What follows belongs to an exercise in optimizing a design on an open flow for small area; a production flow would make more cautious choices. In this exercise RTL edits were held to simulation tests only and were not proved equivalent to the original. Some runs may be left out. An edit can pass the tests and still lose a function that they never use.

### config.mk
export PLATFORM = sky130hd
export DESIGN_NAME = change_heat
export DESIGN_NICKNAME = change_heat
export VERILOG_FILES = /design/flow/design.v
export SDC_FILE = /design/flow/constraint.sdc
export NUM_CORES = 4
export LEC_CHECK = 0
export CAP_MARGIN = 20
export CORE_MARGIN = 2
export CORE_UTILIZATION = 40
export SLEW_MARGIN = 20
### run.sh
#!/bin/bash
# synth_recipe.tcl (not shown) runs the flow's synth.tcl, then flattens the netlist and writes it again
# the make line also repeats each setting of config.mk as NAME=value (left out here)
make -C /OpenROAD-flow-scripts/flow DESIGN_CONFIG=/design/flow/config.mk WORK_HOME=/design/flow/orfs CLKGATE_MAP_FILE= SYNTH_SCRIPT=/design/flow/synth_recipe.tcl finish
### constraint.sdc
create_clock -name core_clock -period 16.0 [get_ports {clk}]
set_input_delay 3.2000 -clock core_clock [delete_from_list [all_inputs] [get_ports {clk}]]
set_output_delay 3.2000 -clock core_clock [all_outputs]
set_load 0.01 [all_outputs]
### design.v
module change_heat(	input clk, 
							input rst,  
							input button1,  
							input button2,  
							input toggle_oven,  
							input toggle_time_temp,  
							input toggle_set,  
							output reg [6:0] hex3,  
							output reg [6:0] hex2, 
							output reg [6:0] hex1, 
							output reg [6:0] hex0, 
							output reg temp_reached,  
							output reg timer_reached);  
	parameter MAX_COUNT_HEAT = 500;  
	reg [30:0] count;
	reg new_clk;
	parameter BUTTON_LIM = 100;  
	reg [30:0] button_count;
	reg button_clk;
	reg heat_val;  
	reg [9:0] updated_temp;  
	reg [9:0] goal_temp;  
	reg [3:0] hex3_num;
	reg [3:0] hex2_num;
	reg [3:0] hex1_num;
	reg [3:0] hex0_num;
	parameter max_count_timer = 250;  
	reg [28:0] count_timer;
	reg timer_clk;
	reg[3:0] number;
	reg[2:0] number2;
	reg[3:0] number3;
	reg[2:0] number4;
	reg[3:0] num;
	reg[2:0] num2;
	reg[3:0] num3;
	reg[2:0] num4;
	reg [5:0] set_sec;
	reg [5:0] set_min;
	reg [3:0] number1_clock;
	reg [2:0] number2_clock;
	reg [3:0] number3_clock;
	reg [2:0] number4_clock;
	wire button_tick = (button_count > BUTTON_LIM) && !button_clk;
	wire heat_tick   = (count > MAX_COUNT_HEAT) && !new_clk;
	wire timer_tick  = (count_timer > max_count_timer) && !timer_clk;
	always @ (posedge clk) begin
		if (rst) begin
			button_count <= 0;
			button_clk <= 0;
			count <= 0;
			new_clk <= 0;
			count_timer <= 0;
			timer_clk <= 0;
		end else begin
			if (button_count <= BUTTON_LIM) begin
				 button_count <= button_count + 1;
			end else begin 
				 button_count <= 0;
				 button_clk <= ~button_clk;
			end
			if (count <= MAX_COUNT_HEAT) begin
				 count <= count + 1;
			end else begin 
				 count <= 0;
				 new_clk <= ~new_clk;
			end
			if (count_timer <= max_count_timer) begin
				count_timer <= count_timer + 1;
			end else begin 
				count_timer <= 0;
				timer_clk <= ~timer_clk;
			end
		end
	end
	wire [5:0] set_min_up = set_min + 1;
	wire [5:0] set_min_dn = set_min - 1;
	wire [5:0] set_sec_up = set_sec + 5;
	wire [5:0] set_sec_dn = set_sec - 5;
	always @(posedge clk) begin
		if (rst) begin
			set_sec <= 0;
			set_min <= 0;
			num <= 0;
			num2 <= 0;
			num3 <= 0;
			num4 <= 0;
			goal_temp <= 300;
		end else if (button_tick) begin
			if (toggle_oven == 1) begin  
				if (toggle_time_temp == 0) begin  
					if(toggle_set == 0) begin  
						if (button1 == 0) begin
							if (set_sec >= 55) begin
								set_sec <= 0;
								set_min <= set_min_up;
								num3 <= set_min_up % 10;
								num4 <= set_min_up / 10;
							end else begin
								set_sec <= set_sec_up;
								num <= set_sec_up % 10;
								num2 <= set_sec_up / 10;
							end
						end else if (button2 == 0) begin
							if (set_sec == 0) begin
								set_min <= set_min_dn;
								num3 <= set_min_dn % 10;
								num4 <= set_min_dn / 10;
								set_sec <= 60;
							end else begin
								set_sec <= set_sec_dn;
								num <= set_sec_dn % 10;
								num2 <= set_sec_dn / 10;
							end
						end
					end
				end else begin  
					if (toggle_set == 0) begin  
						if (button1 == 0) begin  
							goal_temp <= goal_temp + 5;
						end else if (button2 == 0) begin
							goal_temp <= goal_temp - 5;
						end
					end
				end
			end
		end
	end
	always @(*) begin
		temp_reached = 0;  
		if (toggle_oven == 1) begin  
			if (toggle_time_temp == 1) begin 
				if (toggle_set == 0) begin  
					hex3_num = 11;
					hex2_num = goal_temp / 100; 
					hex1_num = (goal_temp / 10) % 10;
					hex0_num = goal_temp % 10;
				end else begin
					hex3_num = 11;
					hex2_num = updated_temp / 100; 
					hex1_num = (updated_temp / 10) % 10;
					hex0_num = updated_temp % 10;
				end
			end else begin
				if (toggle_set == 0) begin
					hex0_num = num;
					hex1_num = num2;
					hex2_num = num3;
					hex3_num = num4;
				end else begin
					hex0_num = number;
					hex1_num = number2;
					hex2_num = number3;
					hex3_num = number4;
				end
			end
			if (updated_temp > goal_temp - 2 && updated_temp < goal_temp + 2) begin
				temp_reached = 1;  
			end else begin
				temp_reached = 0;  
			end
		end else begin  
			hex3_num = number4_clock;
			hex2_num = number3_clock;
			hex1_num = number2_clock;
			hex0_num = number1_clock; 
		end
	end
	always @(*) begin
		if (updated_temp < goal_temp) begin
			heat_val = 1;
		end else begin
			heat_val = 0;
		end
	end
	always @(posedge clk) begin
		if (rst) begin
			updated_temp <= 60;
		end else if (heat_tick) begin
			if (heat_val == 1) begin
				updated_temp <= updated_temp + 4;
			end else begin
				updated_temp <= updated_temp - 1;
			end
		end
	end
	always @ (posedge clk) begin
		if (rst) begin
			timer_reached <= 0;
			number <= 0;
			number2 <= 0;
			number3 <= 0;
			number4 <= 0;
			number1_clock <= 0;
			number2_clock <= 0;
			number3_clock <= 0;
			number4_clock <= 0;
		end else if (timer_tick) begin
			if (toggle_oven == 1) begin  
				if (toggle_set == 0) begin
					number <= num;
					number2 <= num2;
					number3 <= num3;
					number4 <= num4;
				end else if (toggle_set == 1) begin  
					if (number == 0 && number2 == 0 && number3 == 0 && number4 == 0) begin
							timer_reached <= 1;
							number <= 0;
							number2 <= 0;
							number3 <= 0;
							number4 <= 0;
					end else begin
						timer_reached <= 0;
						if (number == 0) begin
							number <= 9;
							number2 <= number2 - 1;
							if (number2 == 0) begin
								number2 <= 5;
								number3 <= number3 - 1;
								if (number3 == 0) begin
									number3 <= 9;
									number4 <= number4 - 1;
									if (number4 == 0) begin
										number4 <= 5;
									end
								end else begin
									number3 <= number3 - 1;
								end
							end else begin
								number2 <= number2 - 1;
							end
						end else begin
							number <= number - 1;
						end
					end
				end
			end else begin  
				if (number1_clock >= 9) begin
					number1_clock <= 0;
					number2_clock <= number2_clock + 1;
					if (number2_clock >= 5) begin
						number2_clock <= 0;
						number3_clock <= number3_clock +1;
						if (number3_clock >= 9) begin
							number3_clock <= 0;
							number4_clock <= number4_clock + 1;
							if (number4_clock >= 5) begin
								number4_clock <= 0;
							end
						end else begin
							number3_clock <= number3_clock + 1;
						end
					end else begin
						number2_clock <= number2_clock + 1;
					end
				end else begin
					number1_clock <= number1_clock + 1;
				end
			end
		end
	end
	always @ (*) begin
		case (hex3_num) 
			 0: begin
				  hex3 = 7'b1000000;
			 end
			 1: begin
				  hex3 = 7'b1111001;
			 end
			 2: begin
				  hex3 = 7'b0100100;
			 end
			 3: begin
				  hex3 = 7'b0110000;
			 end
			 4: begin
				  hex3 = 7'b0011001;
			 end
			 5: begin
				  hex3 = 7'b0010010;
			 end
			 6: begin
				  hex3 = 7'b0000010;
			 end
			 7: begin
				  hex3 = 7'b1111000;
			 end
			 8: begin
				  hex3 = 7'b0000000;
			 end
			 9: begin
				  hex3 = 7'b0010000;
			 end
			 default: hex3 = 7'b1111111;
		endcase
		case (hex2_num) 
			 0: begin
				  hex2 = 7'b1000000;
			 end
			 1: begin
				  hex2 = 7'b1111001;
			 end
			 2: begin
				  hex2 = 7'b0100100;
			 end
			 3: begin
				  hex2 = 7'b0110000;
			 end
			 4: begin
				  hex2 = 7'b0011001;
			 end
			 5: begin
				  hex2 = 7'b0010010;
			 end
			 6: begin
				  hex2 = 7'b0000010;
			 end
			 7: begin
				  hex2 = 7'b1111000;
			 end
			 8: begin
				  hex2 = 7'b0000000;
			 end
			 9: begin
				  hex2 = 7'b0010000;
			 end
			 default: hex2 = 7'b1111111;
		endcase
		case (hex1_num) 
			 0: begin
				  hex1 = 7'b1000000;
			 end
			 1: begin
				  hex1 = 7'b1111001;
			 end
			 2: begin
				  hex1 = 7'b0100100;
			 end
			 3: begin
				  hex1 = 7'b0110000;
			 end
			 4: begin
				  hex1 = 7'b0011001;
			 end
			 5: begin
				  hex1 = 7'b0010010;
			 end
			 6: begin
				  hex1 = 7'b0000010;
			 end
			 7: begin
				  hex1 = 7'b1111000;
			 end
			 8: begin
				  hex1 = 7'b0000000;
			 end
			 9: begin
				  hex1 = 7'b0010000;
			 end
			 default: hex1 = 7'b1111111;
		endcase
		case (hex0_num) 
			 0: begin
				  hex0 = 7'b1000000;
			 end
			 1: begin
				  hex0 = 7'b1111001;
			 end
			 2: begin
				  hex0 = 7'b0100100;
			 end
			 3: begin
				  hex0 = 7'b0110000;
			 end
			 4: begin
				  hex0 = 7'b0011001;
			 end
			 5: begin
				  hex0 = 7'b0010010;
			 end
			 6: begin
				  hex0 = 7'b0000010;
			 end
			 7: begin
				  hex0 = 7'b1111000;
			 end
			 8: begin
				  hex0 = 7'b0000000;
			 end
			 9: begin
				  hex0 = 7'b0010000;
			 end
			 default: hex0 = 7'b1111111;
		endcase
	end
endmodule
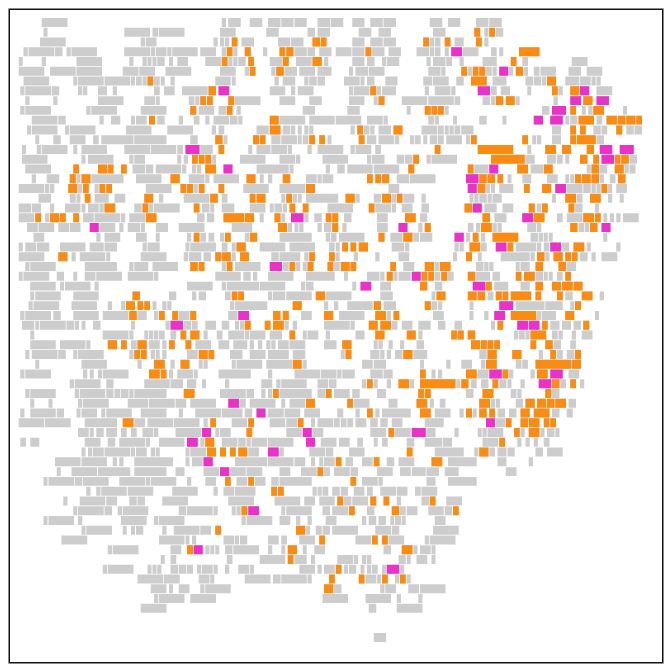
Fig. 1. Logic cells by family (run 1).
orange -> inverting AOI/OAI gates  # cells 381
magenta -> AND-OR and OR-AND gates  # cells 55

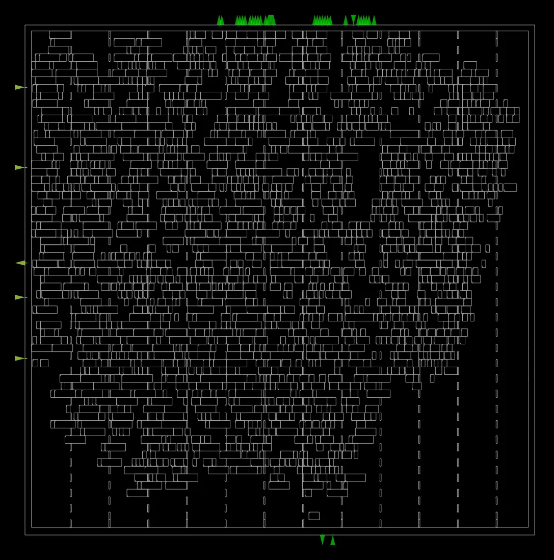
Fig. 2. Cell placement (run 1).
Core Rows: 65
fraction of area in registers: 23.7%
sequential cells: 169
CORE AREA: 31300 um2
Tap Count: 402

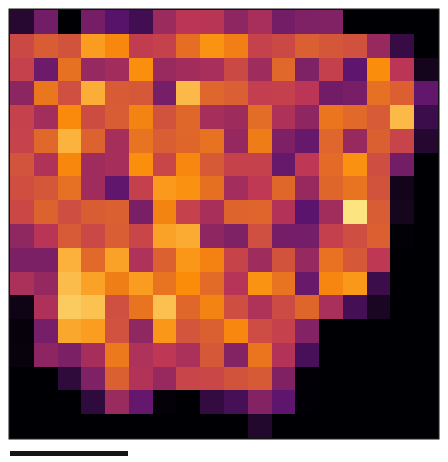
Fig. 3. Local utilization (run 1).
The bar under the picture is 50 um long. 18 x 18 tiles, from black (low) to pale yellow (high), 0 to 100% covered.
mean over tiles = 42%
nearly empty tiles = 20%
tiles over 75% full = 9.0%
emptiest ninth of the die = bottom right

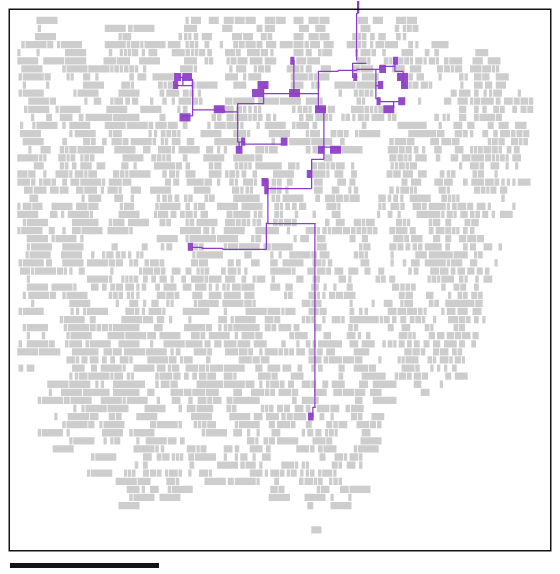
Fig. 4. Wires at chosen ports, followed through buffers (run 1).
The bar under the picture is 50 um long.
purple -> toggle_oven  # direction input, edge top, end cells 30, buffers 2, wire 409 um
port bufs: 36
IO Pins: 37

==> impl_metrics.yaml, run 1 <==
run_status:
  status: "timing/DRC/antenna clean"
yosys:
  netlist-cell-type-count: 106
  synth-simple-area-share_pct: 22.4
  synthCells: 1607
  synth_fa_ha_area_share_pct: 10.7
  muxShareOfSynthArea_pct: 6.04
  synth_edf_count: 0
  yosysTopAreaCellShare_pct: 26.8
finish:
  antenna_cells: 0
  nClkBuffers: 17
  fin_util_pct: 45.6
  stdcell_count: 2105
  buffers: 61
  fill_cells: 3087
  multi_input_area_share_pct: 62.5
  largest_class: "multi-input gates"
  nMultiInputCombCells: 1358
  buffer_area_share_pct: 3.75
global_route:
  grt_pass1_wl_um: 51800
  grt_max_degree: 81
  antenna_found_initial: 0
  met3_usage_pct: 2.11
  grt_use_total_pct: 18.6
sta:
  tightest_slew_ps: 1020
  finalCriticalPeriod_ps: 15350
  fin_crit_sh_pct: 95.9
  slew_violations: 0
detailed_routing:
  wl_met2_um: 14300
  ant_nets: 0
  route.met3.wl_um: 1220
  wl_um: 30500
  via_count: 11622
  route.detailed.drc: 0
  top_layer_used: "met4"
  via_per_inst: 5.52
clock_tree:
  cts_tree: "done"
  cts_root_buf: "clkbuf_16"
  htree_levels: 4
  holdBufCountCts: 0
  clk-insertion-delay-late_ps: 430
  clockBufferDepth: 2
worst_setup_path:
  crit_slowest_cell: "clkdlybuf4s50_1"
  crit_type: "in2out"
  end_kind: "output pin"
  path_depth: 39
  critPathRequiredTime_ps: 12800
placed_design:
  postPlaceCellArea_um2: 13600
  dpl.cell_count: 2072
  place_ws_ps: 420
floorplan:
  die_h_um: 182
Fig. 5: run 1, the metal 3 layer
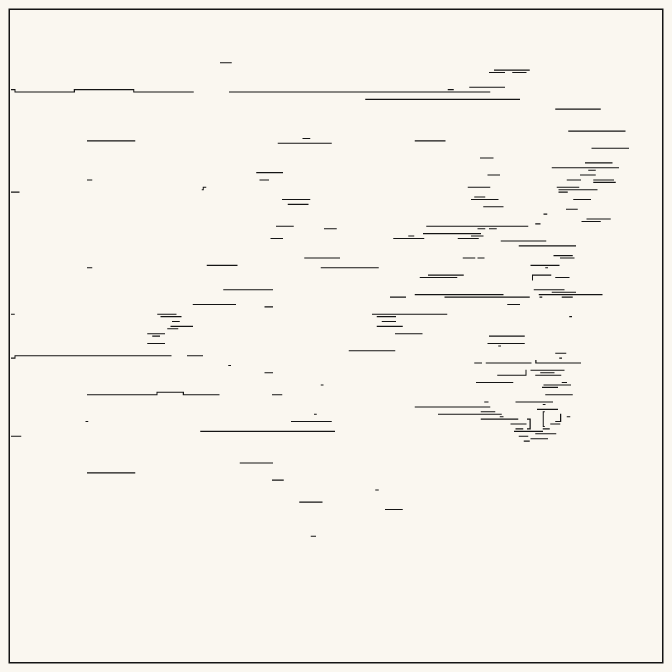

## Run 2: files that changed since run 1, shown whole
==> design.v <==
module change_heat(
	input clk,
	input rst,  
	input button1,  
	input button2,  
	input toggle_oven,
	input toggle_time_temp,
	input toggle_set,
	output reg [6:0] hex3,
	output reg [6:0] hex2,
	output reg [6:0] hex1,
	output reg [6:0] hex0,
	output reg temp_reached,
	output reg timer_reached);
	reg [7:0] lb; reg [8:0] lt; reg [9:0] lh;
	wire button_tick = (lb == 8'd205);
	wire timer_tick  = (lt == 9'd398);
	wire heat_tick   = (lh == 10'd278);
	always @(posedge clk) begin
		if (rst) begin
			lb <= 8'd50; lt <= 9'd72; lh <= 10'd780;
		end else begin
			lb <= button_tick ? 8'd18 : {lb[6:0], ~(lb[7]^lb[5]^lb[4]^lb[3])};
			lt <= timer_tick ? 9'd74 : {lt[7:0], ~(lt[8]^lt[4])};
			lh <= heat_tick ? 10'd844 : {lh[8:0], ~(lh[9]^lh[6])};
		end
	end
	reg [3:0] s;
	reg [3:0] d;
	reg [2:0] mt;
	reg [3:0] mo;
	wire set_time = button_tick && toggle_oven && !toggle_time_temp && !toggle_set;
	wire set_temp = button_tick && toggle_oven && toggle_time_temp && !toggle_set;
	always @(posedge clk) begin
		if (rst) begin
			s <= 0; d <= 0; mt <= 0; mo <= 0;
		end else if (set_time) begin
			if (!button1) begin
				if (s >= 4'd11) begin
					s <= 0;
					if (mt == 3'd6 && mo == 4'd3) begin mt <= 0; mo <= 0; end
					else if (mo == 4'd9) begin mo <= 0; mt <= mt + 1'b1; end
					else mo <= mo + 1'b1;
				end else begin
					s <= s + 1'b1;
					d <= s + 1'b1;
				end
			end else if (!button2) begin
				if (s == 4'd0) begin
					s <= 4'd12;
					if (mt == 3'd0 && mo == 4'd0) begin mt <= 3'd6; mo <= 4'd3; end
					else if (mo == 4'd0) begin mo <= 4'd9; mt <= mt - 1'b1; end
					else mo <= mo - 1'b1;
				end else begin
					s <= s - 1'b1;
					d <= s - 1'b1;
				end
			end
		end
	end
	reg [3:0] gh, gt, go;  
	reg [3:0] uh, ut, uo;  
	always @(posedge clk) begin
		if (rst) begin
			gh <= 4'd3; gt <= 4'd0; go <= 4'd0;
		end else if (set_temp) begin
			if (!button1) begin  
				if (gh == 4'd10 && (gt == 4'd2 || (gt == 4'd1 && go == 4'd9))) begin
					gh <= 0; gt <= 0; go <= (go == 4'd9) ? 4'd0 : go + 1'b1;
				end else if (go >= 4'd5) begin
					go <= go - 4'd5;
					if (gt == 4'd9) begin gt <= 0; gh <= gh + 1'b1; end
					else gt <= gt + 1'b1;
				end else go <= go + 4'd5;
			end else if (!button2) begin  
				if (gh == 4'd0 && gt == 4'd0 && go < 4'd5) begin
					gh <= 4'd10;
					if (go == 4'd0) begin gt <= 4'd1; go <= 4'd9; end
					else begin gt <= 4'd2; go <= go - 1'b1; end
				end else if (go >= 4'd5) go <= go - 4'd5;
				else begin
					go <= go + 4'd5;
					if (gt == 4'd0) begin gt <= 4'd9; gh <= gh - 1'b1; end
					else gt <= gt - 1'b1;
				end
			end
		end
	end
	wire heat_val = {uh, ut, uo} < {gh, gt, go};
	always @(posedge clk) begin
		if (rst) begin
			uh <= 4'd0; ut <= 4'd6; uo <= 4'd0;
		end else if (heat_tick) begin
			if (heat_val) begin  
				if (uh == 4'd10 && ut == 4'd2) begin uh <= 0; ut <= 0; end
				else if (uo >= 4'd6) begin
					uo <= uo - 4'd6;
					if (ut == 4'd9) begin ut <= 0; uh <= uh + 1'b1; end
					else ut <= ut + 1'b1;
				end else uo <= uo + 4'd4;
			end else begin  
				if (uh == 4'd0 && ut == 4'd0 && uo == 4'd0) begin
					uh <= 4'd10; ut <= 4'd2; uo <= 4'd3;
				end else if (uo == 4'd0) begin
					uo <= 4'd9;
					if (ut == 4'd0) begin ut <= 4'd9; uh <= uh - 1'b1; end
					else ut <= ut - 1'b1;
				end else uo <= uo - 1'b1;
			end
		end
	end
	wire eh = uh == gh, et = ut == gt;
	wire near_o = (uo == go) || (uo == go + 4'd1) || (go == uo + 4'd1);
	wire near = (eh && et && near_o) ||
		(eh && ut == gt + 4'd1 && uo == 4'd0 && go == 4'd9) ||
		(eh && gt == ut + 4'd1 && go == 4'd0 && uo == 4'd9) ||
		(uh == gh + 4'd1 && ut == 4'd0 && uo == 4'd0 && gt == 4'd9 && go == 4'd9) ||
		(gh == uh + 4'd1 && gt == 4'd0 && go == 4'd0 && ut == 4'd9 && uo == 4'd9);
	wire goal_ge2 = (gh != 0) || (gt != 0) || (go >= 4'd2);
	reg [3:0] n0; reg [2:0] n1; reg [3:0] n2; reg [2:0] n3;
	reg [3:0] c0; reg [2:0] c1; reg [3:0] c2; reg [2:0] c3;
	wire [3:0] num0 = {1'b0, d[0], 1'b0, d[0]};
	wire [2:0] num1 = d[3:1];
	wire n_zero = (n0 == 0) && (n1 == 0) && (n2 == 0) && (n3 == 0);
	always @(posedge clk) begin
		if (rst) begin
			timer_reached <= 0;
			n0 <= 0; n1 <= 0; n2 <= 0; n3 <= 0;
			c0 <= 0; c1 <= 0; c2 <= 0; c3 <= 0;
		end else if (timer_tick) begin
			if (toggle_oven) begin
				if (!toggle_set) begin
					n0 <= num0; n1 <= num1; n2 <= mo; n3 <= mt;
				end else if (n_zero) begin
					timer_reached <= 1;
				end else begin
					timer_reached <= 0;
					if (n0 != 0) n0 <= n0 - 1'b1;
					else begin
						n0 <= 4'd9;
						if (n1 != 0) n1 <= n1 - 1'b1;
						else begin
							n1 <= 3'd5;
							if (n2 != 0) n2 <= n2 - 1'b1;
							else begin
								n2 <= 4'd9;
								n3 <= n3 - 1'b1;
							end
						end
					end
				end
			end else begin
				if (c0 >= 4'd9) begin
					c0 <= 0;
					if (c1 >= 3'd5) begin
						c1 <= 0;
						if (c2 >= 4'd9) begin
							c2 <= 0;
							c3 <= (c3 >= 3'd5) ? 3'd0 : c3 + 1'b1;
						end else c2 <= c2 + 1'b1;
					end else c1 <= c1 + 1'b1;
				end else c0 <= c0 + 1'b1;
			end
		end
	end
	reg [3:0] h3, h2, h1, h0;
	always @(*) begin
		if (!toggle_oven) begin
			h3 = {1'b0, c3}; h2 = c2; h1 = {1'b0, c1}; h0 = c0;
		end else if (toggle_time_temp) begin
			h3 = 4'd11;
			if (toggle_set) begin h2 = uh; h1 = ut; h0 = uo; end
			else begin h2 = gh; h1 = gt; h0 = go; end
		end else if (!toggle_set) begin
			h3 = {1'b0, mt}; h2 = mo; h1 = {1'b0, num1}; h0 = num0;
		end else begin
			h3 = {1'b0, n3}; h2 = n2; h1 = {1'b0, n1}; h0 = n0;
		end
		temp_reached = toggle_oven && goal_ge2 && near;
	end
	function [6:0] seg(input [3:0] v);
		case (v)
			4'd0: seg = 7'b1000000;
			4'd1: seg = 7'b1111001;
			4'd2: seg = 7'b0100100;
			4'd3: seg = 7'b0110000;
			4'd4: seg = 7'b0011001;
			4'd5: seg = 7'b0010010;
			4'd6: seg = 7'b0000010;
			4'd7: seg = 7'b1111000;
			4'd8: seg = 7'b0000000;
			4'd9: seg = 7'b0010000;
			default: seg = 7'b1111111;
		endcase
	endfunction
	always @(*) begin
		hex3 = seg(h3); hex2 = seg(h2); hex1 = seg(h1); hex0 = seg(h0);
	end
endmodule
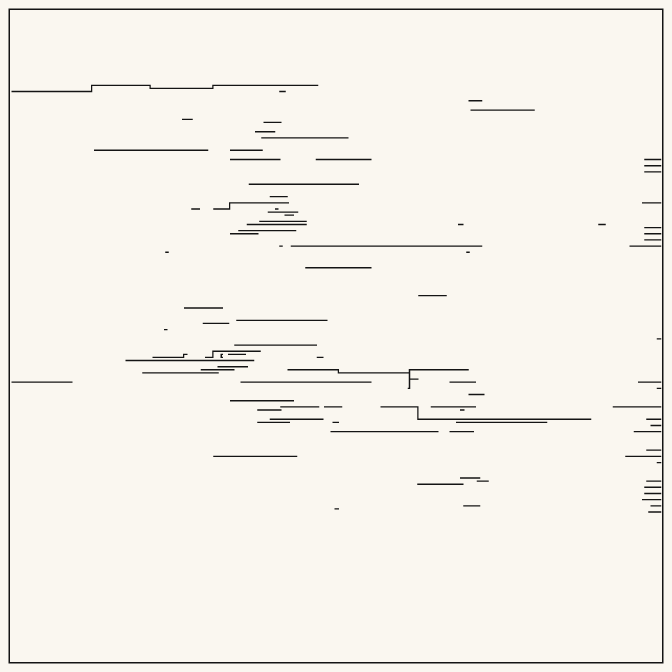
Fig. 6. The metal 3 layer (run 2).
nets with wire on the layer = 76
share of all routed wire = 4.1%
longest straight run = 41.9 um
main direction = horizontal
wire length on this layer = 852 um

==> run 2 against run 1 <==
Compared with the run above: routed wire length shrank 33%; critical path depth fell by 33; final area fell by 40%; final cell count fell by 40%.
==> impl_metrics.yaml, run 2 <==
yosys:
  yosysTopAreaCellShare_pct: 24.5
  synth_edf_count: 0
  muxShareOfSynthArea_pct: 6.04
  synth_fa_ha_area_share_pct: 14.2
  synth-simple-area-share_pct: 22.3
  synthCells: 986
  netlist-cell-type-count: 81
clock_tree:
  cts_root_buf: "clkbuf_16"
  clk-insertion-delay-late_ps: 360
  clockBufferDepth: 2
detailed_routing:
  via_count: 7056
  top_layer_used: "met4"
  wl_um: 20600
  route.detailed.drc: 0
  via_per_inst: 5.62
  wl_met2_um: 9170
  ant_nets: 0
  route.met3.wl_um: 851
global_route:
  met3_usage_pct: 2.23
  grt_use_total_pct: 20.6
  antenna_found_initial: 0
  grt_max_degree: 75
placed_design:
  io_buffer_count: 36
  dpl.cell_count: 1239
  postPlaceCellArea_um2: 8280
finish:
  buffers: 40
  buffer_area_share_pct: 4.43
  fin_util_pct: 45.5
  stdcell_count: 1255
  seq_cells: 95
  multi_input_area_share_pct: 63.2
  seq_share_pct: 22.1
  largest_class: "multi-input gates"
worst_setup_path:
  critPathRequiredTime_ps: 12800
  crit_type: "in2out"
  crit_slowest_cell: "clkdlybuf4s50_1"
  end_kind: "output pin"
  path_depth: 6
run_status:
  status: "timing/DRC/antenna clean"
sta:
  fin_crit_sh_pct: 59.7
  slew_violations: 0
  finalCriticalPeriod_ps: 9560
  tightest_slew_ps: 859
  max_freq_mhz: 105
floorplan:
  num_io_pins: 37
  rows: 50
  core_um2: 18900
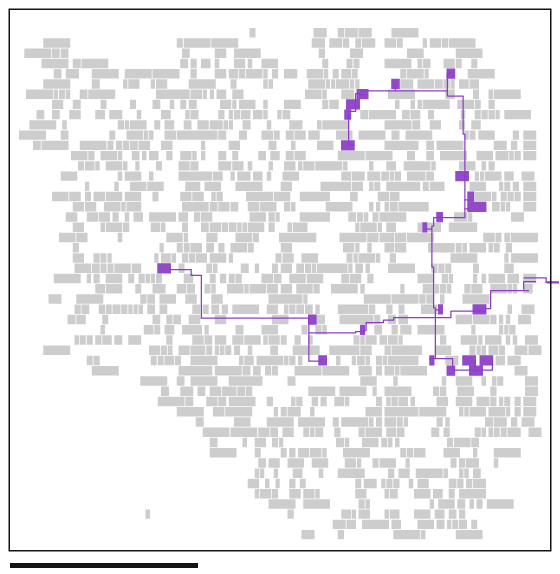
Fig. 7. Wires at chosen ports, followed through buffers (run 2).
The bar under the picture is 50 um long.
purple -> toggle_oven  # direction input, edge right, end cells 23, buffers 2, wire 315 um

Fig. 8: run 2, local utilization
The bar under the picture is 50 um long. 14 x 14 tiles, from black (low) to pale yellow (high), 0 to 100% covered.
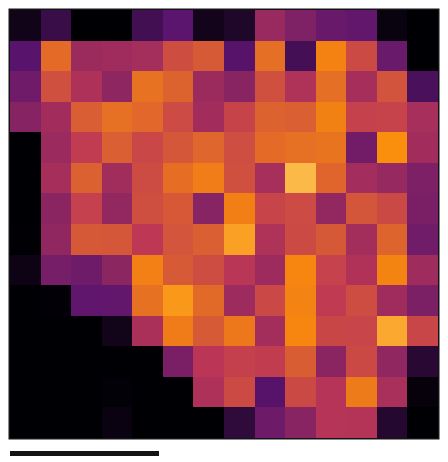

## Run 3: what changed since run 2
==> flow/run.sh (new file) <==
#!/bin/bash
# Own flow: the standard synthesis, then the combinational logic re-mapped
# for area (flip-flops untouched), then the standard layout steps.
set -euo pipefail
R=$PWD/orfs/results/$FLOW_PLATFORM/change_heat/base
LIB=$FLOW_HOME/platforms/$FLOW_PLATFORM/lib/sky130_fd_sc_hd__tt_025C_1v80.lib
bash standard.sh $R/1_2_yosys.v > synth.log 2>&1
cp $R/1_2_yosys.v $PWD/standard_synth.v
sed -e "s|LIBFILE|$LIB|g" -e "s|IN_NETLIST|$PWD/standard_synth.v|" \
    -e "s|OUT_NETLIST|$R/1_2_yosys.v|" -e "s|ABCSCRIPT|$PWD/flow/area.abc|" \
    flow/reopt.ys > reopt_run.ys
yosys -s reopt_run.ys > reopt.log 2>&1
bash standard.sh "BUFFER_PORTS_ARGS=-buffer_cell sky130_fd_sc_hd__buf_1" finish > layout.log 2>&1
==> flow/area.abc (new file) <==
strash
dch -f
amap
topo
==> flow/reopt.ys (new file) <==
# Re-map the combinational logic of the standard synthesis netlist for area.
# The flip-flops (and their instance names) are kept as they are.
read_liberty -ignore_miss_func LIBFILE
read_verilog IN_NETLIST
hierarchy -top change_heat
setattr -mod -set keep_hierarchy 1 sky130_fd_sc_hd__df* sky130_fd_sc_hd__edf* sky130_fd_sc_hd__sdf* sky130_fd_sc_hd__dl*
flatten
delete t:$scopeinfo
select change_heat
opt_clean
opt -fast
abc -liberty LIBFILE -dont_use *lpflow* -dont_use *probe* -script ABCSCRIPT
opt_clean -purge
hilomap -singleton -hicell sky130_fd_sc_hd__conb_1 HI -locell sky130_fd_sc_hd__conb_1 LO
insbuf -buf sky130_fd_sc_hd__buf_4 A X
splitnets
opt_clean -purge
select -clear
blackbox sky130_fd_sc_hd__*
write_verilog -noattr -nohex -nodec -selected OUT_NETLIST
==> standard.sh (new file) <==
#!/bin/bash
# synth_recipe.tcl (not shown) runs the flow's synth.tcl, then flattens the netlist and writes it again
# the make line also repeats each setting of config.mk as NAME=value (left out here)
make -C /OpenROAD-flow-scripts/flow DESIGN_CONFIG=/design/flow/config.mk WORK_HOME=/design/flow/orfs CLKGATE_MAP_FILE= SYNTH_SCRIPT=/design/flow/synth_recipe.tcl "${@:-finish}"
removed: run.sh
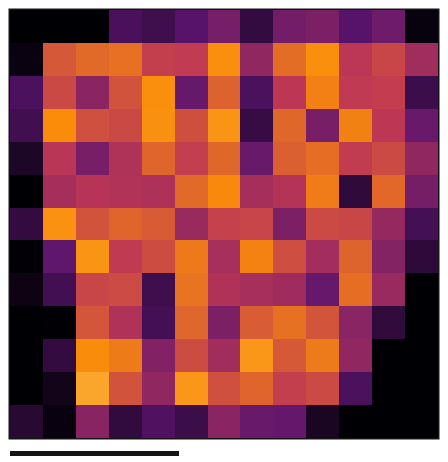
Fig. 9. Local utilization (run 3).
The bar under the picture is 50 um long. 13 x 13 tiles, from black (low) to pale yellow (high), 0 to 100% covered.
fullest tile = 81%
nearly empty tiles = 11%
emptiest ninth of the die = bottom right
Starting Density: 41.2%
final core utilization: 46.0%
CORE AREA: 14600 um2

==> run 3 against run 2 <==
Compared with the run above: worst hold slack got worse by 28 ps; clock-buffer cell count increased by 1; first-iteration DRC count decreased by 14%; clock skew decreased by 4.1 ps; register-to-register slack got worse by 440 ps; still clean on timing, DRC and antenna; worst setup slack got worse by 330 ps; global-route usage increased by 1.9 points; critical path depth increased by 4; area after synthesis decreased by 22%.
==> impl_metrics.yaml, run 3 <==
finish:
  multi_input_area_share_pct: 54.4
  largest_class: "multi-input gates"
  stdcell_count: 1154
  final_cell_mix: "nor2_1, clkinv_1, dfxtp_1"
  buffers: 41
  buffer_area_share_pct: 2.58
  seq_share_pct: 28.2
  nClkBuffers: 10
worst_setup_path:
  crit_slowest_cell: "o311ai_0"
  cp-startpoint: "toggle_oven"
  end_kind: "output pin"
  crit_type: "in2out"
  path_depth: 10
  cp_common_cell: "clkinv_1"
  critPathRequiredTime_ps: 12800
detailed_routing:
  wl_um: 17800
  via_count: 6729
  ant_nets: 0
  route.detailed.drc: 0
  top_layer_used: "met4"
  via_per_inst: 5.83
  wl_met2_um: 7570
clock_tree:
  cts_root_buf: "clkbuf_16"
  cts.sinks: 95
  clk-insertion-delay-late_ps: 360
  htree_levels: 3
  clockBufferDepth: 2
global_route:
  met3_usage_pct: 4.51
  grt_use_total_pct: 22.6
  antenna_found_initial: 0
placed_design:
  io_buffer_count: 36
  postPlaceCellArea_um2: 6440
  place_ws_ps: 6230
  dpl.cell_count: 1138
floorplan:
  num_io_pins: 37
  rows: 44
  nWellTaps: 184
  die_h_um: 127
sta:
  max_freq_mhz: 101
  tightest_slew_ps: 898
  hold-worst-slack_ps: 415
  slew_violations: 0
  relSlewSlack_pct: 40.1
  finalCriticalPeriod_ps: 9880
yosys:
  synthCells: 913
run_status:
  status: "timing/DRC/antenna clean"
worst_hold_path:
  whs_endpoint: "lb[2]"
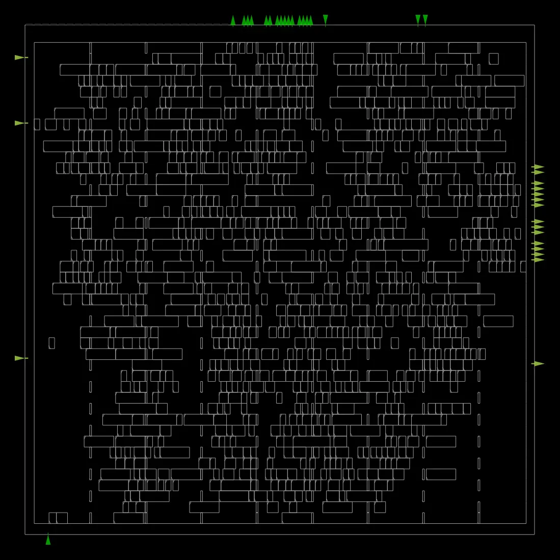
Fig. 10. Cell placement (run 3).
Fill cells: 1534
sequential cells: 95

Fig. 11: run 3, wires at chosen ports, followed through buffers
The bar under the picture is 50 um long.
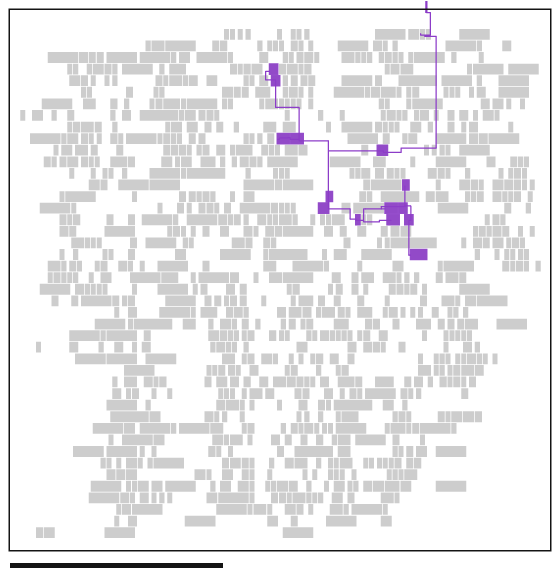

## Run 4: what changed since run 3
==> flow/run.sh (replaced) <==
#!/bin/bash
# Own flow: the standard synthesis, then the combinational logic re-mapped
# for area (flip-flops untouched), then the standard layout steps.
set -euo pipefail
R=$PWD/orfs/results/$FLOW_PLATFORM/change_heat/base
LIB=$FLOW_HOME/platforms/$FLOW_PLATFORM/lib/sky130_fd_sc_hd__tt_025C_1v80.lib
ABC=${ABC:-area.abc}
bash standard.sh $R/1_2_yosys.v > synth.log 2>&1
cp $R/1_2_yosys.v $PWD/standard_synth.v
sed -e "s|LIBFILE|$LIB|g" -e "s|IN_NETLIST|$PWD/standard_synth.v|" \
    -e "s|OUT_NETLIST|$R/1_2_yosys.v|" -e "s|ABCSCRIPT|$PWD/flow/$ABC|" \
    flow/reopt.ys > reopt_run.ys
yosys -s reopt_run.ys > reopt.log 2>&1
CTS="${CTS:--sink_clustering_enable -repair_clock_nets -dont_use_dummy_load -buf_list sky130_fd_sc_hd__clkbuf_8}"
bash standard.sh "BUFFER_PORTS_ARGS=-buffer_cell sky130_fd_sc_hd__buf_1" "CTS_ARGS=$CTS" finish > layout.log 2>&1
==> flow/area.abc (replaced) <==
strash
&get -n
&deepsyn -T 60
&put
dch -f
amap
topo
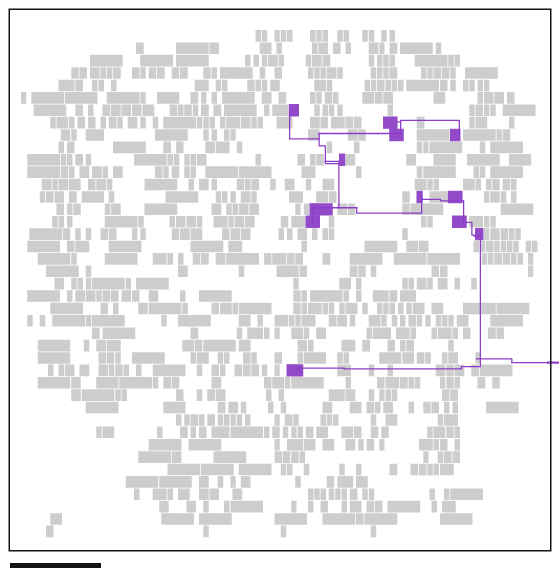
Fig. 12. Wires at chosen ports, followed through buffers (run 4).
The bar under the picture is 20 um long.
purple -> toggle_oven  # direction input, edge right, end cells 13, buffers 1, wire 216 um

==> run 4 against run 3 <==
Compared with the run above: clock-buffer cell count is 1 lower; register-to-register slack worse by 650 ps; synthesized cell count is 16% lower; core utilization is 0.88 points lower; highest routed layer unchanged.
==> impl_metrics.yaml, run 4 <==
run_status:
  status: "timing/DRC/antenna clean"
detailed_routing:
  via_count: 5644
  route.detailed.drc: 0
  top_layer_used: "met4"
  wl_met2_um: 7100
  wl_um: 15800
  via_per_inst: 5.73
  ant_nets: 0
clock_tree:
  clk-insertion-delay-late_ps: 400
  cts_root_buf: "clkbuf_8"
  clockBufferDepth: 2
  cts.sinks: 95
  cts-buffers-inserted: 9
  cts_tree: "done"
global_route:
  grt_use_total_pct: 22.5
  grt_max_degree: 46
  grt_pass1_wl_um: 25600
  antenna_found_initial: 0
  met3_usage_pct: 5.41
worst_setup_path:
  end_kind: "output pin"
  critPathRequiredTime_ps: 12800
  path_depth: 15
  crit_slowest_cell: "nor3_1"
  cp-startpoint: "toggle_oven"
  cp_common_cell: "clkinv_1"
  crit_type: "in2out"
finish:
  seq_share_pct: 33.1
  stdcell_count: 985
  multi_input_area_share_pct: 51.0
  final_cell_mix: "nor2_1, clkinv_1, dfxtp_1"
  seq_cells: 95
  buffer_area_share_pct: 2.64
  fill_cells: 1350
  largest_class: "multi-input gates"
placed_design:
  place_ws_ps: 5460
  dpl.cell_count: 976
  io_buffer_count: 36
  postPlaceCellArea_um2: 5620
floorplan:
  nWellTaps: 172
  rows: 41
  num_io_pins: 37
  die_h_um: 119
worst_hold_path:
  whs_endpoint: "lb[6]"
yosys:
  synthCells: 766
sta:
  max_freq_mhz: 93.0
  finalCriticalPeriod_ps: 10750
  relSlewSlack_pct: 30.5
  hold-worst-slack_ps: 412
  tightest_slew_ps: 1030
  slew_violations: 0
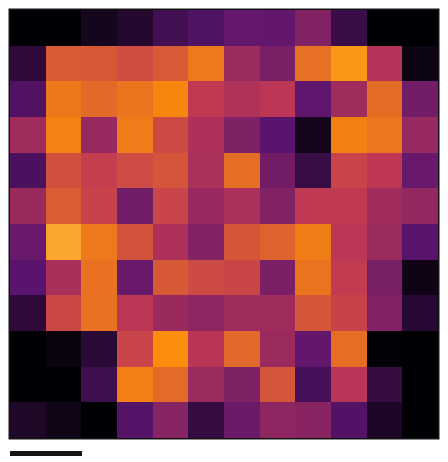
Fig. 13. Local utilization (run 4).
The bar under the picture is 20 um long. 12 x 12 tiles, from black (low) to pale yellow (high), 0 to 100% covered.
fullest tile = 81%
mean over tiles = 39%
nearly empty tiles = 8.3%
final core utilization: 45.1%
Starting Density: 41.3%
CORE AREA: 12700 um2

Fig. 14: run 4, logic cells by family
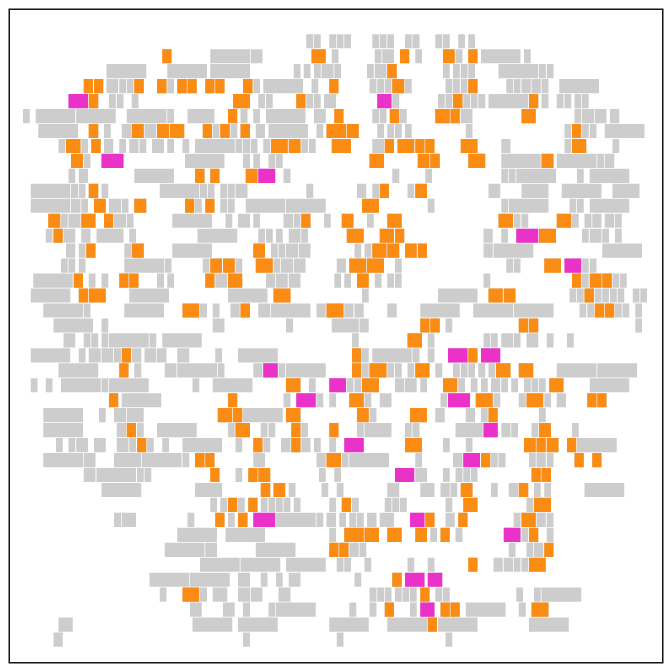

## Run 5: what changed since run 4
--- a/design.v
+++ b/design.v
@@ -58,65 +58,82 @@
 			end
 		end
 	end
-	reg [3:0] gh, gt, go;  
-	reg [3:0] uh, ut, uo;  
-	always @(posedge clk) begin
-		if (rst) begin
-			gh <= 4'd3; gt <= 4'd0; go <= 4'd0;
+	reg [3:0] gh, gt; reg gb; reg [2:0] gr;  
+	reg [3:0] uh, ut; reg ub; reg [2:0] ur;  
+	always @(posedge clk) begin
+		if (rst) begin
+			gh <= 4'd3; gt <= 4'd0; gb <= 0; gr <= 0;
 		end else if (set_temp) begin
 			if (!button1) begin  
-				if (gh == 4'd10 && (gt == 4'd2 || (gt == 4'd1 && go == 4'd9))) begin
-					gh <= 0; gt <= 0; go <= (go == 4'd9) ? 4'd0 : go + 1'b1;
-				end else if (go >= 4'd5) begin
-					go <= go - 4'd5;
-					if (gt == 4'd9) begin gt <= 0; gh <= gh + 1'b1; end
-					else gt <= gt + 1'b1;
-				end else go <= go + 4'd5;
+				if (gh == 4'd10 && (gt == 4'd2 || (gt == 4'd1 && gb && gr == 3'd4))) begin
+					gh <= 0; gt <= 0; gb <= 0; gr <= gb ? 3'd0 : gr + 1'b1;
+				end else begin
+					gb <= !gb;
+					if (gb) begin
+						if (gt == 4'd9) begin gt <= 0; gh <= gh + 1'b1; end
+						else gt <= gt + 1'b1;
+					end
+				end
 			end else if (!button2) begin  
-				if (gh == 4'd0 && gt == 4'd0 && go < 4'd5) begin
+				if (gh == 4'd0 && gt == 4'd0 && !gb) begin
 					gh <= 4'd10;
-					if (go == 4'd0) begin gt <= 4'd1; go <= 4'd9; end
-					else begin gt <= 4'd2; go <= go - 1'b1; end
-				end else if (go >= 4'd5) go <= go - 4'd5;
-				else begin
-					go <= go + 4'd5;
-					if (gt == 4'd0) begin gt <= 4'd9; gh <= gh - 1'b1; end
-					else gt <= gt - 1'b1;
-				end
-			end
-		end
-	end
-	wire heat_val = {uh, ut, uo} < {gh, gt, go};
-	always @(posedge clk) begin
-		if (rst) begin
-			uh <= 4'd0; ut <= 4'd6; uo <= 4'd0;
+					if (gr == 3'd0) begin gt <= 4'd1; gb <= 1; gr <= 3'd4; end
+					else begin gt <= 4'd2; gr <= gr - 1'b1; end
+				end else begin
+					gb <= !gb;
+					if (!gb) begin
+						if (gt == 4'd0) begin gt <= 4'd9; gh <= gh - 1'b1; end
+						else gt <= gt - 1'b1;
+					end
+				end
+			end
+		end
+	end
+	wire heat_val = {uh, ut, ub, ur} < {gh, gt, gb, gr};
+	wire ur0 = ur == 3'd0;
+	always @(posedge clk) begin
+		if (rst) begin
+			uh <= 4'd0; ut <= 4'd6; ub <= 0; ur <= 0;
 		end else if (heat_tick) begin
 			if (heat_val) begin  
 				if (uh == 4'd10 && ut == 4'd2) begin uh <= 0; ut <= 0; end
-				else if (uo >= 4'd6) begin
-					uo <= uo - 4'd6;
-					if (ut == 4'd9) begin ut <= 0; uh <= uh + 1'b1; end
-					else ut <= ut + 1'b1;
-				end else uo <= uo + 4'd4;
+				else begin
+					ur <= ur0 ? 3'd4 : ur - 1'b1;
+					ub <= ub ^ !ur0;
+					if (!ur0 && ub) begin
+						if (ut == 4'd9) begin ut <= 0; uh <= uh + 1'b1; end
+						else ut <= ut + 1'b1;
+					end
+				end
 			end else begin  
-				if (uh == 4'd0 && ut == 4'd0 && uo == 4'd0) begin
-					uh <= 4'd10; ut <= 4'd2; uo <= 4'd3;
-				end else if (uo == 4'd0) begin
-					uo <= 4'd9;
-					if (ut == 4'd0) begin ut <= 4'd9; uh <= uh - 1'b1; end
-					else ut <= ut - 1'b1;
-				end else uo <= uo - 1'b1;
-			end
-		end
-	end
+				if (uh == 4'd0 && ut == 4'd0 && !ub && ur0) begin
+					uh <= 4'd10; ut <= 4'd2; ub <= 0; ur <= 3'd3;
+				end else begin
+					ur <= ur0 ? 3'd4 : ur - 1'b1;
+					ub <= ub ^ ur0;
+					if (ur0 && !ub) begin
+						if (ut == 4'd0) begin ut <= 4'd9; uh <= uh - 1'b1; end
+						else ut <= ut - 1'b1;
+					end
+				end
+			end
+		end
+	end
+	wire uo0 = !ub && ur == 3'd0, uo9 = ub && ur == 3'd4;
+	wire go0 = !gb && gr == 3'd0, go9 = gb && gr == 3'd4;
+	wire o_eq = ub == gb && ur == gr;
+	wire o_up = (ub == gb && ur == gr + 3'd1) || (!gb && gr == 3'd4 && ub && ur == 3'd0);
+	wire o_gp = (ub == gb && gr == ur + 3'd1) || (!ub && ur == 3'd4 && gb && gr == 3'd0);
 	wire eh = uh == gh, et = ut == gt;
-	wire near_o = (uo == go) || (uo == go + 4'd1) || (go == uo + 4'd1);
-	wire near = (eh && et && near_o) ||
-		(eh && ut == gt + 4'd1 && uo == 4'd0 && go == 4'd9) ||
-		(eh && gt == ut + 4'd1 && go == 4'd0 && uo == 4'd9) ||
-		(uh == gh + 4'd1 && ut == 4'd0 && uo == 4'd0 && gt == 4'd9 && go == 4'd9) ||
-		(gh == uh + 4'd1 && gt == 4'd0 && go == 4'd0 && ut == 4'd9 && uo == 4'd9);
-	wire goal_ge2 = (gh != 0) || (gt != 0) || (go >= 4'd2);
+	wire near = (eh && et && (o_eq || o_up || o_gp)) ||
+		(eh && ut == gt + 4'd1 && uo0 && go9) ||
+		(eh && gt == ut + 4'd1 && go0 && uo9) ||
+		(uh == gh + 4'd1 && ut == 4'd0 && uo0 && gt == 4'd9 && go9) ||
+		(gh == uh + 4'd1 && gt == 4'd0 && go0 && ut == 4'd9 && uo9);
+	wire goal_ge2 = (gh != 0) || (gt != 0) || gb || (gr >= 3'd2);
+	wire sb = toggle_set ? ub : gb;
+	wire [2:0] sr = toggle_set ? ur : gr;
+	wire [3:0] so = sb ? {1'b0, sr} + 4'd5 : {1'b0, sr};
 	reg [3:0] n0; reg [2:0] n1; reg [3:0] n2; reg [2:0] n3;
 	reg [3:0] c0; reg [2:0] c1; reg [3:0] c2; reg [2:0] c3;
 	wire [3:0] num0 = {1'b0, d[0], 1'b0, d[0]};
@@ -169,8 +186,9 @@
 			h3 = {1'b0, c3}; h2 = c2; h1 = {1'b0, c1}; h0 = c0;
 		end else if (toggle_time_temp) begin
 			h3 = 4'd11;
-			if (toggle_set) begin h2 = uh; h1 = ut; h0 = uo; end
-			else begin h2 = gh; h1 = gt; h0 = go; end
+			if (toggle_set) begin h2 = uh; h1 = ut; end
+			else begin h2 = gh; h1 = gt; end
+			h0 = so;
 		end else if (!toggle_set) begin
 			h3 = {1'b0, mt}; h2 = mo; h1 = {1'b0, num1}; h0 = num0;
 		end else begin
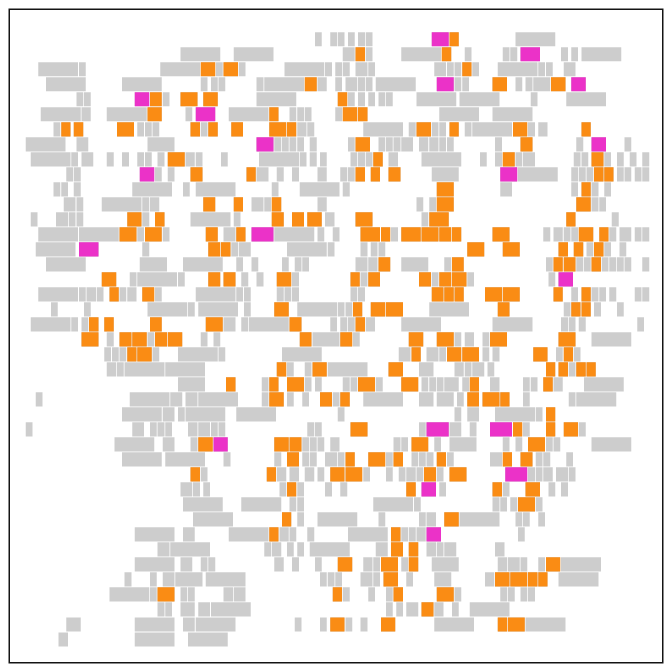
Fig. 15. Logic cells by family (run 5).
orange -> inverting AOI/OAI gates  # cells 203, where all over the die
magenta -> AND-OR and OR-AND gates  # cells 19, where all over the die
multi-input combinational area share: 50.4%
commonest non-fill, non-tap cell in the layout: nor2_1

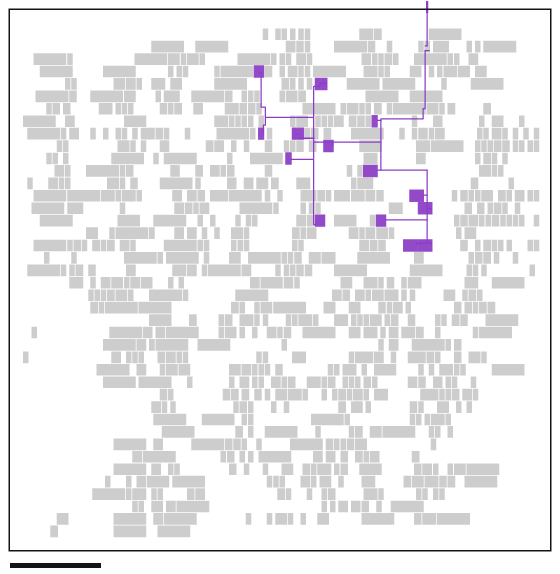
Fig. 16. Wires at chosen ports, followed through buffers (run 5).
The bar under the picture is 20 um long.
purple -> toggle_oven  # direction input, edge top, end cells 16, buffers 1, wire 173 um

==> run 5 against run 4 <==
Compared with the run above: largest cell class unchanged; routed wire length shrank 1.9%; global-route usage shrank 0.19 points; critical path type unchanged; final cell count shrank 1.7%; first-iteration DRC count grew 5.4%; non-clock buffer count shrank 1; flip-flop and latch count is the same.
==> impl_metrics.yaml, run 5 <==
detailed_routing:
  via_count: 5574
  wl_met2_um: 6740
  route.detailed.drc: 0
  via_per_inst: 5.76
floorplan:
  die_h_um: 118
  rows: 41
  num_io_pins: 37
  initial_core_util_pct: 41.2
finish:
  seq_cells: 95
  fin_util_pct: 45.0
  fill_cells: 1347
  seq_share_pct: 33.4
  final_cell_mix: "nor2_1, clkinv_1, dfxtp_1"
run_status:
  status: "timing/DRC/antenna clean"
yosys:
  synthCells: 750
worst_setup_path:
  path_depth: 15
  end_kind: "output pin"
sta:
  relSlewSlack_pct: 35.7
  finalCriticalPeriod_ps: 9860
  hold-worst-slack_ps: 415
clock_tree:
  cts_tree: "done"
  cts_root_buf: "clkbuf_8"
  cts-buffers-inserted: 9
placed_design:
  postPlaceCellArea_um2: 5570
global_route:
  grt_use_total_pct: 22.3
  grt_max_degree: 50
worst_hold_path:
  whs_endpoint: "lh[4]"
Fig. 17: run 5, local utilization
The bar under the picture is 20 um long. 12 x 12 tiles, from black (low) to pale yellow (high), 0 to 100% covered.
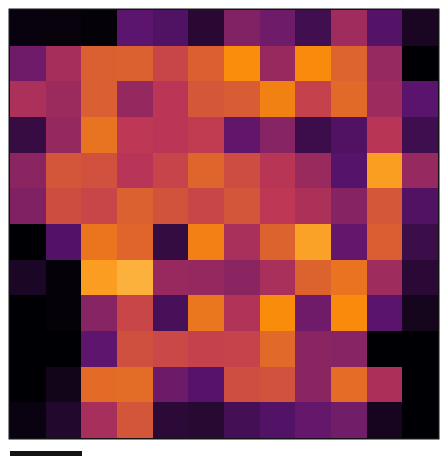

==> run 6: a larger rewrite; changed files in full <==
removed: flow/area.abc
==> design.v <==
module change_heat(
	input clk,
	input rst,  
	input button1,  
	input button2,  
	input toggle_oven,
	input toggle_time_temp,
	input toggle_set,
	output reg [6:0] hex3,
	output reg [6:0] hex2,
	output reg [6:0] hex1,
	output reg [6:0] hex0,
	output reg temp_reached,
	output reg timer_reached);
	reg [2:0] c8;
	reg [5:0] c63, c51;
	reg [7:0] c251;
	wire p1 = c8[1:0] == 2'd1;
	wire w51 = c51 == 6'd19;
	wire w251 = c251 == 8'd216;
	wire button_tick = p1 && w51;
	wire heat_tick   = p1 && w251;
	wire timer_tick  = c8 == 3'd3 && c63 == 6'd32;
	always @(posedge clk) begin
		if (rst) begin
			c8 <= 0; c63 <= 0; c51 <= 0; c251 <= 0;
		end else begin
			c8 <= c8 + 1'b1;
			c63 <= {c63[4:0], ~(c63[5] ^ c63[4])};
			c51 <= w51 ? 6'd0 : {c51[4:0], ~(c51[5] ^ c51[4])};
			c251 <= w251 ? 8'd0 : {c251[6:0], ~(c251[7] ^ c251[5] ^ c251[4] ^ c251[3])};
		end
	end
	reg [3:0] e;
	reg [2:0] mt;
	reg [3:0] mo;
	wire set_time = button_tick && toggle_oven && !toggle_time_temp && !toggle_set;
	wire set_temp = button_tick && toggle_oven && toggle_time_temp && !toggle_set;
	wire s_up = set_time && !button1;
	wire s_dn = set_time && button1 && !button2;
	reg [3:0] e_up, e_dn;
	reg m_up, m_dn;
	always @(*) begin
		m_up = 0; m_dn = 0;
		case (e)
			4'd11: begin e_up = 4'd13; m_up = 1; end
			4'd12: begin e_up = 4'd0; m_up = 1; end
			4'd13: e_up = 4'd1;
			4'd14: begin e_up = 4'd0; m_up = 1; end
			4'd15: begin e_up = 4'd13; m_up = 1; end
			default: e_up = e + 1'b1;
		endcase
		case (e)
			4'd0: begin e_dn = 4'd12; m_dn = 1; end
			4'd12: e_dn = 4'd11;
			4'd13: begin e_dn = 4'd15; m_dn = 1; end
			4'd14: e_dn = 4'd11;
			4'd15: e_dn = 4'd11;
			default: e_dn = e - 1'b1;
		endcase
	end
	wire sp = e[3] && e[2];
	wire [3:0] d = sp ? {e[0], 1'b0, e[0], e[0]} : e;
	always @(posedge clk) begin
		if (rst) begin
			e <= 0; mt <= 0; mo <= 0;
		end else begin
			if (s_up) e <= e_up;
			else if (s_dn) e <= e_dn;
			if (s_up && m_up) begin
				if (mt == 3'd6 && mo == 4'd3) begin mt <= 0; mo <= 0; end
				else if (mo == 4'd9) begin mo <= 0; mt <= mt + 1'b1; end
				else mo <= mo + 1'b1;
			end else if (s_dn && m_dn) begin
				if (mt == 3'd0 && mo == 4'd0) begin mt <= 3'd6; mo <= 4'd3; end
				else if (mo == 4'd0) begin mo <= 4'd9; mt <= mt - 1'b1; end
				else mo <= mo - 1'b1;
			end
		end
	end
	reg [3:0] gh, gt; reg gb; reg [2:0] gr;  
	reg [3:0] uh, ut; reg ub; reg [2:0] ur;  
	always @(posedge clk) begin
		if (rst) begin
			gh <= 4'd3; gt <= 4'd0; gb <= 0; gr <= 0;
		end else if (set_temp) begin
			if (!button1) begin  
				if (gh == 4'd10 && (gt == 4'd2 || (gt == 4'd1 && gb && gr == 3'd4))) begin
					gh <= 0; gt <= 0; gb <= 0; gr <= gb ? 3'd0 : gr + 1'b1;
				end else begin
					gb <= !gb;
					if (gb) begin
						if (gt == 4'd9) begin gt <= 0; gh <= gh + 1'b1; end
						else gt <= gt + 1'b1;
					end
				end
			end else if (!button2) begin  
				if (gh == 4'd0 && gt == 4'd0 && !gb) begin
					gh <= 4'd10;
					if (gr == 3'd0) begin gt <= 4'd1; gb <= 1; gr <= 3'd4; end
					else begin gt <= 4'd2; gr <= gr - 1'b1; end
				end else begin
					gb <= !gb;
					if (!gb) begin
						if (gt == 4'd0) begin gt <= 4'd9; gh <= gh - 1'b1; end
						else gt <= gt - 1'b1;
					end
				end
			end
		end
	end
	wire heat_val = {uh, ut, ub, ur} < {gh, gt, gb, gr};
	wire ur0 = ur == 3'd0;
	always @(posedge clk) begin
		if (rst) begin
			uh <= 4'd0; ut <= 4'd6; ub <= 0; ur <= 0;
		end else if (heat_tick) begin
			if (heat_val) begin  
				if (uh == 4'd10 && ut == 4'd2) begin uh <= 0; ut <= 0; end
				else begin
					ur <= ur0 ? 3'd4 : ur - 1'b1;
					ub <= ub ^ !ur0;
					if (!ur0 && ub) begin
						if (ut == 4'd9) begin ut <= 0; uh <= uh + 1'b1; end
						else ut <= ut + 1'b1;
					end
				end
			end else begin  
				if (uh == 4'd0 && ut == 4'd0 && !ub && ur0) begin
					uh <= 4'd10; ut <= 4'd2; ub <= 0; ur <= 3'd3;
				end else begin
					ur <= ur0 ? 3'd4 : ur - 1'b1;
					ub <= ub ^ ur0;
					if (ur0 && !ub) begin
						if (ut == 4'd0) begin ut <= 4'd9; uh <= uh - 1'b1; end
						else ut <= ut - 1'b1;
					end
				end
			end
		end
	end
	wire uo0 = !ub && ur == 3'd0, uo9 = ub && ur == 3'd4;
	wire go0 = !gb && gr == 3'd0, go9 = gb && gr == 3'd4;
	wire o_eq = ub == gb && ur == gr;
	wire o_up = (ub == gb && ur == gr + 3'd1) || (!gb && gr == 3'd4 && ub && ur == 3'd0);
	wire o_gp = (ub == gb && gr == ur + 3'd1) || (!ub && ur == 3'd4 && gb && gr == 3'd0);
	wire eh = uh == gh, et = ut == gt;
	wire near = (eh && et && (o_eq || o_up || o_gp)) ||
		(eh && ut == gt + 4'd1 && uo0 && go9) ||
		(eh && gt == ut + 4'd1 && go0 && uo9) ||
		(uh == gh + 4'd1 && ut == 4'd0 && uo0 && gt == 4'd9 && go9) ||
		(gh == uh + 4'd1 && gt == 4'd0 && go0 && ut == 4'd9 && uo9);
	wire goal_ge2 = (gh != 0) || (gt != 0) || gb || (gr >= 3'd2);
	reg n0b; reg [2:0] n0r; reg [2:0] n1; reg [3:0] n2; reg [2:0] n3;
	reg c0b; reg [2:0] c0r; reg [2:0] c1; reg [3:0] c2; reg [2:0] c3;
	wire [2:0] num1 = d[3:1];
	wire n0z = !n0b && n0r == 3'd0;
	wire n_zero = n0z && (n1 == 0) && (n2 == 0) && (n3 == 0);
	wire c09 = c0b && c0r == 3'd4;
	always @(posedge clk) begin
		if (rst) begin
			timer_reached <= 0;
			n0b <= 0; n0r <= 0; n1 <= 0; n2 <= 0; n3 <= 0;
			c0b <= 0; c0r <= 0; c1 <= 0; c2 <= 0; c3 <= 0;
		end else if (timer_tick) begin
			if (toggle_oven) begin
				if (!toggle_set) begin
					n0b <= d[0]; n0r <= 0; n1 <= num1; n2 <= mo; n3 <= mt;
				end else if (n_zero) begin
					timer_reached <= 1;
				end else begin
					timer_reached <= 0;
					n0r <= (n0r == 3'd0) ? 3'd4 : n0r - 1'b1;
					if (n0r == 3'd0) n0b <= !n0b;
					if (n0z) begin
						if (n1 != 0) n1 <= n1 - 1'b1;
						else begin
							n1 <= 3'd5;
							if (n2 != 0) n2 <= n2 - 1'b1;
							else begin
								n2 <= 4'd9;
								n3 <= n3 - 1'b1;
							end
						end
					end
				end
			end else begin
				c0r <= (c0r == 3'd4) ? 3'd0 : c0r + 1'b1;
				if (c0r == 3'd4) c0b <= !c0b;
				if (c09) begin
					if (c1 >= 3'd5) begin
						c1 <= 0;
						if (c2 >= 4'd9) begin
							c2 <= 0;
							c3 <= (c3 >= 3'd5) ? 3'd0 : c3 + 1'b1;
						end else c2 <= c2 + 1'b1;
					end else c1 <= c1 + 1'b1;
				end
			end
		end
	end
	reg [3:0] h3, h2, h1;
	reg h0b; reg [2:0] h0r;
	always @(*) begin
		if (!toggle_oven) begin
			h3 = {1'b0, c3}; h2 = c2; h1 = {1'b0, c1}; h0b = c0b; h0r = c0r;
		end else if (toggle_time_temp) begin
			h3 = 4'd11;
			if (toggle_set) begin h2 = uh; h1 = ut; h0b = ub; h0r = ur; end
			else begin h2 = gh; h1 = gt; h0b = gb; h0r = gr; end
		end else if (!toggle_set) begin
			h3 = {1'b0, mt}; h2 = mo; h1 = {1'b0, num1}; h0b = d[0]; h0r = 3'd0;
		end else begin
			h3 = {1'b0, n3}; h2 = n2; h1 = {1'b0, n1}; h0b = n0b; h0r = n0r;
		end
		temp_reached = toggle_oven && goal_ge2 && near;
	end
	function [6:0] seg(input [3:0] v);
		case (v)
			4'd0: seg = 7'b1000000;
			4'd1: seg = 7'b1111001;
			4'd2: seg = 7'b0100100;
			4'd3: seg = 7'b0110000;
			4'd4: seg = 7'b0011001;
			4'd5: seg = 7'b0010010;
			4'd6: seg = 7'b0000010;
			4'd7: seg = 7'b1111000;
			4'd8: seg = 7'b0000000;
			4'd9: seg = 7'b0010000;
			default: seg = 7'b1111111;
		endcase
	endfunction
	function [6:0] seg5(input b, input [2:0] r);
		case ({b, r})
			4'd0: seg5 = 7'b1000000;
			4'd1: seg5 = 7'b1111001;
			4'd2: seg5 = 7'b0100100;
			4'd3: seg5 = 7'b0110000;
			4'd4: seg5 = 7'b0011001;
			4'd8: seg5 = 7'b0010010;
			4'd9: seg5 = 7'b0000010;
			4'd10: seg5 = 7'b1111000;
			4'd11: seg5 = 7'b0000000;
			4'd12: seg5 = 7'b0010000;
			default: seg5 = 7'b1111111;
		endcase
	endfunction
	always @(*) begin
		hex3 = seg(h3); hex2 = seg(h2); hex1 = seg(h1); hex0 = seg5(h0b, h0r);
	end
endmodule
==> flow/run.sh <==
#!/bin/bash
# Own flow: the standard synthesis, then the combinational logic re-mapped
# for area by ABC (flip-flops and their names untouched; several seeds, the
# smallest kept), then the standard layout steps with small port buffers
# and a clock tree of clkbuf_8 without dummy loads.
set -euo pipefail
R=$PWD/orfs/results/$FLOW_PLATFORM/change_heat/base
LIB=$FLOW_HOME/platforms/$FLOW_PLATFORM/lib/sky130_fd_sc_hd__tt_025C_1v80.lib
SEEDS=${SEEDS:-1 2 3 4}
DEEP_T=${DEEP_T:-90}
bash standard.sh $R/1_2_yosys.v > synth.log 2>&1
cp $R/1_2_yosys.v $PWD/standard_synth.v
for s in $SEEDS; do
  printf 'strash\n&get -n\n&deepsyn -T %s -S %s\n&put\namap\ntopo\n' $DEEP_T $s > area_$s.abc
  sed -e "s|LIBFILE|$LIB|g" -e "s|IN_NETLIST|$PWD/standard_synth.v|" \
      -e "s|OUT_NETLIST|$PWD/reopt_$s.v|" -e "s|ABCSCRIPT|$PWD/area_$s.abc|" \
      flow/reopt.ys > reopt_$s.ys
  ( yosys -s reopt_$s.ys > reopt_$s.log 2>&1
    yosys -p "read_liberty -lib $LIB; read_verilog $PWD/reopt_$s.v; hierarchy -top $FLOW_TOP; tee -o $PWD/stat_$s.txt stat -liberty $LIB" > stat_$s.log 2>&1 ) &
done
wait
best=""; besta=""
for s in $SEEDS; do
  a=$(grep "Chip area" stat_$s.txt | head -1 | awk '{print $NF}')
  echo "seed $s area $a" >> reopt_choice.txt
  if [[ -n "$a" ]] && { [[ -z "$besta" ]] || python3 -c "import sys; sys.exit(0 if $a < $besta else 1)"; }; then best=$s; besta=$a; fi
done
echo "chosen seed $best area $besta" >> reopt_choice.txt
cp reopt_$best.v $R/1_2_yosys.v
CTS="${CTS:--sink_clustering_enable -repair_clock_nets -dont_use_dummy_load -buf_list sky130_fd_sc_hd__clkbuf_8}"
bash standard.sh "BUFFER_PORTS_ARGS=-buffer_cell sky130_fd_sc_hd__buf_1" "CTS_ARGS=$CTS" finish > layout.log 2>&1
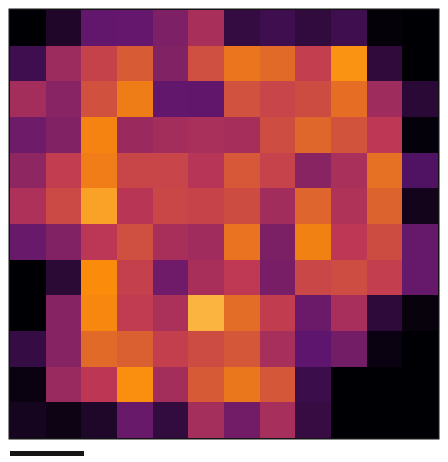
Fig. 18. Local utilization (run 6).
The bar under the picture is 20 um long. 12 x 12 tiles, from black (low) to pale yellow (high), 0 to 100% covered.
tiles over 75% full = 2.8%
nearly empty tiles = 10%
mean over tiles = 39%
emptiest ninth of the die = bottom right
Starting Density: 41.0%
CORE AREA: 12100 um2

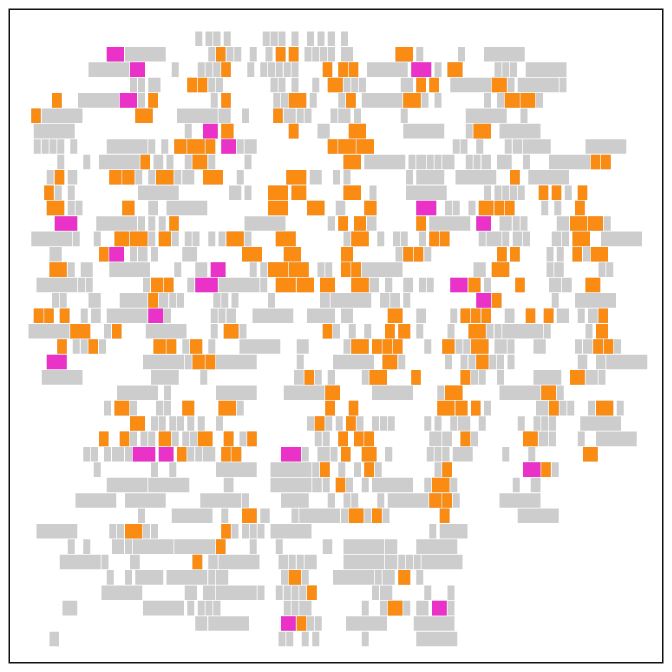
Fig. 19. Logic cells by family (run 6).
orange -> inverting AOI/OAI gates  # cells 200
magenta -> AND-OR and OR-AND gates  # cells 22

==> run 6 against run 5 <==
Compared with the run above: final cell count shrank 2.9%; still clean; global-route usage grew 1.2 points; core utilization grew 0.052 points; critical path depth is the same; clock skew grew 8.7 ps; die area shrank 4.9%; non-clock buffer count is the same; register-to-register slack gained 450 ps.
==> impl_metrics.yaml, run 6 <==
run_status:
  status: "timing/DRC/antenna clean"
finish:
  fill_cells: 1292
  largest_reg_flops: 8
  n_all_inverters: 123
  final_cell_mix: "nor2_1, clkinv_1, dfxtp_1"
  fin_util_pct: 45.0
  seq_share_pct: 32.1
  seq_cells: 87
  layout_commonest_cell: "nor2_1"
  multi_input_area_share_pct: 50.6
sta:
  hold-worst-slack_ps: 417
  relSlewSlack_pct: 28.8
  finalCriticalPeriod_ps: 10020
worst_setup_path:
  end_kind: "output pin"
  cp-start-kind: "input port"
floorplan:
  rows: 40
  num_io_pins: 37
  die_h_um: 115
global_route:
  grt_max_degree: 45
  grt_use_total_pct: 23.6
worst_hold_path:
  whs_endpoint: "c63[3]"
detailed_routing:
  via_per_inst: 5.75
  wl_met2_um: 7130
  via_count: 5409
  route.met3.wl_um: 1000
placed_design:
  place_ws_ps: 6150
  postPlaceCellArea_um2: 5310
clock_tree:
  cts_tree: "done"
  cts-buffers-inserted: 9
  cts_root_buf: "clkbuf_8"
yosys:
  synthCells: 726
Fig. 20: run 6, wires at chosen ports, followed through buffers
The bar under the picture is 20 um long.
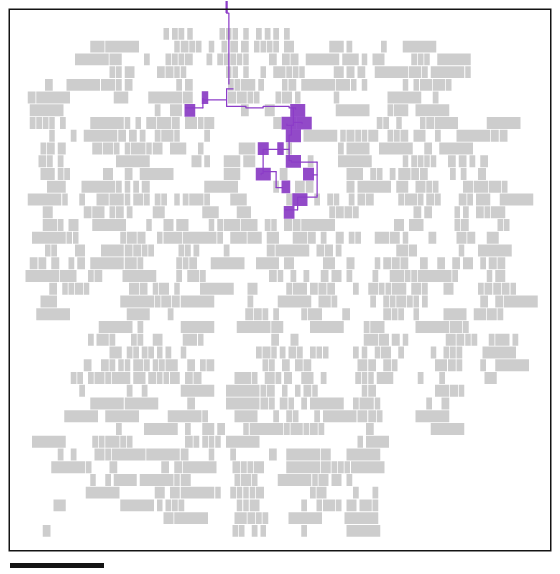

==> run 7: a larger rewrite; changed files in full <==
==> design.v <==
module change_heat(
	input clk,
	input rst,  
	input button1,  
	input button2,  
	input toggle_oven,
	input toggle_time_temp,
	input toggle_set,
	output reg [6:0] hex3,
	output reg [6:0] hex2,
	output reg [6:0] hex1,
	output reg [6:0] hex0,
	output reg temp_reached,
	output reg timer_reached);
	reg [2:0] c8;
	reg [5:0] c63, c51;
	reg [7:0] c251;
	wire p1 = c8[1:0] == 2'd1;
	wire w51 = c51 == 6'd19;
	wire w251 = c251 == 8'd216;
	wire button_tick = p1 && w51;
	wire heat_tick   = p1 && w251;
	wire timer_tick  = c8 == 3'd3 && c63 == 6'd32;
	always @(posedge clk) begin
		if (rst) begin
			c8 <= 0; c63 <= 0; c51 <= 0; c251 <= 0;
		end else begin
			c8 <= c8 + 1'b1;
			c63 <= {c63[4:0], ~(c63[5] ^ c63[4])};
			c51 <= w51 ? 6'd0 : {c51[4:0], ~(c51[5] ^ c51[4])};
			c251 <= w251 ? 8'd0 : {c251[6:0], ~(c251[7] ^ c251[5] ^ c251[4] ^ c251[3])};
		end
	end
	reg [3:0] e;
	reg [5:0] sm;
	wire set_time = button_tick && toggle_oven && !toggle_time_temp && !toggle_set;
	wire set_temp = button_tick && toggle_oven && toggle_time_temp && !toggle_set;
	wire s_up = set_time && !button1;
	wire s_dn = set_time && button1 && !button2;
	reg [3:0] e_up, e_dn;
	reg m_up, m_dn;
	always @(*) begin
		m_up = 0; m_dn = 0;
		case (e)
			4'd11: begin e_up = 4'd13; m_up = 1; end
			4'd12: begin e_up = 4'd0; m_up = 1; end
			4'd13: e_up = 4'd1;
			4'd14: begin e_up = 4'd0; m_up = 1; end
			4'd15: begin e_up = 4'd13; m_up = 1; end
			default: e_up = e + 1'b1;
		endcase
		case (e)
			4'd0: begin e_dn = 4'd12; m_dn = 1; end
			4'd12: e_dn = 4'd11;
			4'd13: begin e_dn = 4'd15; m_dn = 1; end
			4'd14: e_dn = 4'd11;
			4'd15: e_dn = 4'd11;
			default: e_dn = e - 1'b1;
		endcase
	end
	wire sp = e[3] && e[2];
	wire [3:0] d = sp ? {e[0], 1'b0, e[0], e[0]} : e;
	always @(posedge clk) begin
		if (rst) begin
			e <= 0; sm <= 0;
		end else begin
			if (s_up) e <= e_up;
			else if (s_dn) e <= e_dn;
			if (s_up && m_up) sm <= sm + 1'b1;
			else if (s_dn && m_dn) sm <= sm - 1'b1;
		end
	end
	reg [6:0] gq; reg gb; reg [2:0] gr;  
	reg [6:0] uq; reg ub; reg [2:0] ur;  
	always @(posedge clk) begin
		if (rst) begin
			gq <= 7'd30; gb <= 0; gr <= 0;
		end else if (set_temp) begin
			if (!button1) begin  
				if (gq == 7'd102 || (gq == 7'd101 && gb && gr == 3'd4)) begin
					gq <= 0; gb <= 0; gr <= gb ? 3'd0 : gr + 1'b1;
				end else begin
					gb <= !gb;
					if (gb) gq <= gq + 1'b1;
				end
			end else if (!button2) begin  
				if (gq == 7'd0 && !gb) begin
					if (gr == 3'd0) begin gq <= 7'd101; gb <= 1; gr <= 3'd4; end
					else begin gq <= 7'd102; gr <= gr - 1'b1; end
				end else begin
					gb <= !gb;
					if (!gb) gq <= gq - 1'b1;
				end
			end
		end
	end
	wire ur0 = ur == 3'd0;
	wire [7:0] dq = {1'b0, uq} - {1'b0, gq};
	wire q_eq = dq == 8'd0, q_up = dq == 8'd1, q_dn = dq == 8'hff;
	wire o_lt = {ub, ur} < {gb, gr};
	wire heat_val = dq[7] || (q_eq && o_lt);
	always @(posedge clk) begin
		if (rst) begin
			uq <= 7'd6; ub <= 0; ur <= 0;
		end else if (heat_tick) begin
			if (heat_val) begin  
				if (uq == 7'd102) uq <= 0;
				else begin
					ur <= ur0 ? 3'd4 : ur - 1'b1;
					ub <= ub ^ !ur0;
					if (!ur0 && ub) uq <= uq + 1'b1;
				end
			end else begin  
				if (uq == 7'd0 && !ub && ur0) begin
					uq <= 7'd102; ub <= 0; ur <= 3'd3;
				end else begin
					ur <= ur0 ? 3'd4 : ur - 1'b1;
					ub <= ub ^ ur0;
					if (ur0 && !ub) uq <= uq - 1'b1;
				end
			end
		end
	end
	wire uo0 = !ub && ur == 3'd0, uo9 = ub && ur == 3'd4;
	wire go0 = !gb && gr == 3'd0, go9 = gb && gr == 3'd4;
	wire o_eq = ub == gb && ur == gr;
	wire o_up = (ub == gb && ur == gr + 3'd1) || (!gb && gr == 3'd4 && ub && ur == 3'd0);
	wire o_gp = (ub == gb && gr == ur + 3'd1) || (!ub && ur == 3'd4 && gb && gr == 3'd0);
	wire near = (q_eq && (o_eq || o_up || o_gp)) || (q_up && uo0 && go9) || (q_dn && go0 && uo9);
	wire goal_ge2 = (gq != 0) || gb || (gr >= 3'd2);
	reg [5:0] nm; reg [2:0] n1; reg n0b; reg [2:0] n0r;
	reg [5:0] cm; reg [2:0] c1; reg c0b; reg [2:0] c0r;
	wire [2:0] num1 = d[3:1];
	wire n0z = !n0b && n0r == 3'd0;
	wire ns_zero = n0z && n1 == 3'd0;
	wire n_zero = ns_zero && nm == 6'd0;
	wire c09 = c0b && c0r == 3'd4;
	always @(posedge clk) begin
		if (rst) begin
			timer_reached <= 0;
			nm <= 0; n1 <= 0; n0b <= 0; n0r <= 0;
			cm <= 0; c1 <= 0; c0b <= 0; c0r <= 0;
		end else if (timer_tick) begin
			if (toggle_oven) begin
				if (!toggle_set) begin
					nm <= sm; n1 <= num1; n0b <= d[0]; n0r <= 0;
				end else if (n_zero) begin
					timer_reached <= 1;
				end else begin
					timer_reached <= 0;
					n0r <= (n0r == 3'd0) ? 3'd4 : n0r - 1'b1;
					if (n0r == 3'd0) n0b <= !n0b;
					if (n0z) n1 <= (n1 == 3'd0) ? 3'd5 : n1 - 1'b1;
					if (ns_zero) nm <= nm - 1'b1;
				end
			end else begin
				c0r <= (c0r == 3'd4) ? 3'd0 : c0r + 1'b1;
				if (c0r == 3'd4) c0b <= !c0b;
				if (c09) begin
					if (c1 >= 3'd5) begin
						c1 <= 0;
						cm <= (cm == 6'd59) ? 6'd0 : cm + 1'b1;
					end else c1 <= c1 + 1'b1;
				end
			end
		end
	end
	wire temp_mode = toggle_oven && toggle_time_temp;
	wire [5:0] mins = !toggle_oven ? cm : (!toggle_set ? sm : nm);
	wire [6:0] cv = !temp_mode ? {1'b0, mins} : (toggle_set ? uq : gq);
	wire [3:0] cv_hi = cv / 7'd10;
	wire [3:0] cv_lo = cv % 7'd10;
	reg [2:0] h1t; reg h0b; reg [2:0] h0r;
	always @(*) begin
		if (!toggle_oven) begin
			h1t = c1; h0b = c0b; h0r = c0r;
		end else if (toggle_time_temp) begin
			h1t = 3'd0;
			if (toggle_set) begin h0b = ub; h0r = ur; end
			else begin h0b = gb; h0r = gr; end
		end else if (!toggle_set) begin
			h1t = num1; h0b = d[0]; h0r = 3'd0;
		end else begin
			h1t = n1; h0b = n0b; h0r = n0r;
		end
		temp_reached = toggle_oven && goal_ge2 && near;
	end
	wire [2:0] h3 = temp_mode ? 3'd7 : cv_hi[2:0];
	wire [3:0] h2 = temp_mode ? cv_hi : cv_lo;
	wire [3:0] h1 = temp_mode ? cv_lo : {1'b0, h1t};
	function [6:0] seg3(input [2:0] v);
		case (v)
			3'd0: seg3 = 7'b1000000;
			3'd1: seg3 = 7'b1111001;
			3'd2: seg3 = 7'b0100100;
			3'd3: seg3 = 7'b0110000;
			3'd4: seg3 = 7'b0011001;
			3'd5: seg3 = 7'b0010010;
			3'd6: seg3 = 7'b0000010;
			default: seg3 = 7'b1111111;
		endcase
	endfunction
	function [6:0] seg(input [3:0] v);
		case (v)
			4'd0: seg = 7'b1000000;
			4'd1: seg = 7'b1111001;
			4'd2: seg = 7'b0100100;
			4'd3: seg = 7'b0110000;
			4'd4: seg = 7'b0011001;
			4'd5: seg = 7'b0010010;
			4'd6: seg = 7'b0000010;
			4'd7: seg = 7'b1111000;
			4'd8: seg = 7'b0000000;
			4'd9: seg = 7'b0010000;
			default: seg = 7'b1111111;
		endcase
	endfunction
	function [6:0] seg5(input b, input [2:0] r);
		case ({b, r})
			4'd0: seg5 = 7'b1000000;
			4'd1: seg5 = 7'b1111001;
			4'd2: seg5 = 7'b0100100;
			4'd3: seg5 = 7'b0110000;
			4'd4: seg5 = 7'b0011001;
			4'd8: seg5 = 7'b0010010;
			4'd9: seg5 = 7'b0000010;
			4'd10: seg5 = 7'b1111000;
			4'd11: seg5 = 7'b0000000;
			4'd12: seg5 = 7'b0010000;
			default: seg5 = 7'b1111111;
		endcase
	endfunction
	always @(*) begin
		hex3 = seg3(h3); hex2 = seg(h2); hex1 = seg(h1); hex0 = seg5(h0b, h0r);
	end
endmodule
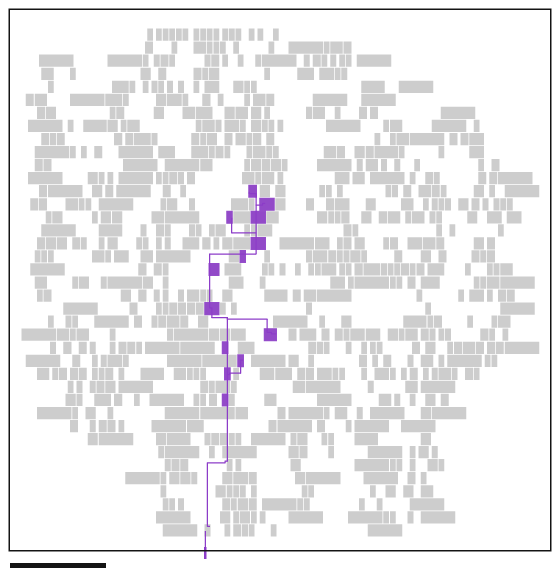
Fig. 21. Wires at chosen ports, followed through buffers (run 7).
The bar under the picture is 20 um long.
purple -> toggle_oven  # direction input, edge bottom, end cells 13, buffers 1, wire 123 um

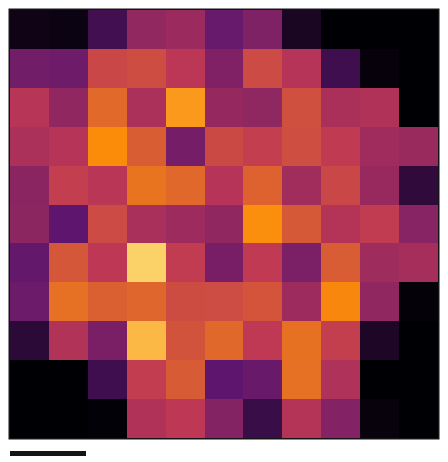
Fig. 22. Local utilization (run 7).
The bar under the picture is 20 um long. 11 x 11 tiles, from black (low) to pale yellow (high), 0 to 100% covered.
nearly empty tiles = 13%
fullest tile = 90%
tiles over 75% full = 3.3%
emptiest ninth of the die = top right
Starting Density: 41.1%
CORE AREA: 11500 um2
final core utilization: 45.0%

==> run 7 against run 6 <==
Compared with the run above: flip-flop and latch count shrank 5; area after synthesis shrank 4.8%; routed wire length shrank 7.3%; critical path type unchanged; critical endpoint unchanged.
==> impl_metrics.yaml, run 7 <==
finish:
  antenna_cells: 0
  final_cell_mix: "nor2_1, clkinv_1, dfxtp_1"
  seq_share_pct: 31.8
  fill_cells: 1182
  seq_cells: 82
  multi_input_area_share_pct: 51.5
  layout_commonest_cell: "nor2_1"
clock_tree:
  cts_tree: "done"
  cts-buffers-inserted: 9
  cts_root_buf: "clkbuf_8"
  post-cts-setup-buffers: 0
global_route:
  grt_max_degree: 51
  grt_use_total_pct: 22.4
placed_design:
  place_ws_ps: 3980
  postPlaceCellArea_um2: 5040
  dp_hpwl_um: 10500
detailed_routing:
  via_per_inst: 5.91
  route.met3.wl_um: 915
  via_count: 5140
  drt-met1-wl_um: 6000
floorplan:
  num_io_pins: 37
  die_h_um: 113
  rows: 39
sta:
  hold-worst-slack_ps: 417
  finalCriticalPeriod_ps: 12180
  relSlewSlack_pct: 40.4
  final-setup-viol-count: 0
worst_setup_path:
  path_buf_inv: 6
  cp-start-kind: "input port"
  crit_type: "in2out"
  worst-r2r-setup-slack_ps: 11940
worst_hold_path:
  hold_start: "c51[3]"
  whs_endpoint: "c51[4]"
yosys:
  synthCells: 681
run_status:
  status: "timing/DRC/antenna clean"
Fig. 23: run 7, cell placement
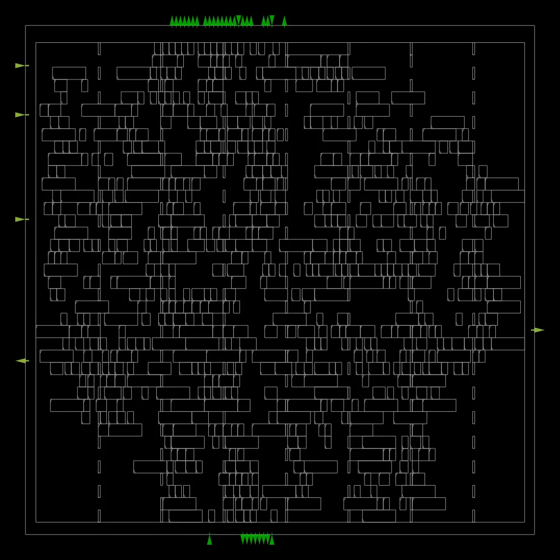

## Run 8: what changed since run 7
--- a/design.v
+++ b/design.v
@@ -95,10 +95,9 @@
 		end
 	end
 	wire ur0 = ur == 3'd0;
-	wire [7:0] dq = {1'b0, uq} - {1'b0, gq};
-	wire q_eq = dq == 8'd0, q_up = dq == 8'd1, q_dn = dq == 8'hff;
-	wire o_lt = {ub, ur} < {gb, gr};
-	wire heat_val = dq[7] || (q_eq && o_lt);
+	wire [8:0] dk = {1'b0, uq, ub} - {1'b0, gq, gb};
+	wire k_eq = dk == 9'd0, k_up = dk == 9'd1, k_dn = dk == 9'h1ff;
+	wire heat_val = dk[8] || (k_eq && ur < gr);
 	always @(posedge clk) begin
 		if (rst) begin
 			uq <= 7'd6; ub <= 0; ur <= 0;
@@ -121,12 +120,8 @@
 			end
 		end
 	end
-	wire uo0 = !ub && ur == 3'd0, uo9 = ub && ur == 3'd4;
-	wire go0 = !gb && gr == 3'd0, go9 = gb && gr == 3'd4;
-	wire o_eq = ub == gb && ur == gr;
-	wire o_up = (ub == gb && ur == gr + 3'd1) || (!gb && gr == 3'd4 && ub && ur == 3'd0);
-	wire o_gp = (ub == gb && gr == ur + 3'd1) || (!ub && ur == 3'd4 && gb && gr == 3'd0);
-	wire near = (q_eq && (o_eq || o_up || o_gp)) || (q_up && uo0 && go9) || (q_dn && go0 && uo9);
+	wire near = (k_eq && (ur == gr || ur == gr + 3'd1 || gr == ur + 3'd1)) ||
+		(k_up && ur == 3'd0 && gr == 3'd4) || (k_dn && ur == 3'd4 && gr == 3'd0);
 	wire goal_ge2 = (gq != 0) || gb || (gr >= 3'd2);
 	reg [5:0] nm; reg [2:0] n1; reg n0b; reg [2:0] n0r;
 	reg [5:0] cm; reg [2:0] c1; reg c0b; reg [2:0] c0r;
@@ -215,6 +210,26 @@
 			default: seg = 7'b1111111;
 		endcase
 	endfunction
+	function [6:0] seg9(input [3:0] v);
+		case (v)
+			4'd0: seg9 = 7'b1000000;
+			4'd1: seg9 = 7'b1111001;
+			4'd2: seg9 = 7'b0100100;
+			4'd3: seg9 = 7'b0110000;
+			4'd4: seg9 = 7'b0011001;
+			4'd5: seg9 = 7'b0010010;
+			4'd6: seg9 = 7'b0000010;
+			4'd7: seg9 = 7'b1111000;
+			4'd8: seg9 = 7'b0000000;
+			4'd9: seg9 = 7'b0010000;
+			4'd10: seg9 = 7'b1101111;
+			4'd11: seg9 = 7'b1111011;
+			4'd12: seg9 = 7'b1001111;
+			4'd13: seg9 = 7'b1111011;
+			4'd14: seg9 = 7'b1101111;
+			default: seg9 = 7'b1111011;
+		endcase
+	endfunction
 	function [6:0] seg5(input b, input [2:0] r);
 		case ({b, r})
 			4'd0: seg5 = 7'b1000000;
@@ -231,6 +246,6 @@
 		endcase
 	endfunction
 	always @(*) begin
-		hex3 = seg3(h3); hex2 = seg(h2); hex1 = seg(h1); hex0 = seg5(h0b, h0r);
+		hex3 = seg3(h3); hex2 = seg(h2); hex1 = seg9(h1); hex0 = seg5(h0b, h0r);
 	end
 endmodule
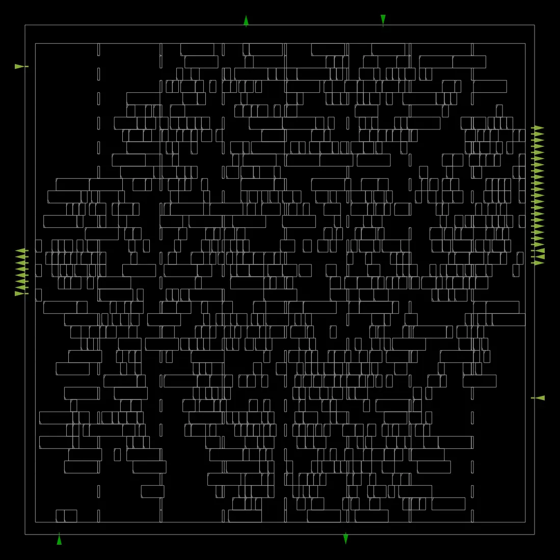
Fig. 24. Cell placement (run 8).
Core Rows: 39
CORE AREA: 11500 um2

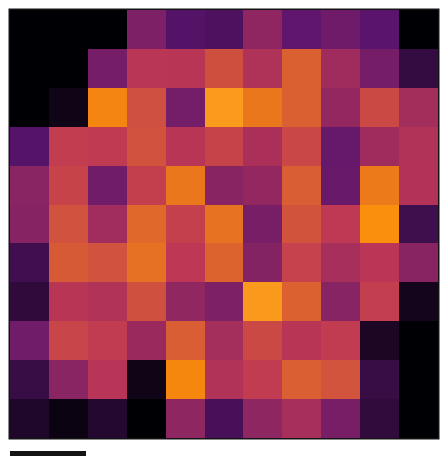
Fig. 25. Local utilization (run 8).
The bar under the picture is 20 um long. 11 x 11 tiles, from black (low) to pale yellow (high), 0 to 100% covered.
emptiest ninth of the die = top left
nearly empty tiles = 9.1%
mean over tiles = 39%
fullest tile = 78%
tiles over 75% full = 2.5%
densest ninth of the die = middle

==> run 8 against run 7 <==
Compared with the run above: still clean on timing, DRC and antenna; core utilization hardly changed; critical path depth stayed put; via count is 0.25% lower; maximum frequency is 5.0% lower; critical endpoint is now hex2[3].
==> impl_metrics.yaml, run 8 <==
finish:
  multi_input_area_share_pct: 50.6
  layout_commonest_cell: "nor2_1"
  fill_cells: 1243
  fin_util_pct: 45.0
  buffer_area_share_pct: 2.78
  final_cell_mix: "nor2_1, clkinv_1, dfxtp_1"
  seq_area_um2: 1640
  antenna_cells: 0
  seq_cells: 82
worst_setup_path:
  worst-r2r-setup-slack_ps: 11870
  crit_type: "in2out"
  cp-start-kind: "input port"
  path_buf_inv: 7
run_status:
  status: "timing/DRC/antenna clean"
global_route:
  grt_max_degree: 50
  antenna_found_initial: 0
  grt_remaining_overflow: 0
  grt_use_total_pct: 22.8
detailed_routing:
  via_per_inst: 5.74
  route.met3.wl_um: 949
  via_count: 5127
  drt-met1-wl_um: 6530
worst_hold_path:
  hold_start: "c63[1]"
  whs_endpoint: "c63[2]"
sta:
  final-setup-viol-count: 0
  finalCriticalPeriod_ps: 12820
  slew_violations: 0
  hold-worst-slack_ps: 407
  skew_ps: 20.2
  relSlewSlack_pct: 36.1
floorplan:
  die_h_um: 113
  initial_core_util_pct: 41.2
  num_io_pins: 37
clock_tree:
  cts-buffers-inserted: 9
  htree_levels: 3
  cts_root_buf: "clkbuf_8"
  cts_tree: "done"
  cts.clk_slew.worst_paths_ps: 80
yosys:
  synthCells: 705
  synth_area_per_cell_um2: 6.73
  netlist_area_um2: 4740
placed_design:
  place_ws_ps: 3370
  place.gp.congestion: 0.937
  dp_hpwl_um: 10800
  postPlaceCellArea_um2: 5060
  io_buffer_count: 36
Fig. 26: run 8, logic cells by family
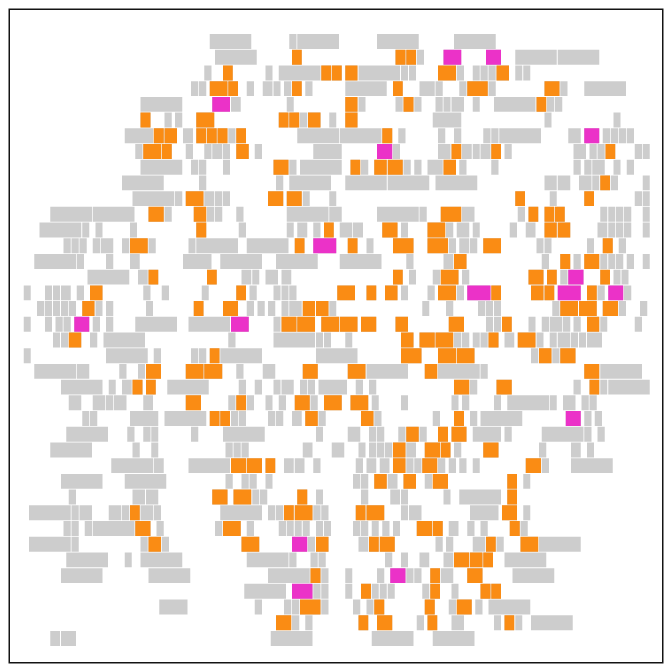

## Run 9: what changed since run 8
--- a/design.v
+++ b/design.v
@@ -15,20 +15,23 @@
 	reg [2:0] c8;
 	reg [5:0] c63, c51;
 	reg [7:0] c251;
+	wire [5:0] s63 = c63 ^ 6'b101010;
+	wire [5:0] s51 = c51 ^ 6'b101010;
+	wire [7:0] s251 = c251 ^ 8'b10101010;
 	wire p1 = c8[1:0] == 2'd1;
-	wire w51 = c51 == 6'd19;
-	wire w251 = c251 == 8'd216;
+	wire w51 = s51 == 6'd19;
+	wire w251 = s251 == 8'd216;
 	wire button_tick = p1 && w51;
 	wire heat_tick   = p1 && w251;
-	wire timer_tick  = c8 == 3'd3 && c63 == 6'd32;
-	always @(posedge clk) begin
-		if (rst) begin
-			c8 <= 0; c63 <= 0; c51 <= 0; c251 <= 0;
+	wire timer_tick  = c8 == 3'd3 && s63 == 6'd32;
+	always @(posedge clk) begin
+		if (rst) begin
+			c8 <= 0; c63 <= 6'b101010; c51 <= 6'b101010; c251 <= 8'b10101010;
 		end else begin
 			c8 <= c8 + 1'b1;
-			c63 <= {c63[4:0], ~(c63[5] ^ c63[4])};
-			c51 <= w51 ? 6'd0 : {c51[4:0], ~(c51[5] ^ c51[4])};
-			c251 <= w251 ? 8'd0 : {c251[6:0], ~(c251[7] ^ c251[5] ^ c251[4] ^ c251[3])};
+			c63 <= {s63[4:0], ~(s63[5] ^ s63[4])} ^ 6'b101010;
+			c51 <= (w51 ? 6'd0 : {s51[4:0], ~(s51[5] ^ s51[4])}) ^ 6'b101010;
+			c251 <= (w251 ? 8'd0 : {s251[6:0], ~(s251[7] ^ s251[5] ^ s251[4] ^ s251[3])}) ^ 8'b10101010;
 		end
 	end
 	reg [3:0] e;
--- a/flow/run.sh
+++ b/flow/run.sh
@@ -6,10 +6,11 @@
 set -euo pipefail
 R=$PWD/orfs/results/$FLOW_PLATFORM/change_heat/base
 LIB=$FLOW_HOME/platforms/$FLOW_PLATFORM/lib/sky130_fd_sc_hd__tt_025C_1v80.lib
-SEEDS=${SEEDS:-1 2 3 4}
+SEEDS=${SEEDS:-1 2 3 4 5 6 7 8}
 DEEP_T=${DEEP_T:-90}
 bash standard.sh $R/1_2_yosys.v > synth.log 2>&1
 cp $R/1_2_yosys.v $PWD/standard_synth.v
+n=0
 for s in $SEEDS; do
   printf 'strash\n&get -n\n&deepsyn -T %s -S %s\n&put\namap\ntopo\n' $DEEP_T $s > area_$s.abc
   sed -e "s|LIBFILE|$LIB|g" -e "s|IN_NETLIST|$PWD/standard_synth.v|" \
@@ -17,6 +18,8 @@
       flow/reopt.ys > reopt_$s.ys
   ( yosys -s reopt_$s.ys > reopt_$s.log 2>&1
     yosys -p "read_liberty -lib $LIB; read_verilog $PWD/reopt_$s.v; hierarchy -top $FLOW_TOP; tee -o $PWD/stat_$s.txt stat -liberty $LIB" > stat_$s.log 2>&1 ) &
+  n=$((n + 1))
+  if (( n % ${NUM_CORES:-4} == 0 )); then wait; fi
 done
 wait
 best=""; besta=""
--- a/flow/reopt.ys
+++ b/flow/reopt.ys
@@ -12,7 +12,7 @@
 abc -liberty LIBFILE -dont_use *lpflow* -dont_use *probe* -script ABCSCRIPT
 opt_clean -purge
 hilomap -singleton -hicell sky130_fd_sc_hd__conb_1 HI -locell sky130_fd_sc_hd__conb_1 LO
-insbuf -buf sky130_fd_sc_hd__buf_4 A X
+insbuf -buf sky130_fd_sc_hd__buf_1 A X
 splitnets
 opt_clean -purge
 select -clear
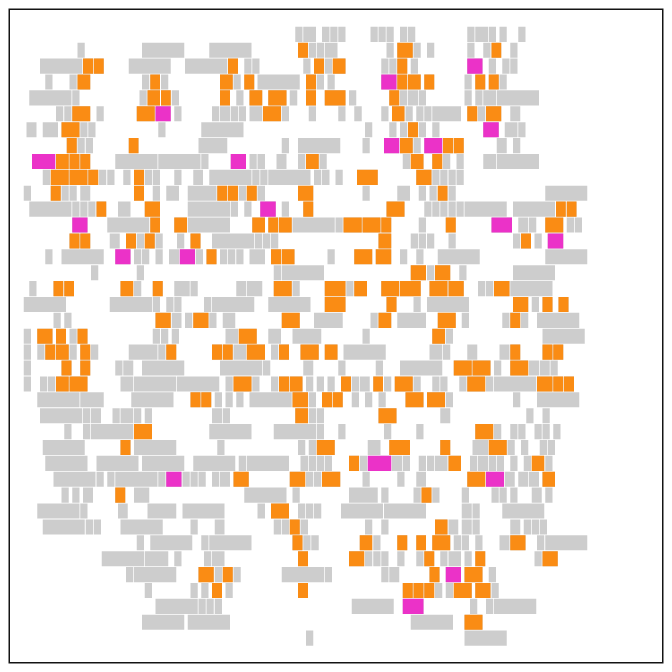
Fig. 27. Logic cells by family (run 9).
magenta -> AND-OR and OR-AND gates  # cells 19
orange -> inverting AOI/OAI gates  # cells 199, where all over the die

==> run 9 against run 8 <==
Compared with the run above: non-clock buffer count increased by 1; worst hold slack worse by 16 ps; worst setup slack better by 54 ps; first-iteration DRC count is 27% lower; still clean on timing, DRC and antenna; final cell count fell by 2.7%.
==> impl_metrics.yaml, run 9 <==
finish:
  seq_cells: 82
  antenna_cells: 0
  fill_cells: 1172
  final_cell_mix: "nor2_1, clkinv_1, dfxtp_1"
  seq_area_um2: 1640
  fin_util_pct: 44.7
global_route:
  grt_max_degree: 37
detailed_routing:
  drt-met1-wl_um: 6300
  via_count: 5087
  via_per_inst: 5.85
clock_tree:
  cts.clk_slew.worst_paths_ps: 80
  cts_root_buf: "clkbuf_8"
worst_setup_path:
  cp-start-kind: "input port"
  crit_type: "in2out"
  worst-r2r-setup-slack_ps: 11020
worst_hold_path:
  whs_endpoint: "c63[3]"
placed_design:
  place_ws_ps: 3520
  postPlaceCellArea_um2: 4960
  dp_hpwl_um: 10200
sta:
  skew_ps: 32.2
  slew_violations: 0
  hold-worst-slack_ps: 391
  relSlewSlack_pct: 55.8
  final-setup-viol-count: 0
  finalCriticalPeriod_ps: 12760
floorplan:
  die_h_um: 112
  rows: 39
  core_um2: 11400
  initial_core_util_pct: 40.7
run_status:
  status: "timing/DRC/antenna clean"
yosys:
  netlist_area_um2: 4630
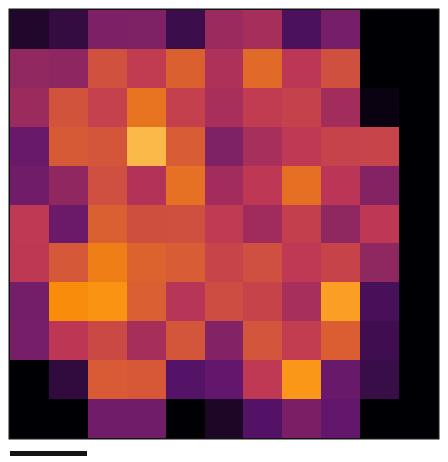
Fig. 28. Local utilization (run 9).
The bar under the picture is 20 um long. 11 x 11 tiles, from black (low) to pale yellow (high), 0 to 100% covered.
nearly empty tiles = 15%
mean over tiles = 39%
fullest tile = 85%
tiles over 75% full = 4.1%


==> layout pictures side by side <==
Cell placement.
panel A
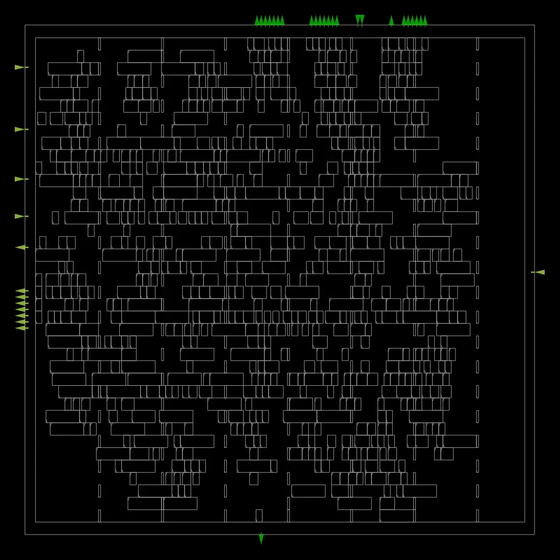
panel B
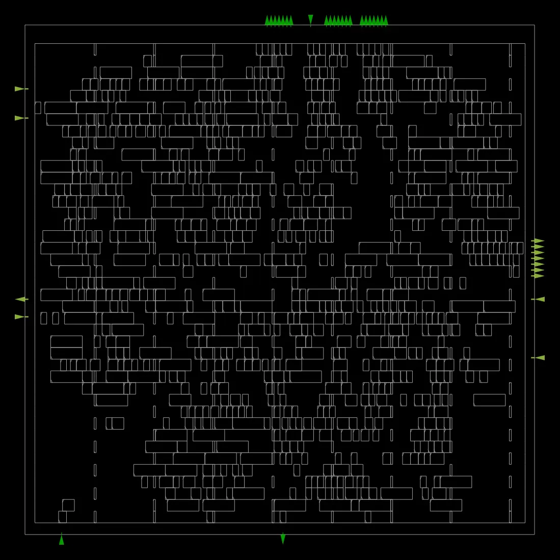
panel C
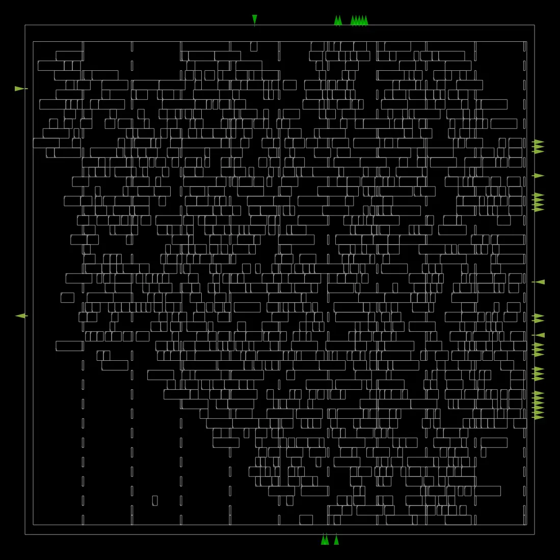
panel D
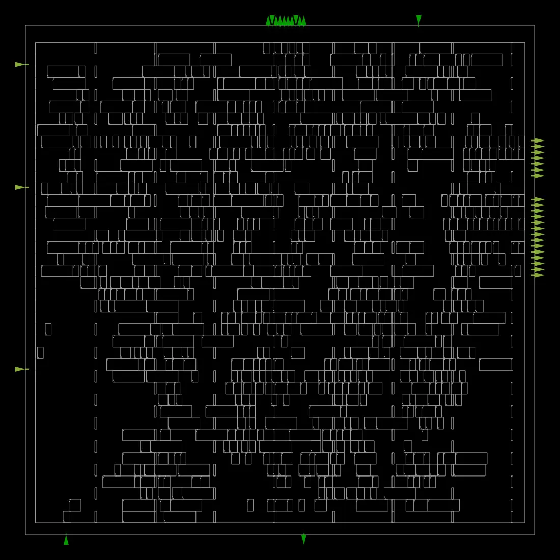
panel E
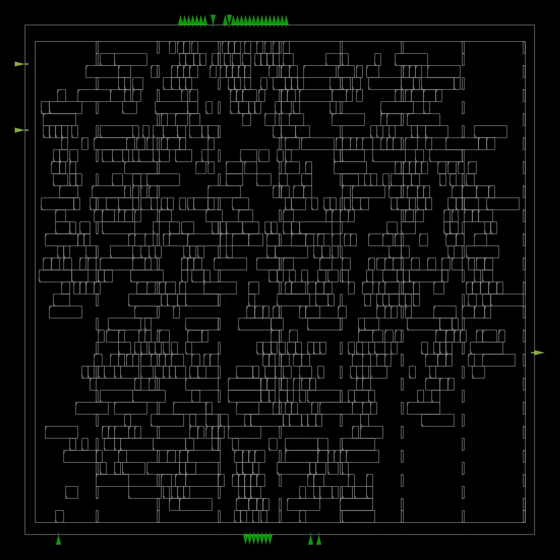
| from | picture |
|---|---|
| run 4 | panel B |
| run 9 | panel A |
| run 2 | panel C |
| run 5 | panel D |
| run 6 | panel E |
- most cells: panel C


==> layout pictures side by side <==
The metal 3 layer.
shot_01.png
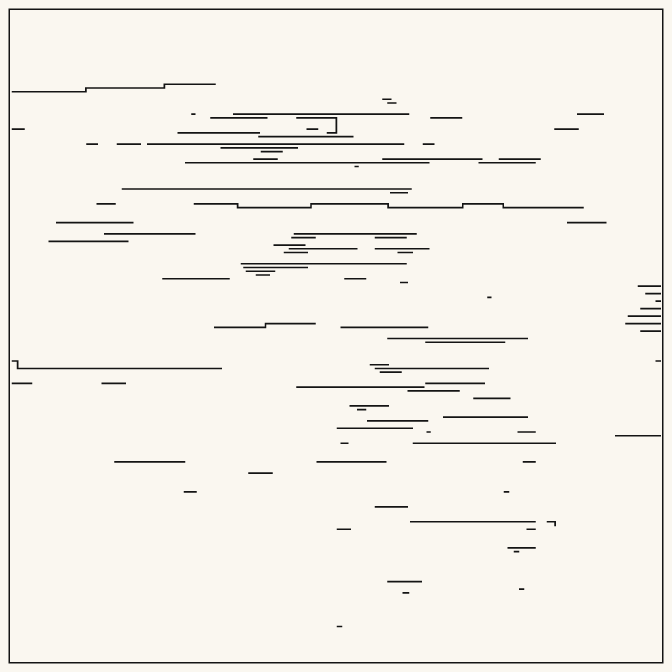
shot_02.png
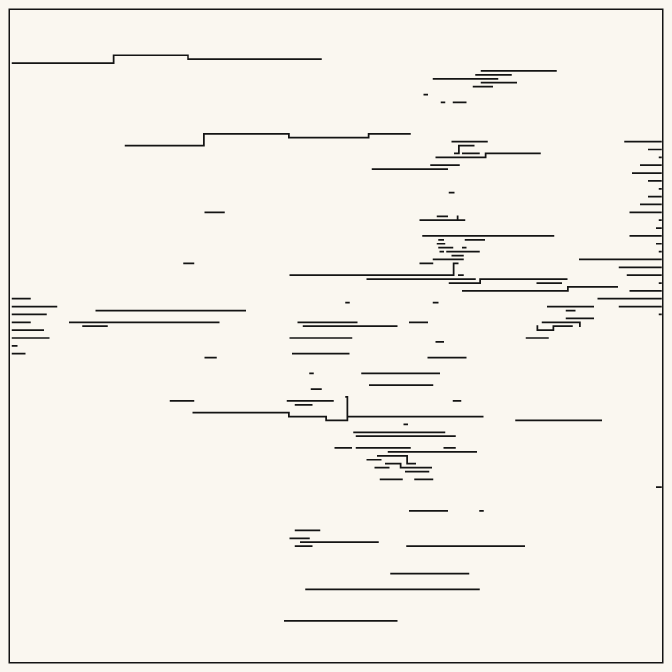
shot_03.png
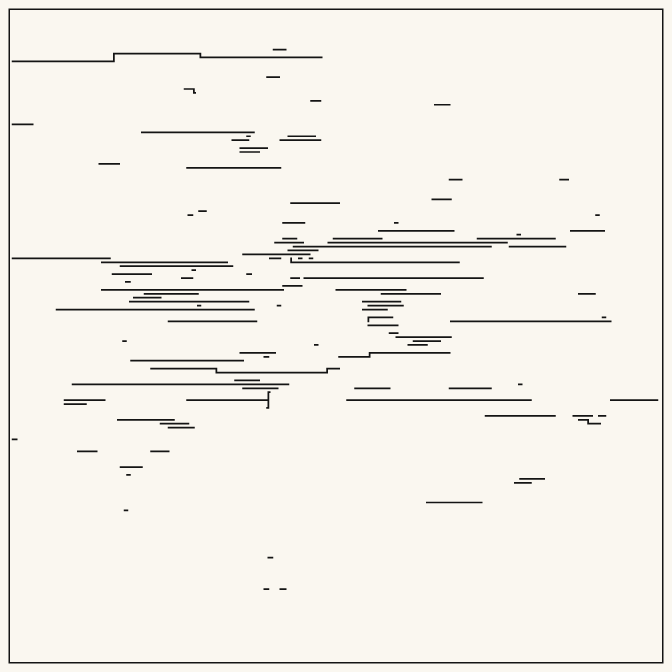
shot_04.png
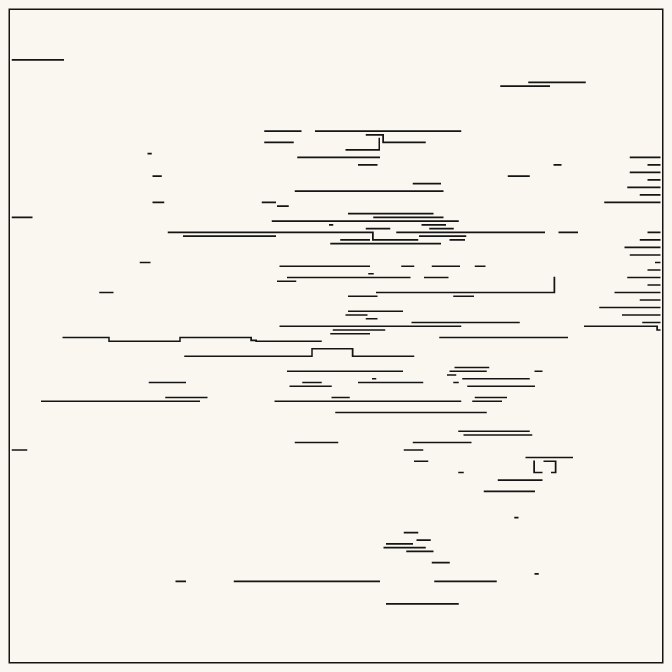
shot_05.png
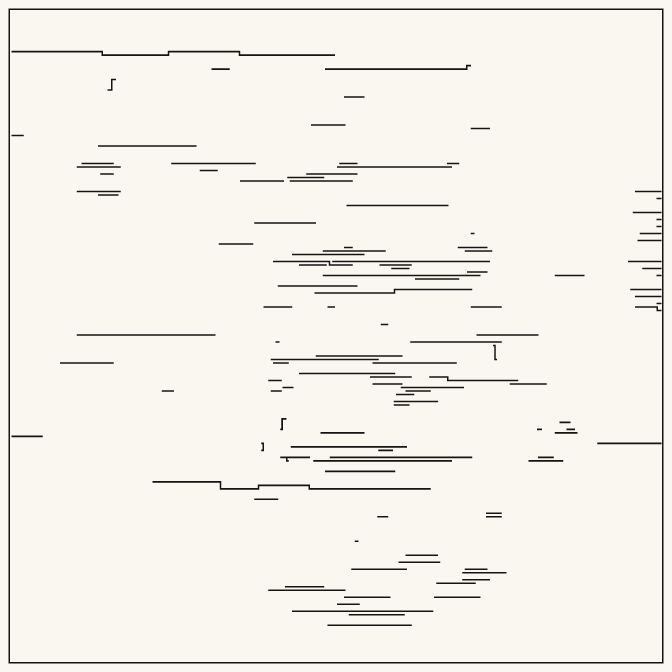
shot_06.png
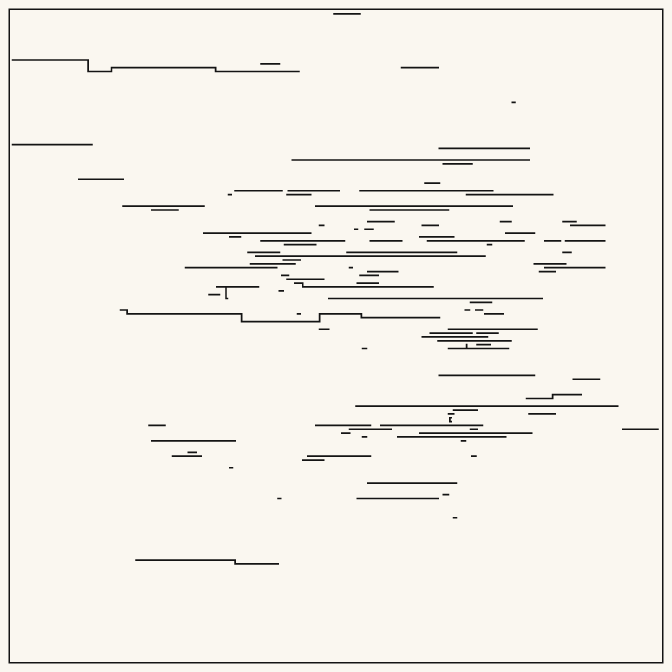
run 8: shot_02.png
run 4: shot_01.png
run 3: shot_05.png
run 7: shot_03.png
run 6: shot_06.png
run 5: shot_04.png

Key to shot_02.png:
nets with wire on the layer = 97
share of all routed wire = 6.8%
wire length on this layer = 949 um

-- port drivers added, routing unchanged --
Ports are ideal in the flow. The routed layouts listed here were re-timed in OpenROAD. Step 1 (the two cells are an assumption about what drives the block):
set clk [get_ports {clk}]
set_driving_cell -lib_cell sky130_fd_sc_hd__clkbuf_16 $clk
set_driving_cell -lib_cell sky130_fd_sc_hd__buf_2 [delete_from_list [all_inputs] $clk]
Step 2 moves the port delays by t, midway between the first and last clock arrival at a register: inputs arrive t later, outputs are due t later. That takes back most of the time a late clock gives input paths. Slacks: no drivers / after step 1 / after step 2; pairs: no drivers / after step 1.
run | shift t [ns] | setup slack, ns | clock arrival spread, ns | slew at the worst register clock pin (ns)
run 1 | 0.470 | 0.650 / 0.599 / 0.599 | 0.015 / 0.015 | 0.08 / 0.08
run 2 | 0.403 | 6.444 / 6.393 / 6.393 | 0.014 / 0.014 | 0.08 / 0.08
run 3 | 0.400 | 6.115 / 6.086 / 6.086 | 0.010 / 0.010 | 0.07 / 0.07
run 4 | 0.415 | 5.249 / 5.214 / 5.214 | 0.036 / 0.036 | 0.11 / 0.11
run 5 | 0.408 | 6.144 / 6.116 / 6.116 | 0.030 / 0.030 | 0.10 / 0.10
run 6 | 0.406 | 5.982 / 5.947 / 5.947 | 0.036 / 0.036 | 0.10 / 0.10
run 7 | 0.397 | 3.818 / 3.796 / 3.796 | 0.020 / 0.019 | 0.09 / 0.09
run 8 | 0.396 | 3.183 / 3.137 / 3.137 | 0.021 / 0.020 | 0.08 / 0.08
run 9 | 0.388 | 3.238 / 3.193 / 3.193 | 0.033 / 0.033 | 0.09 / 0.09
After both steps every run listed still meets setup and hold.
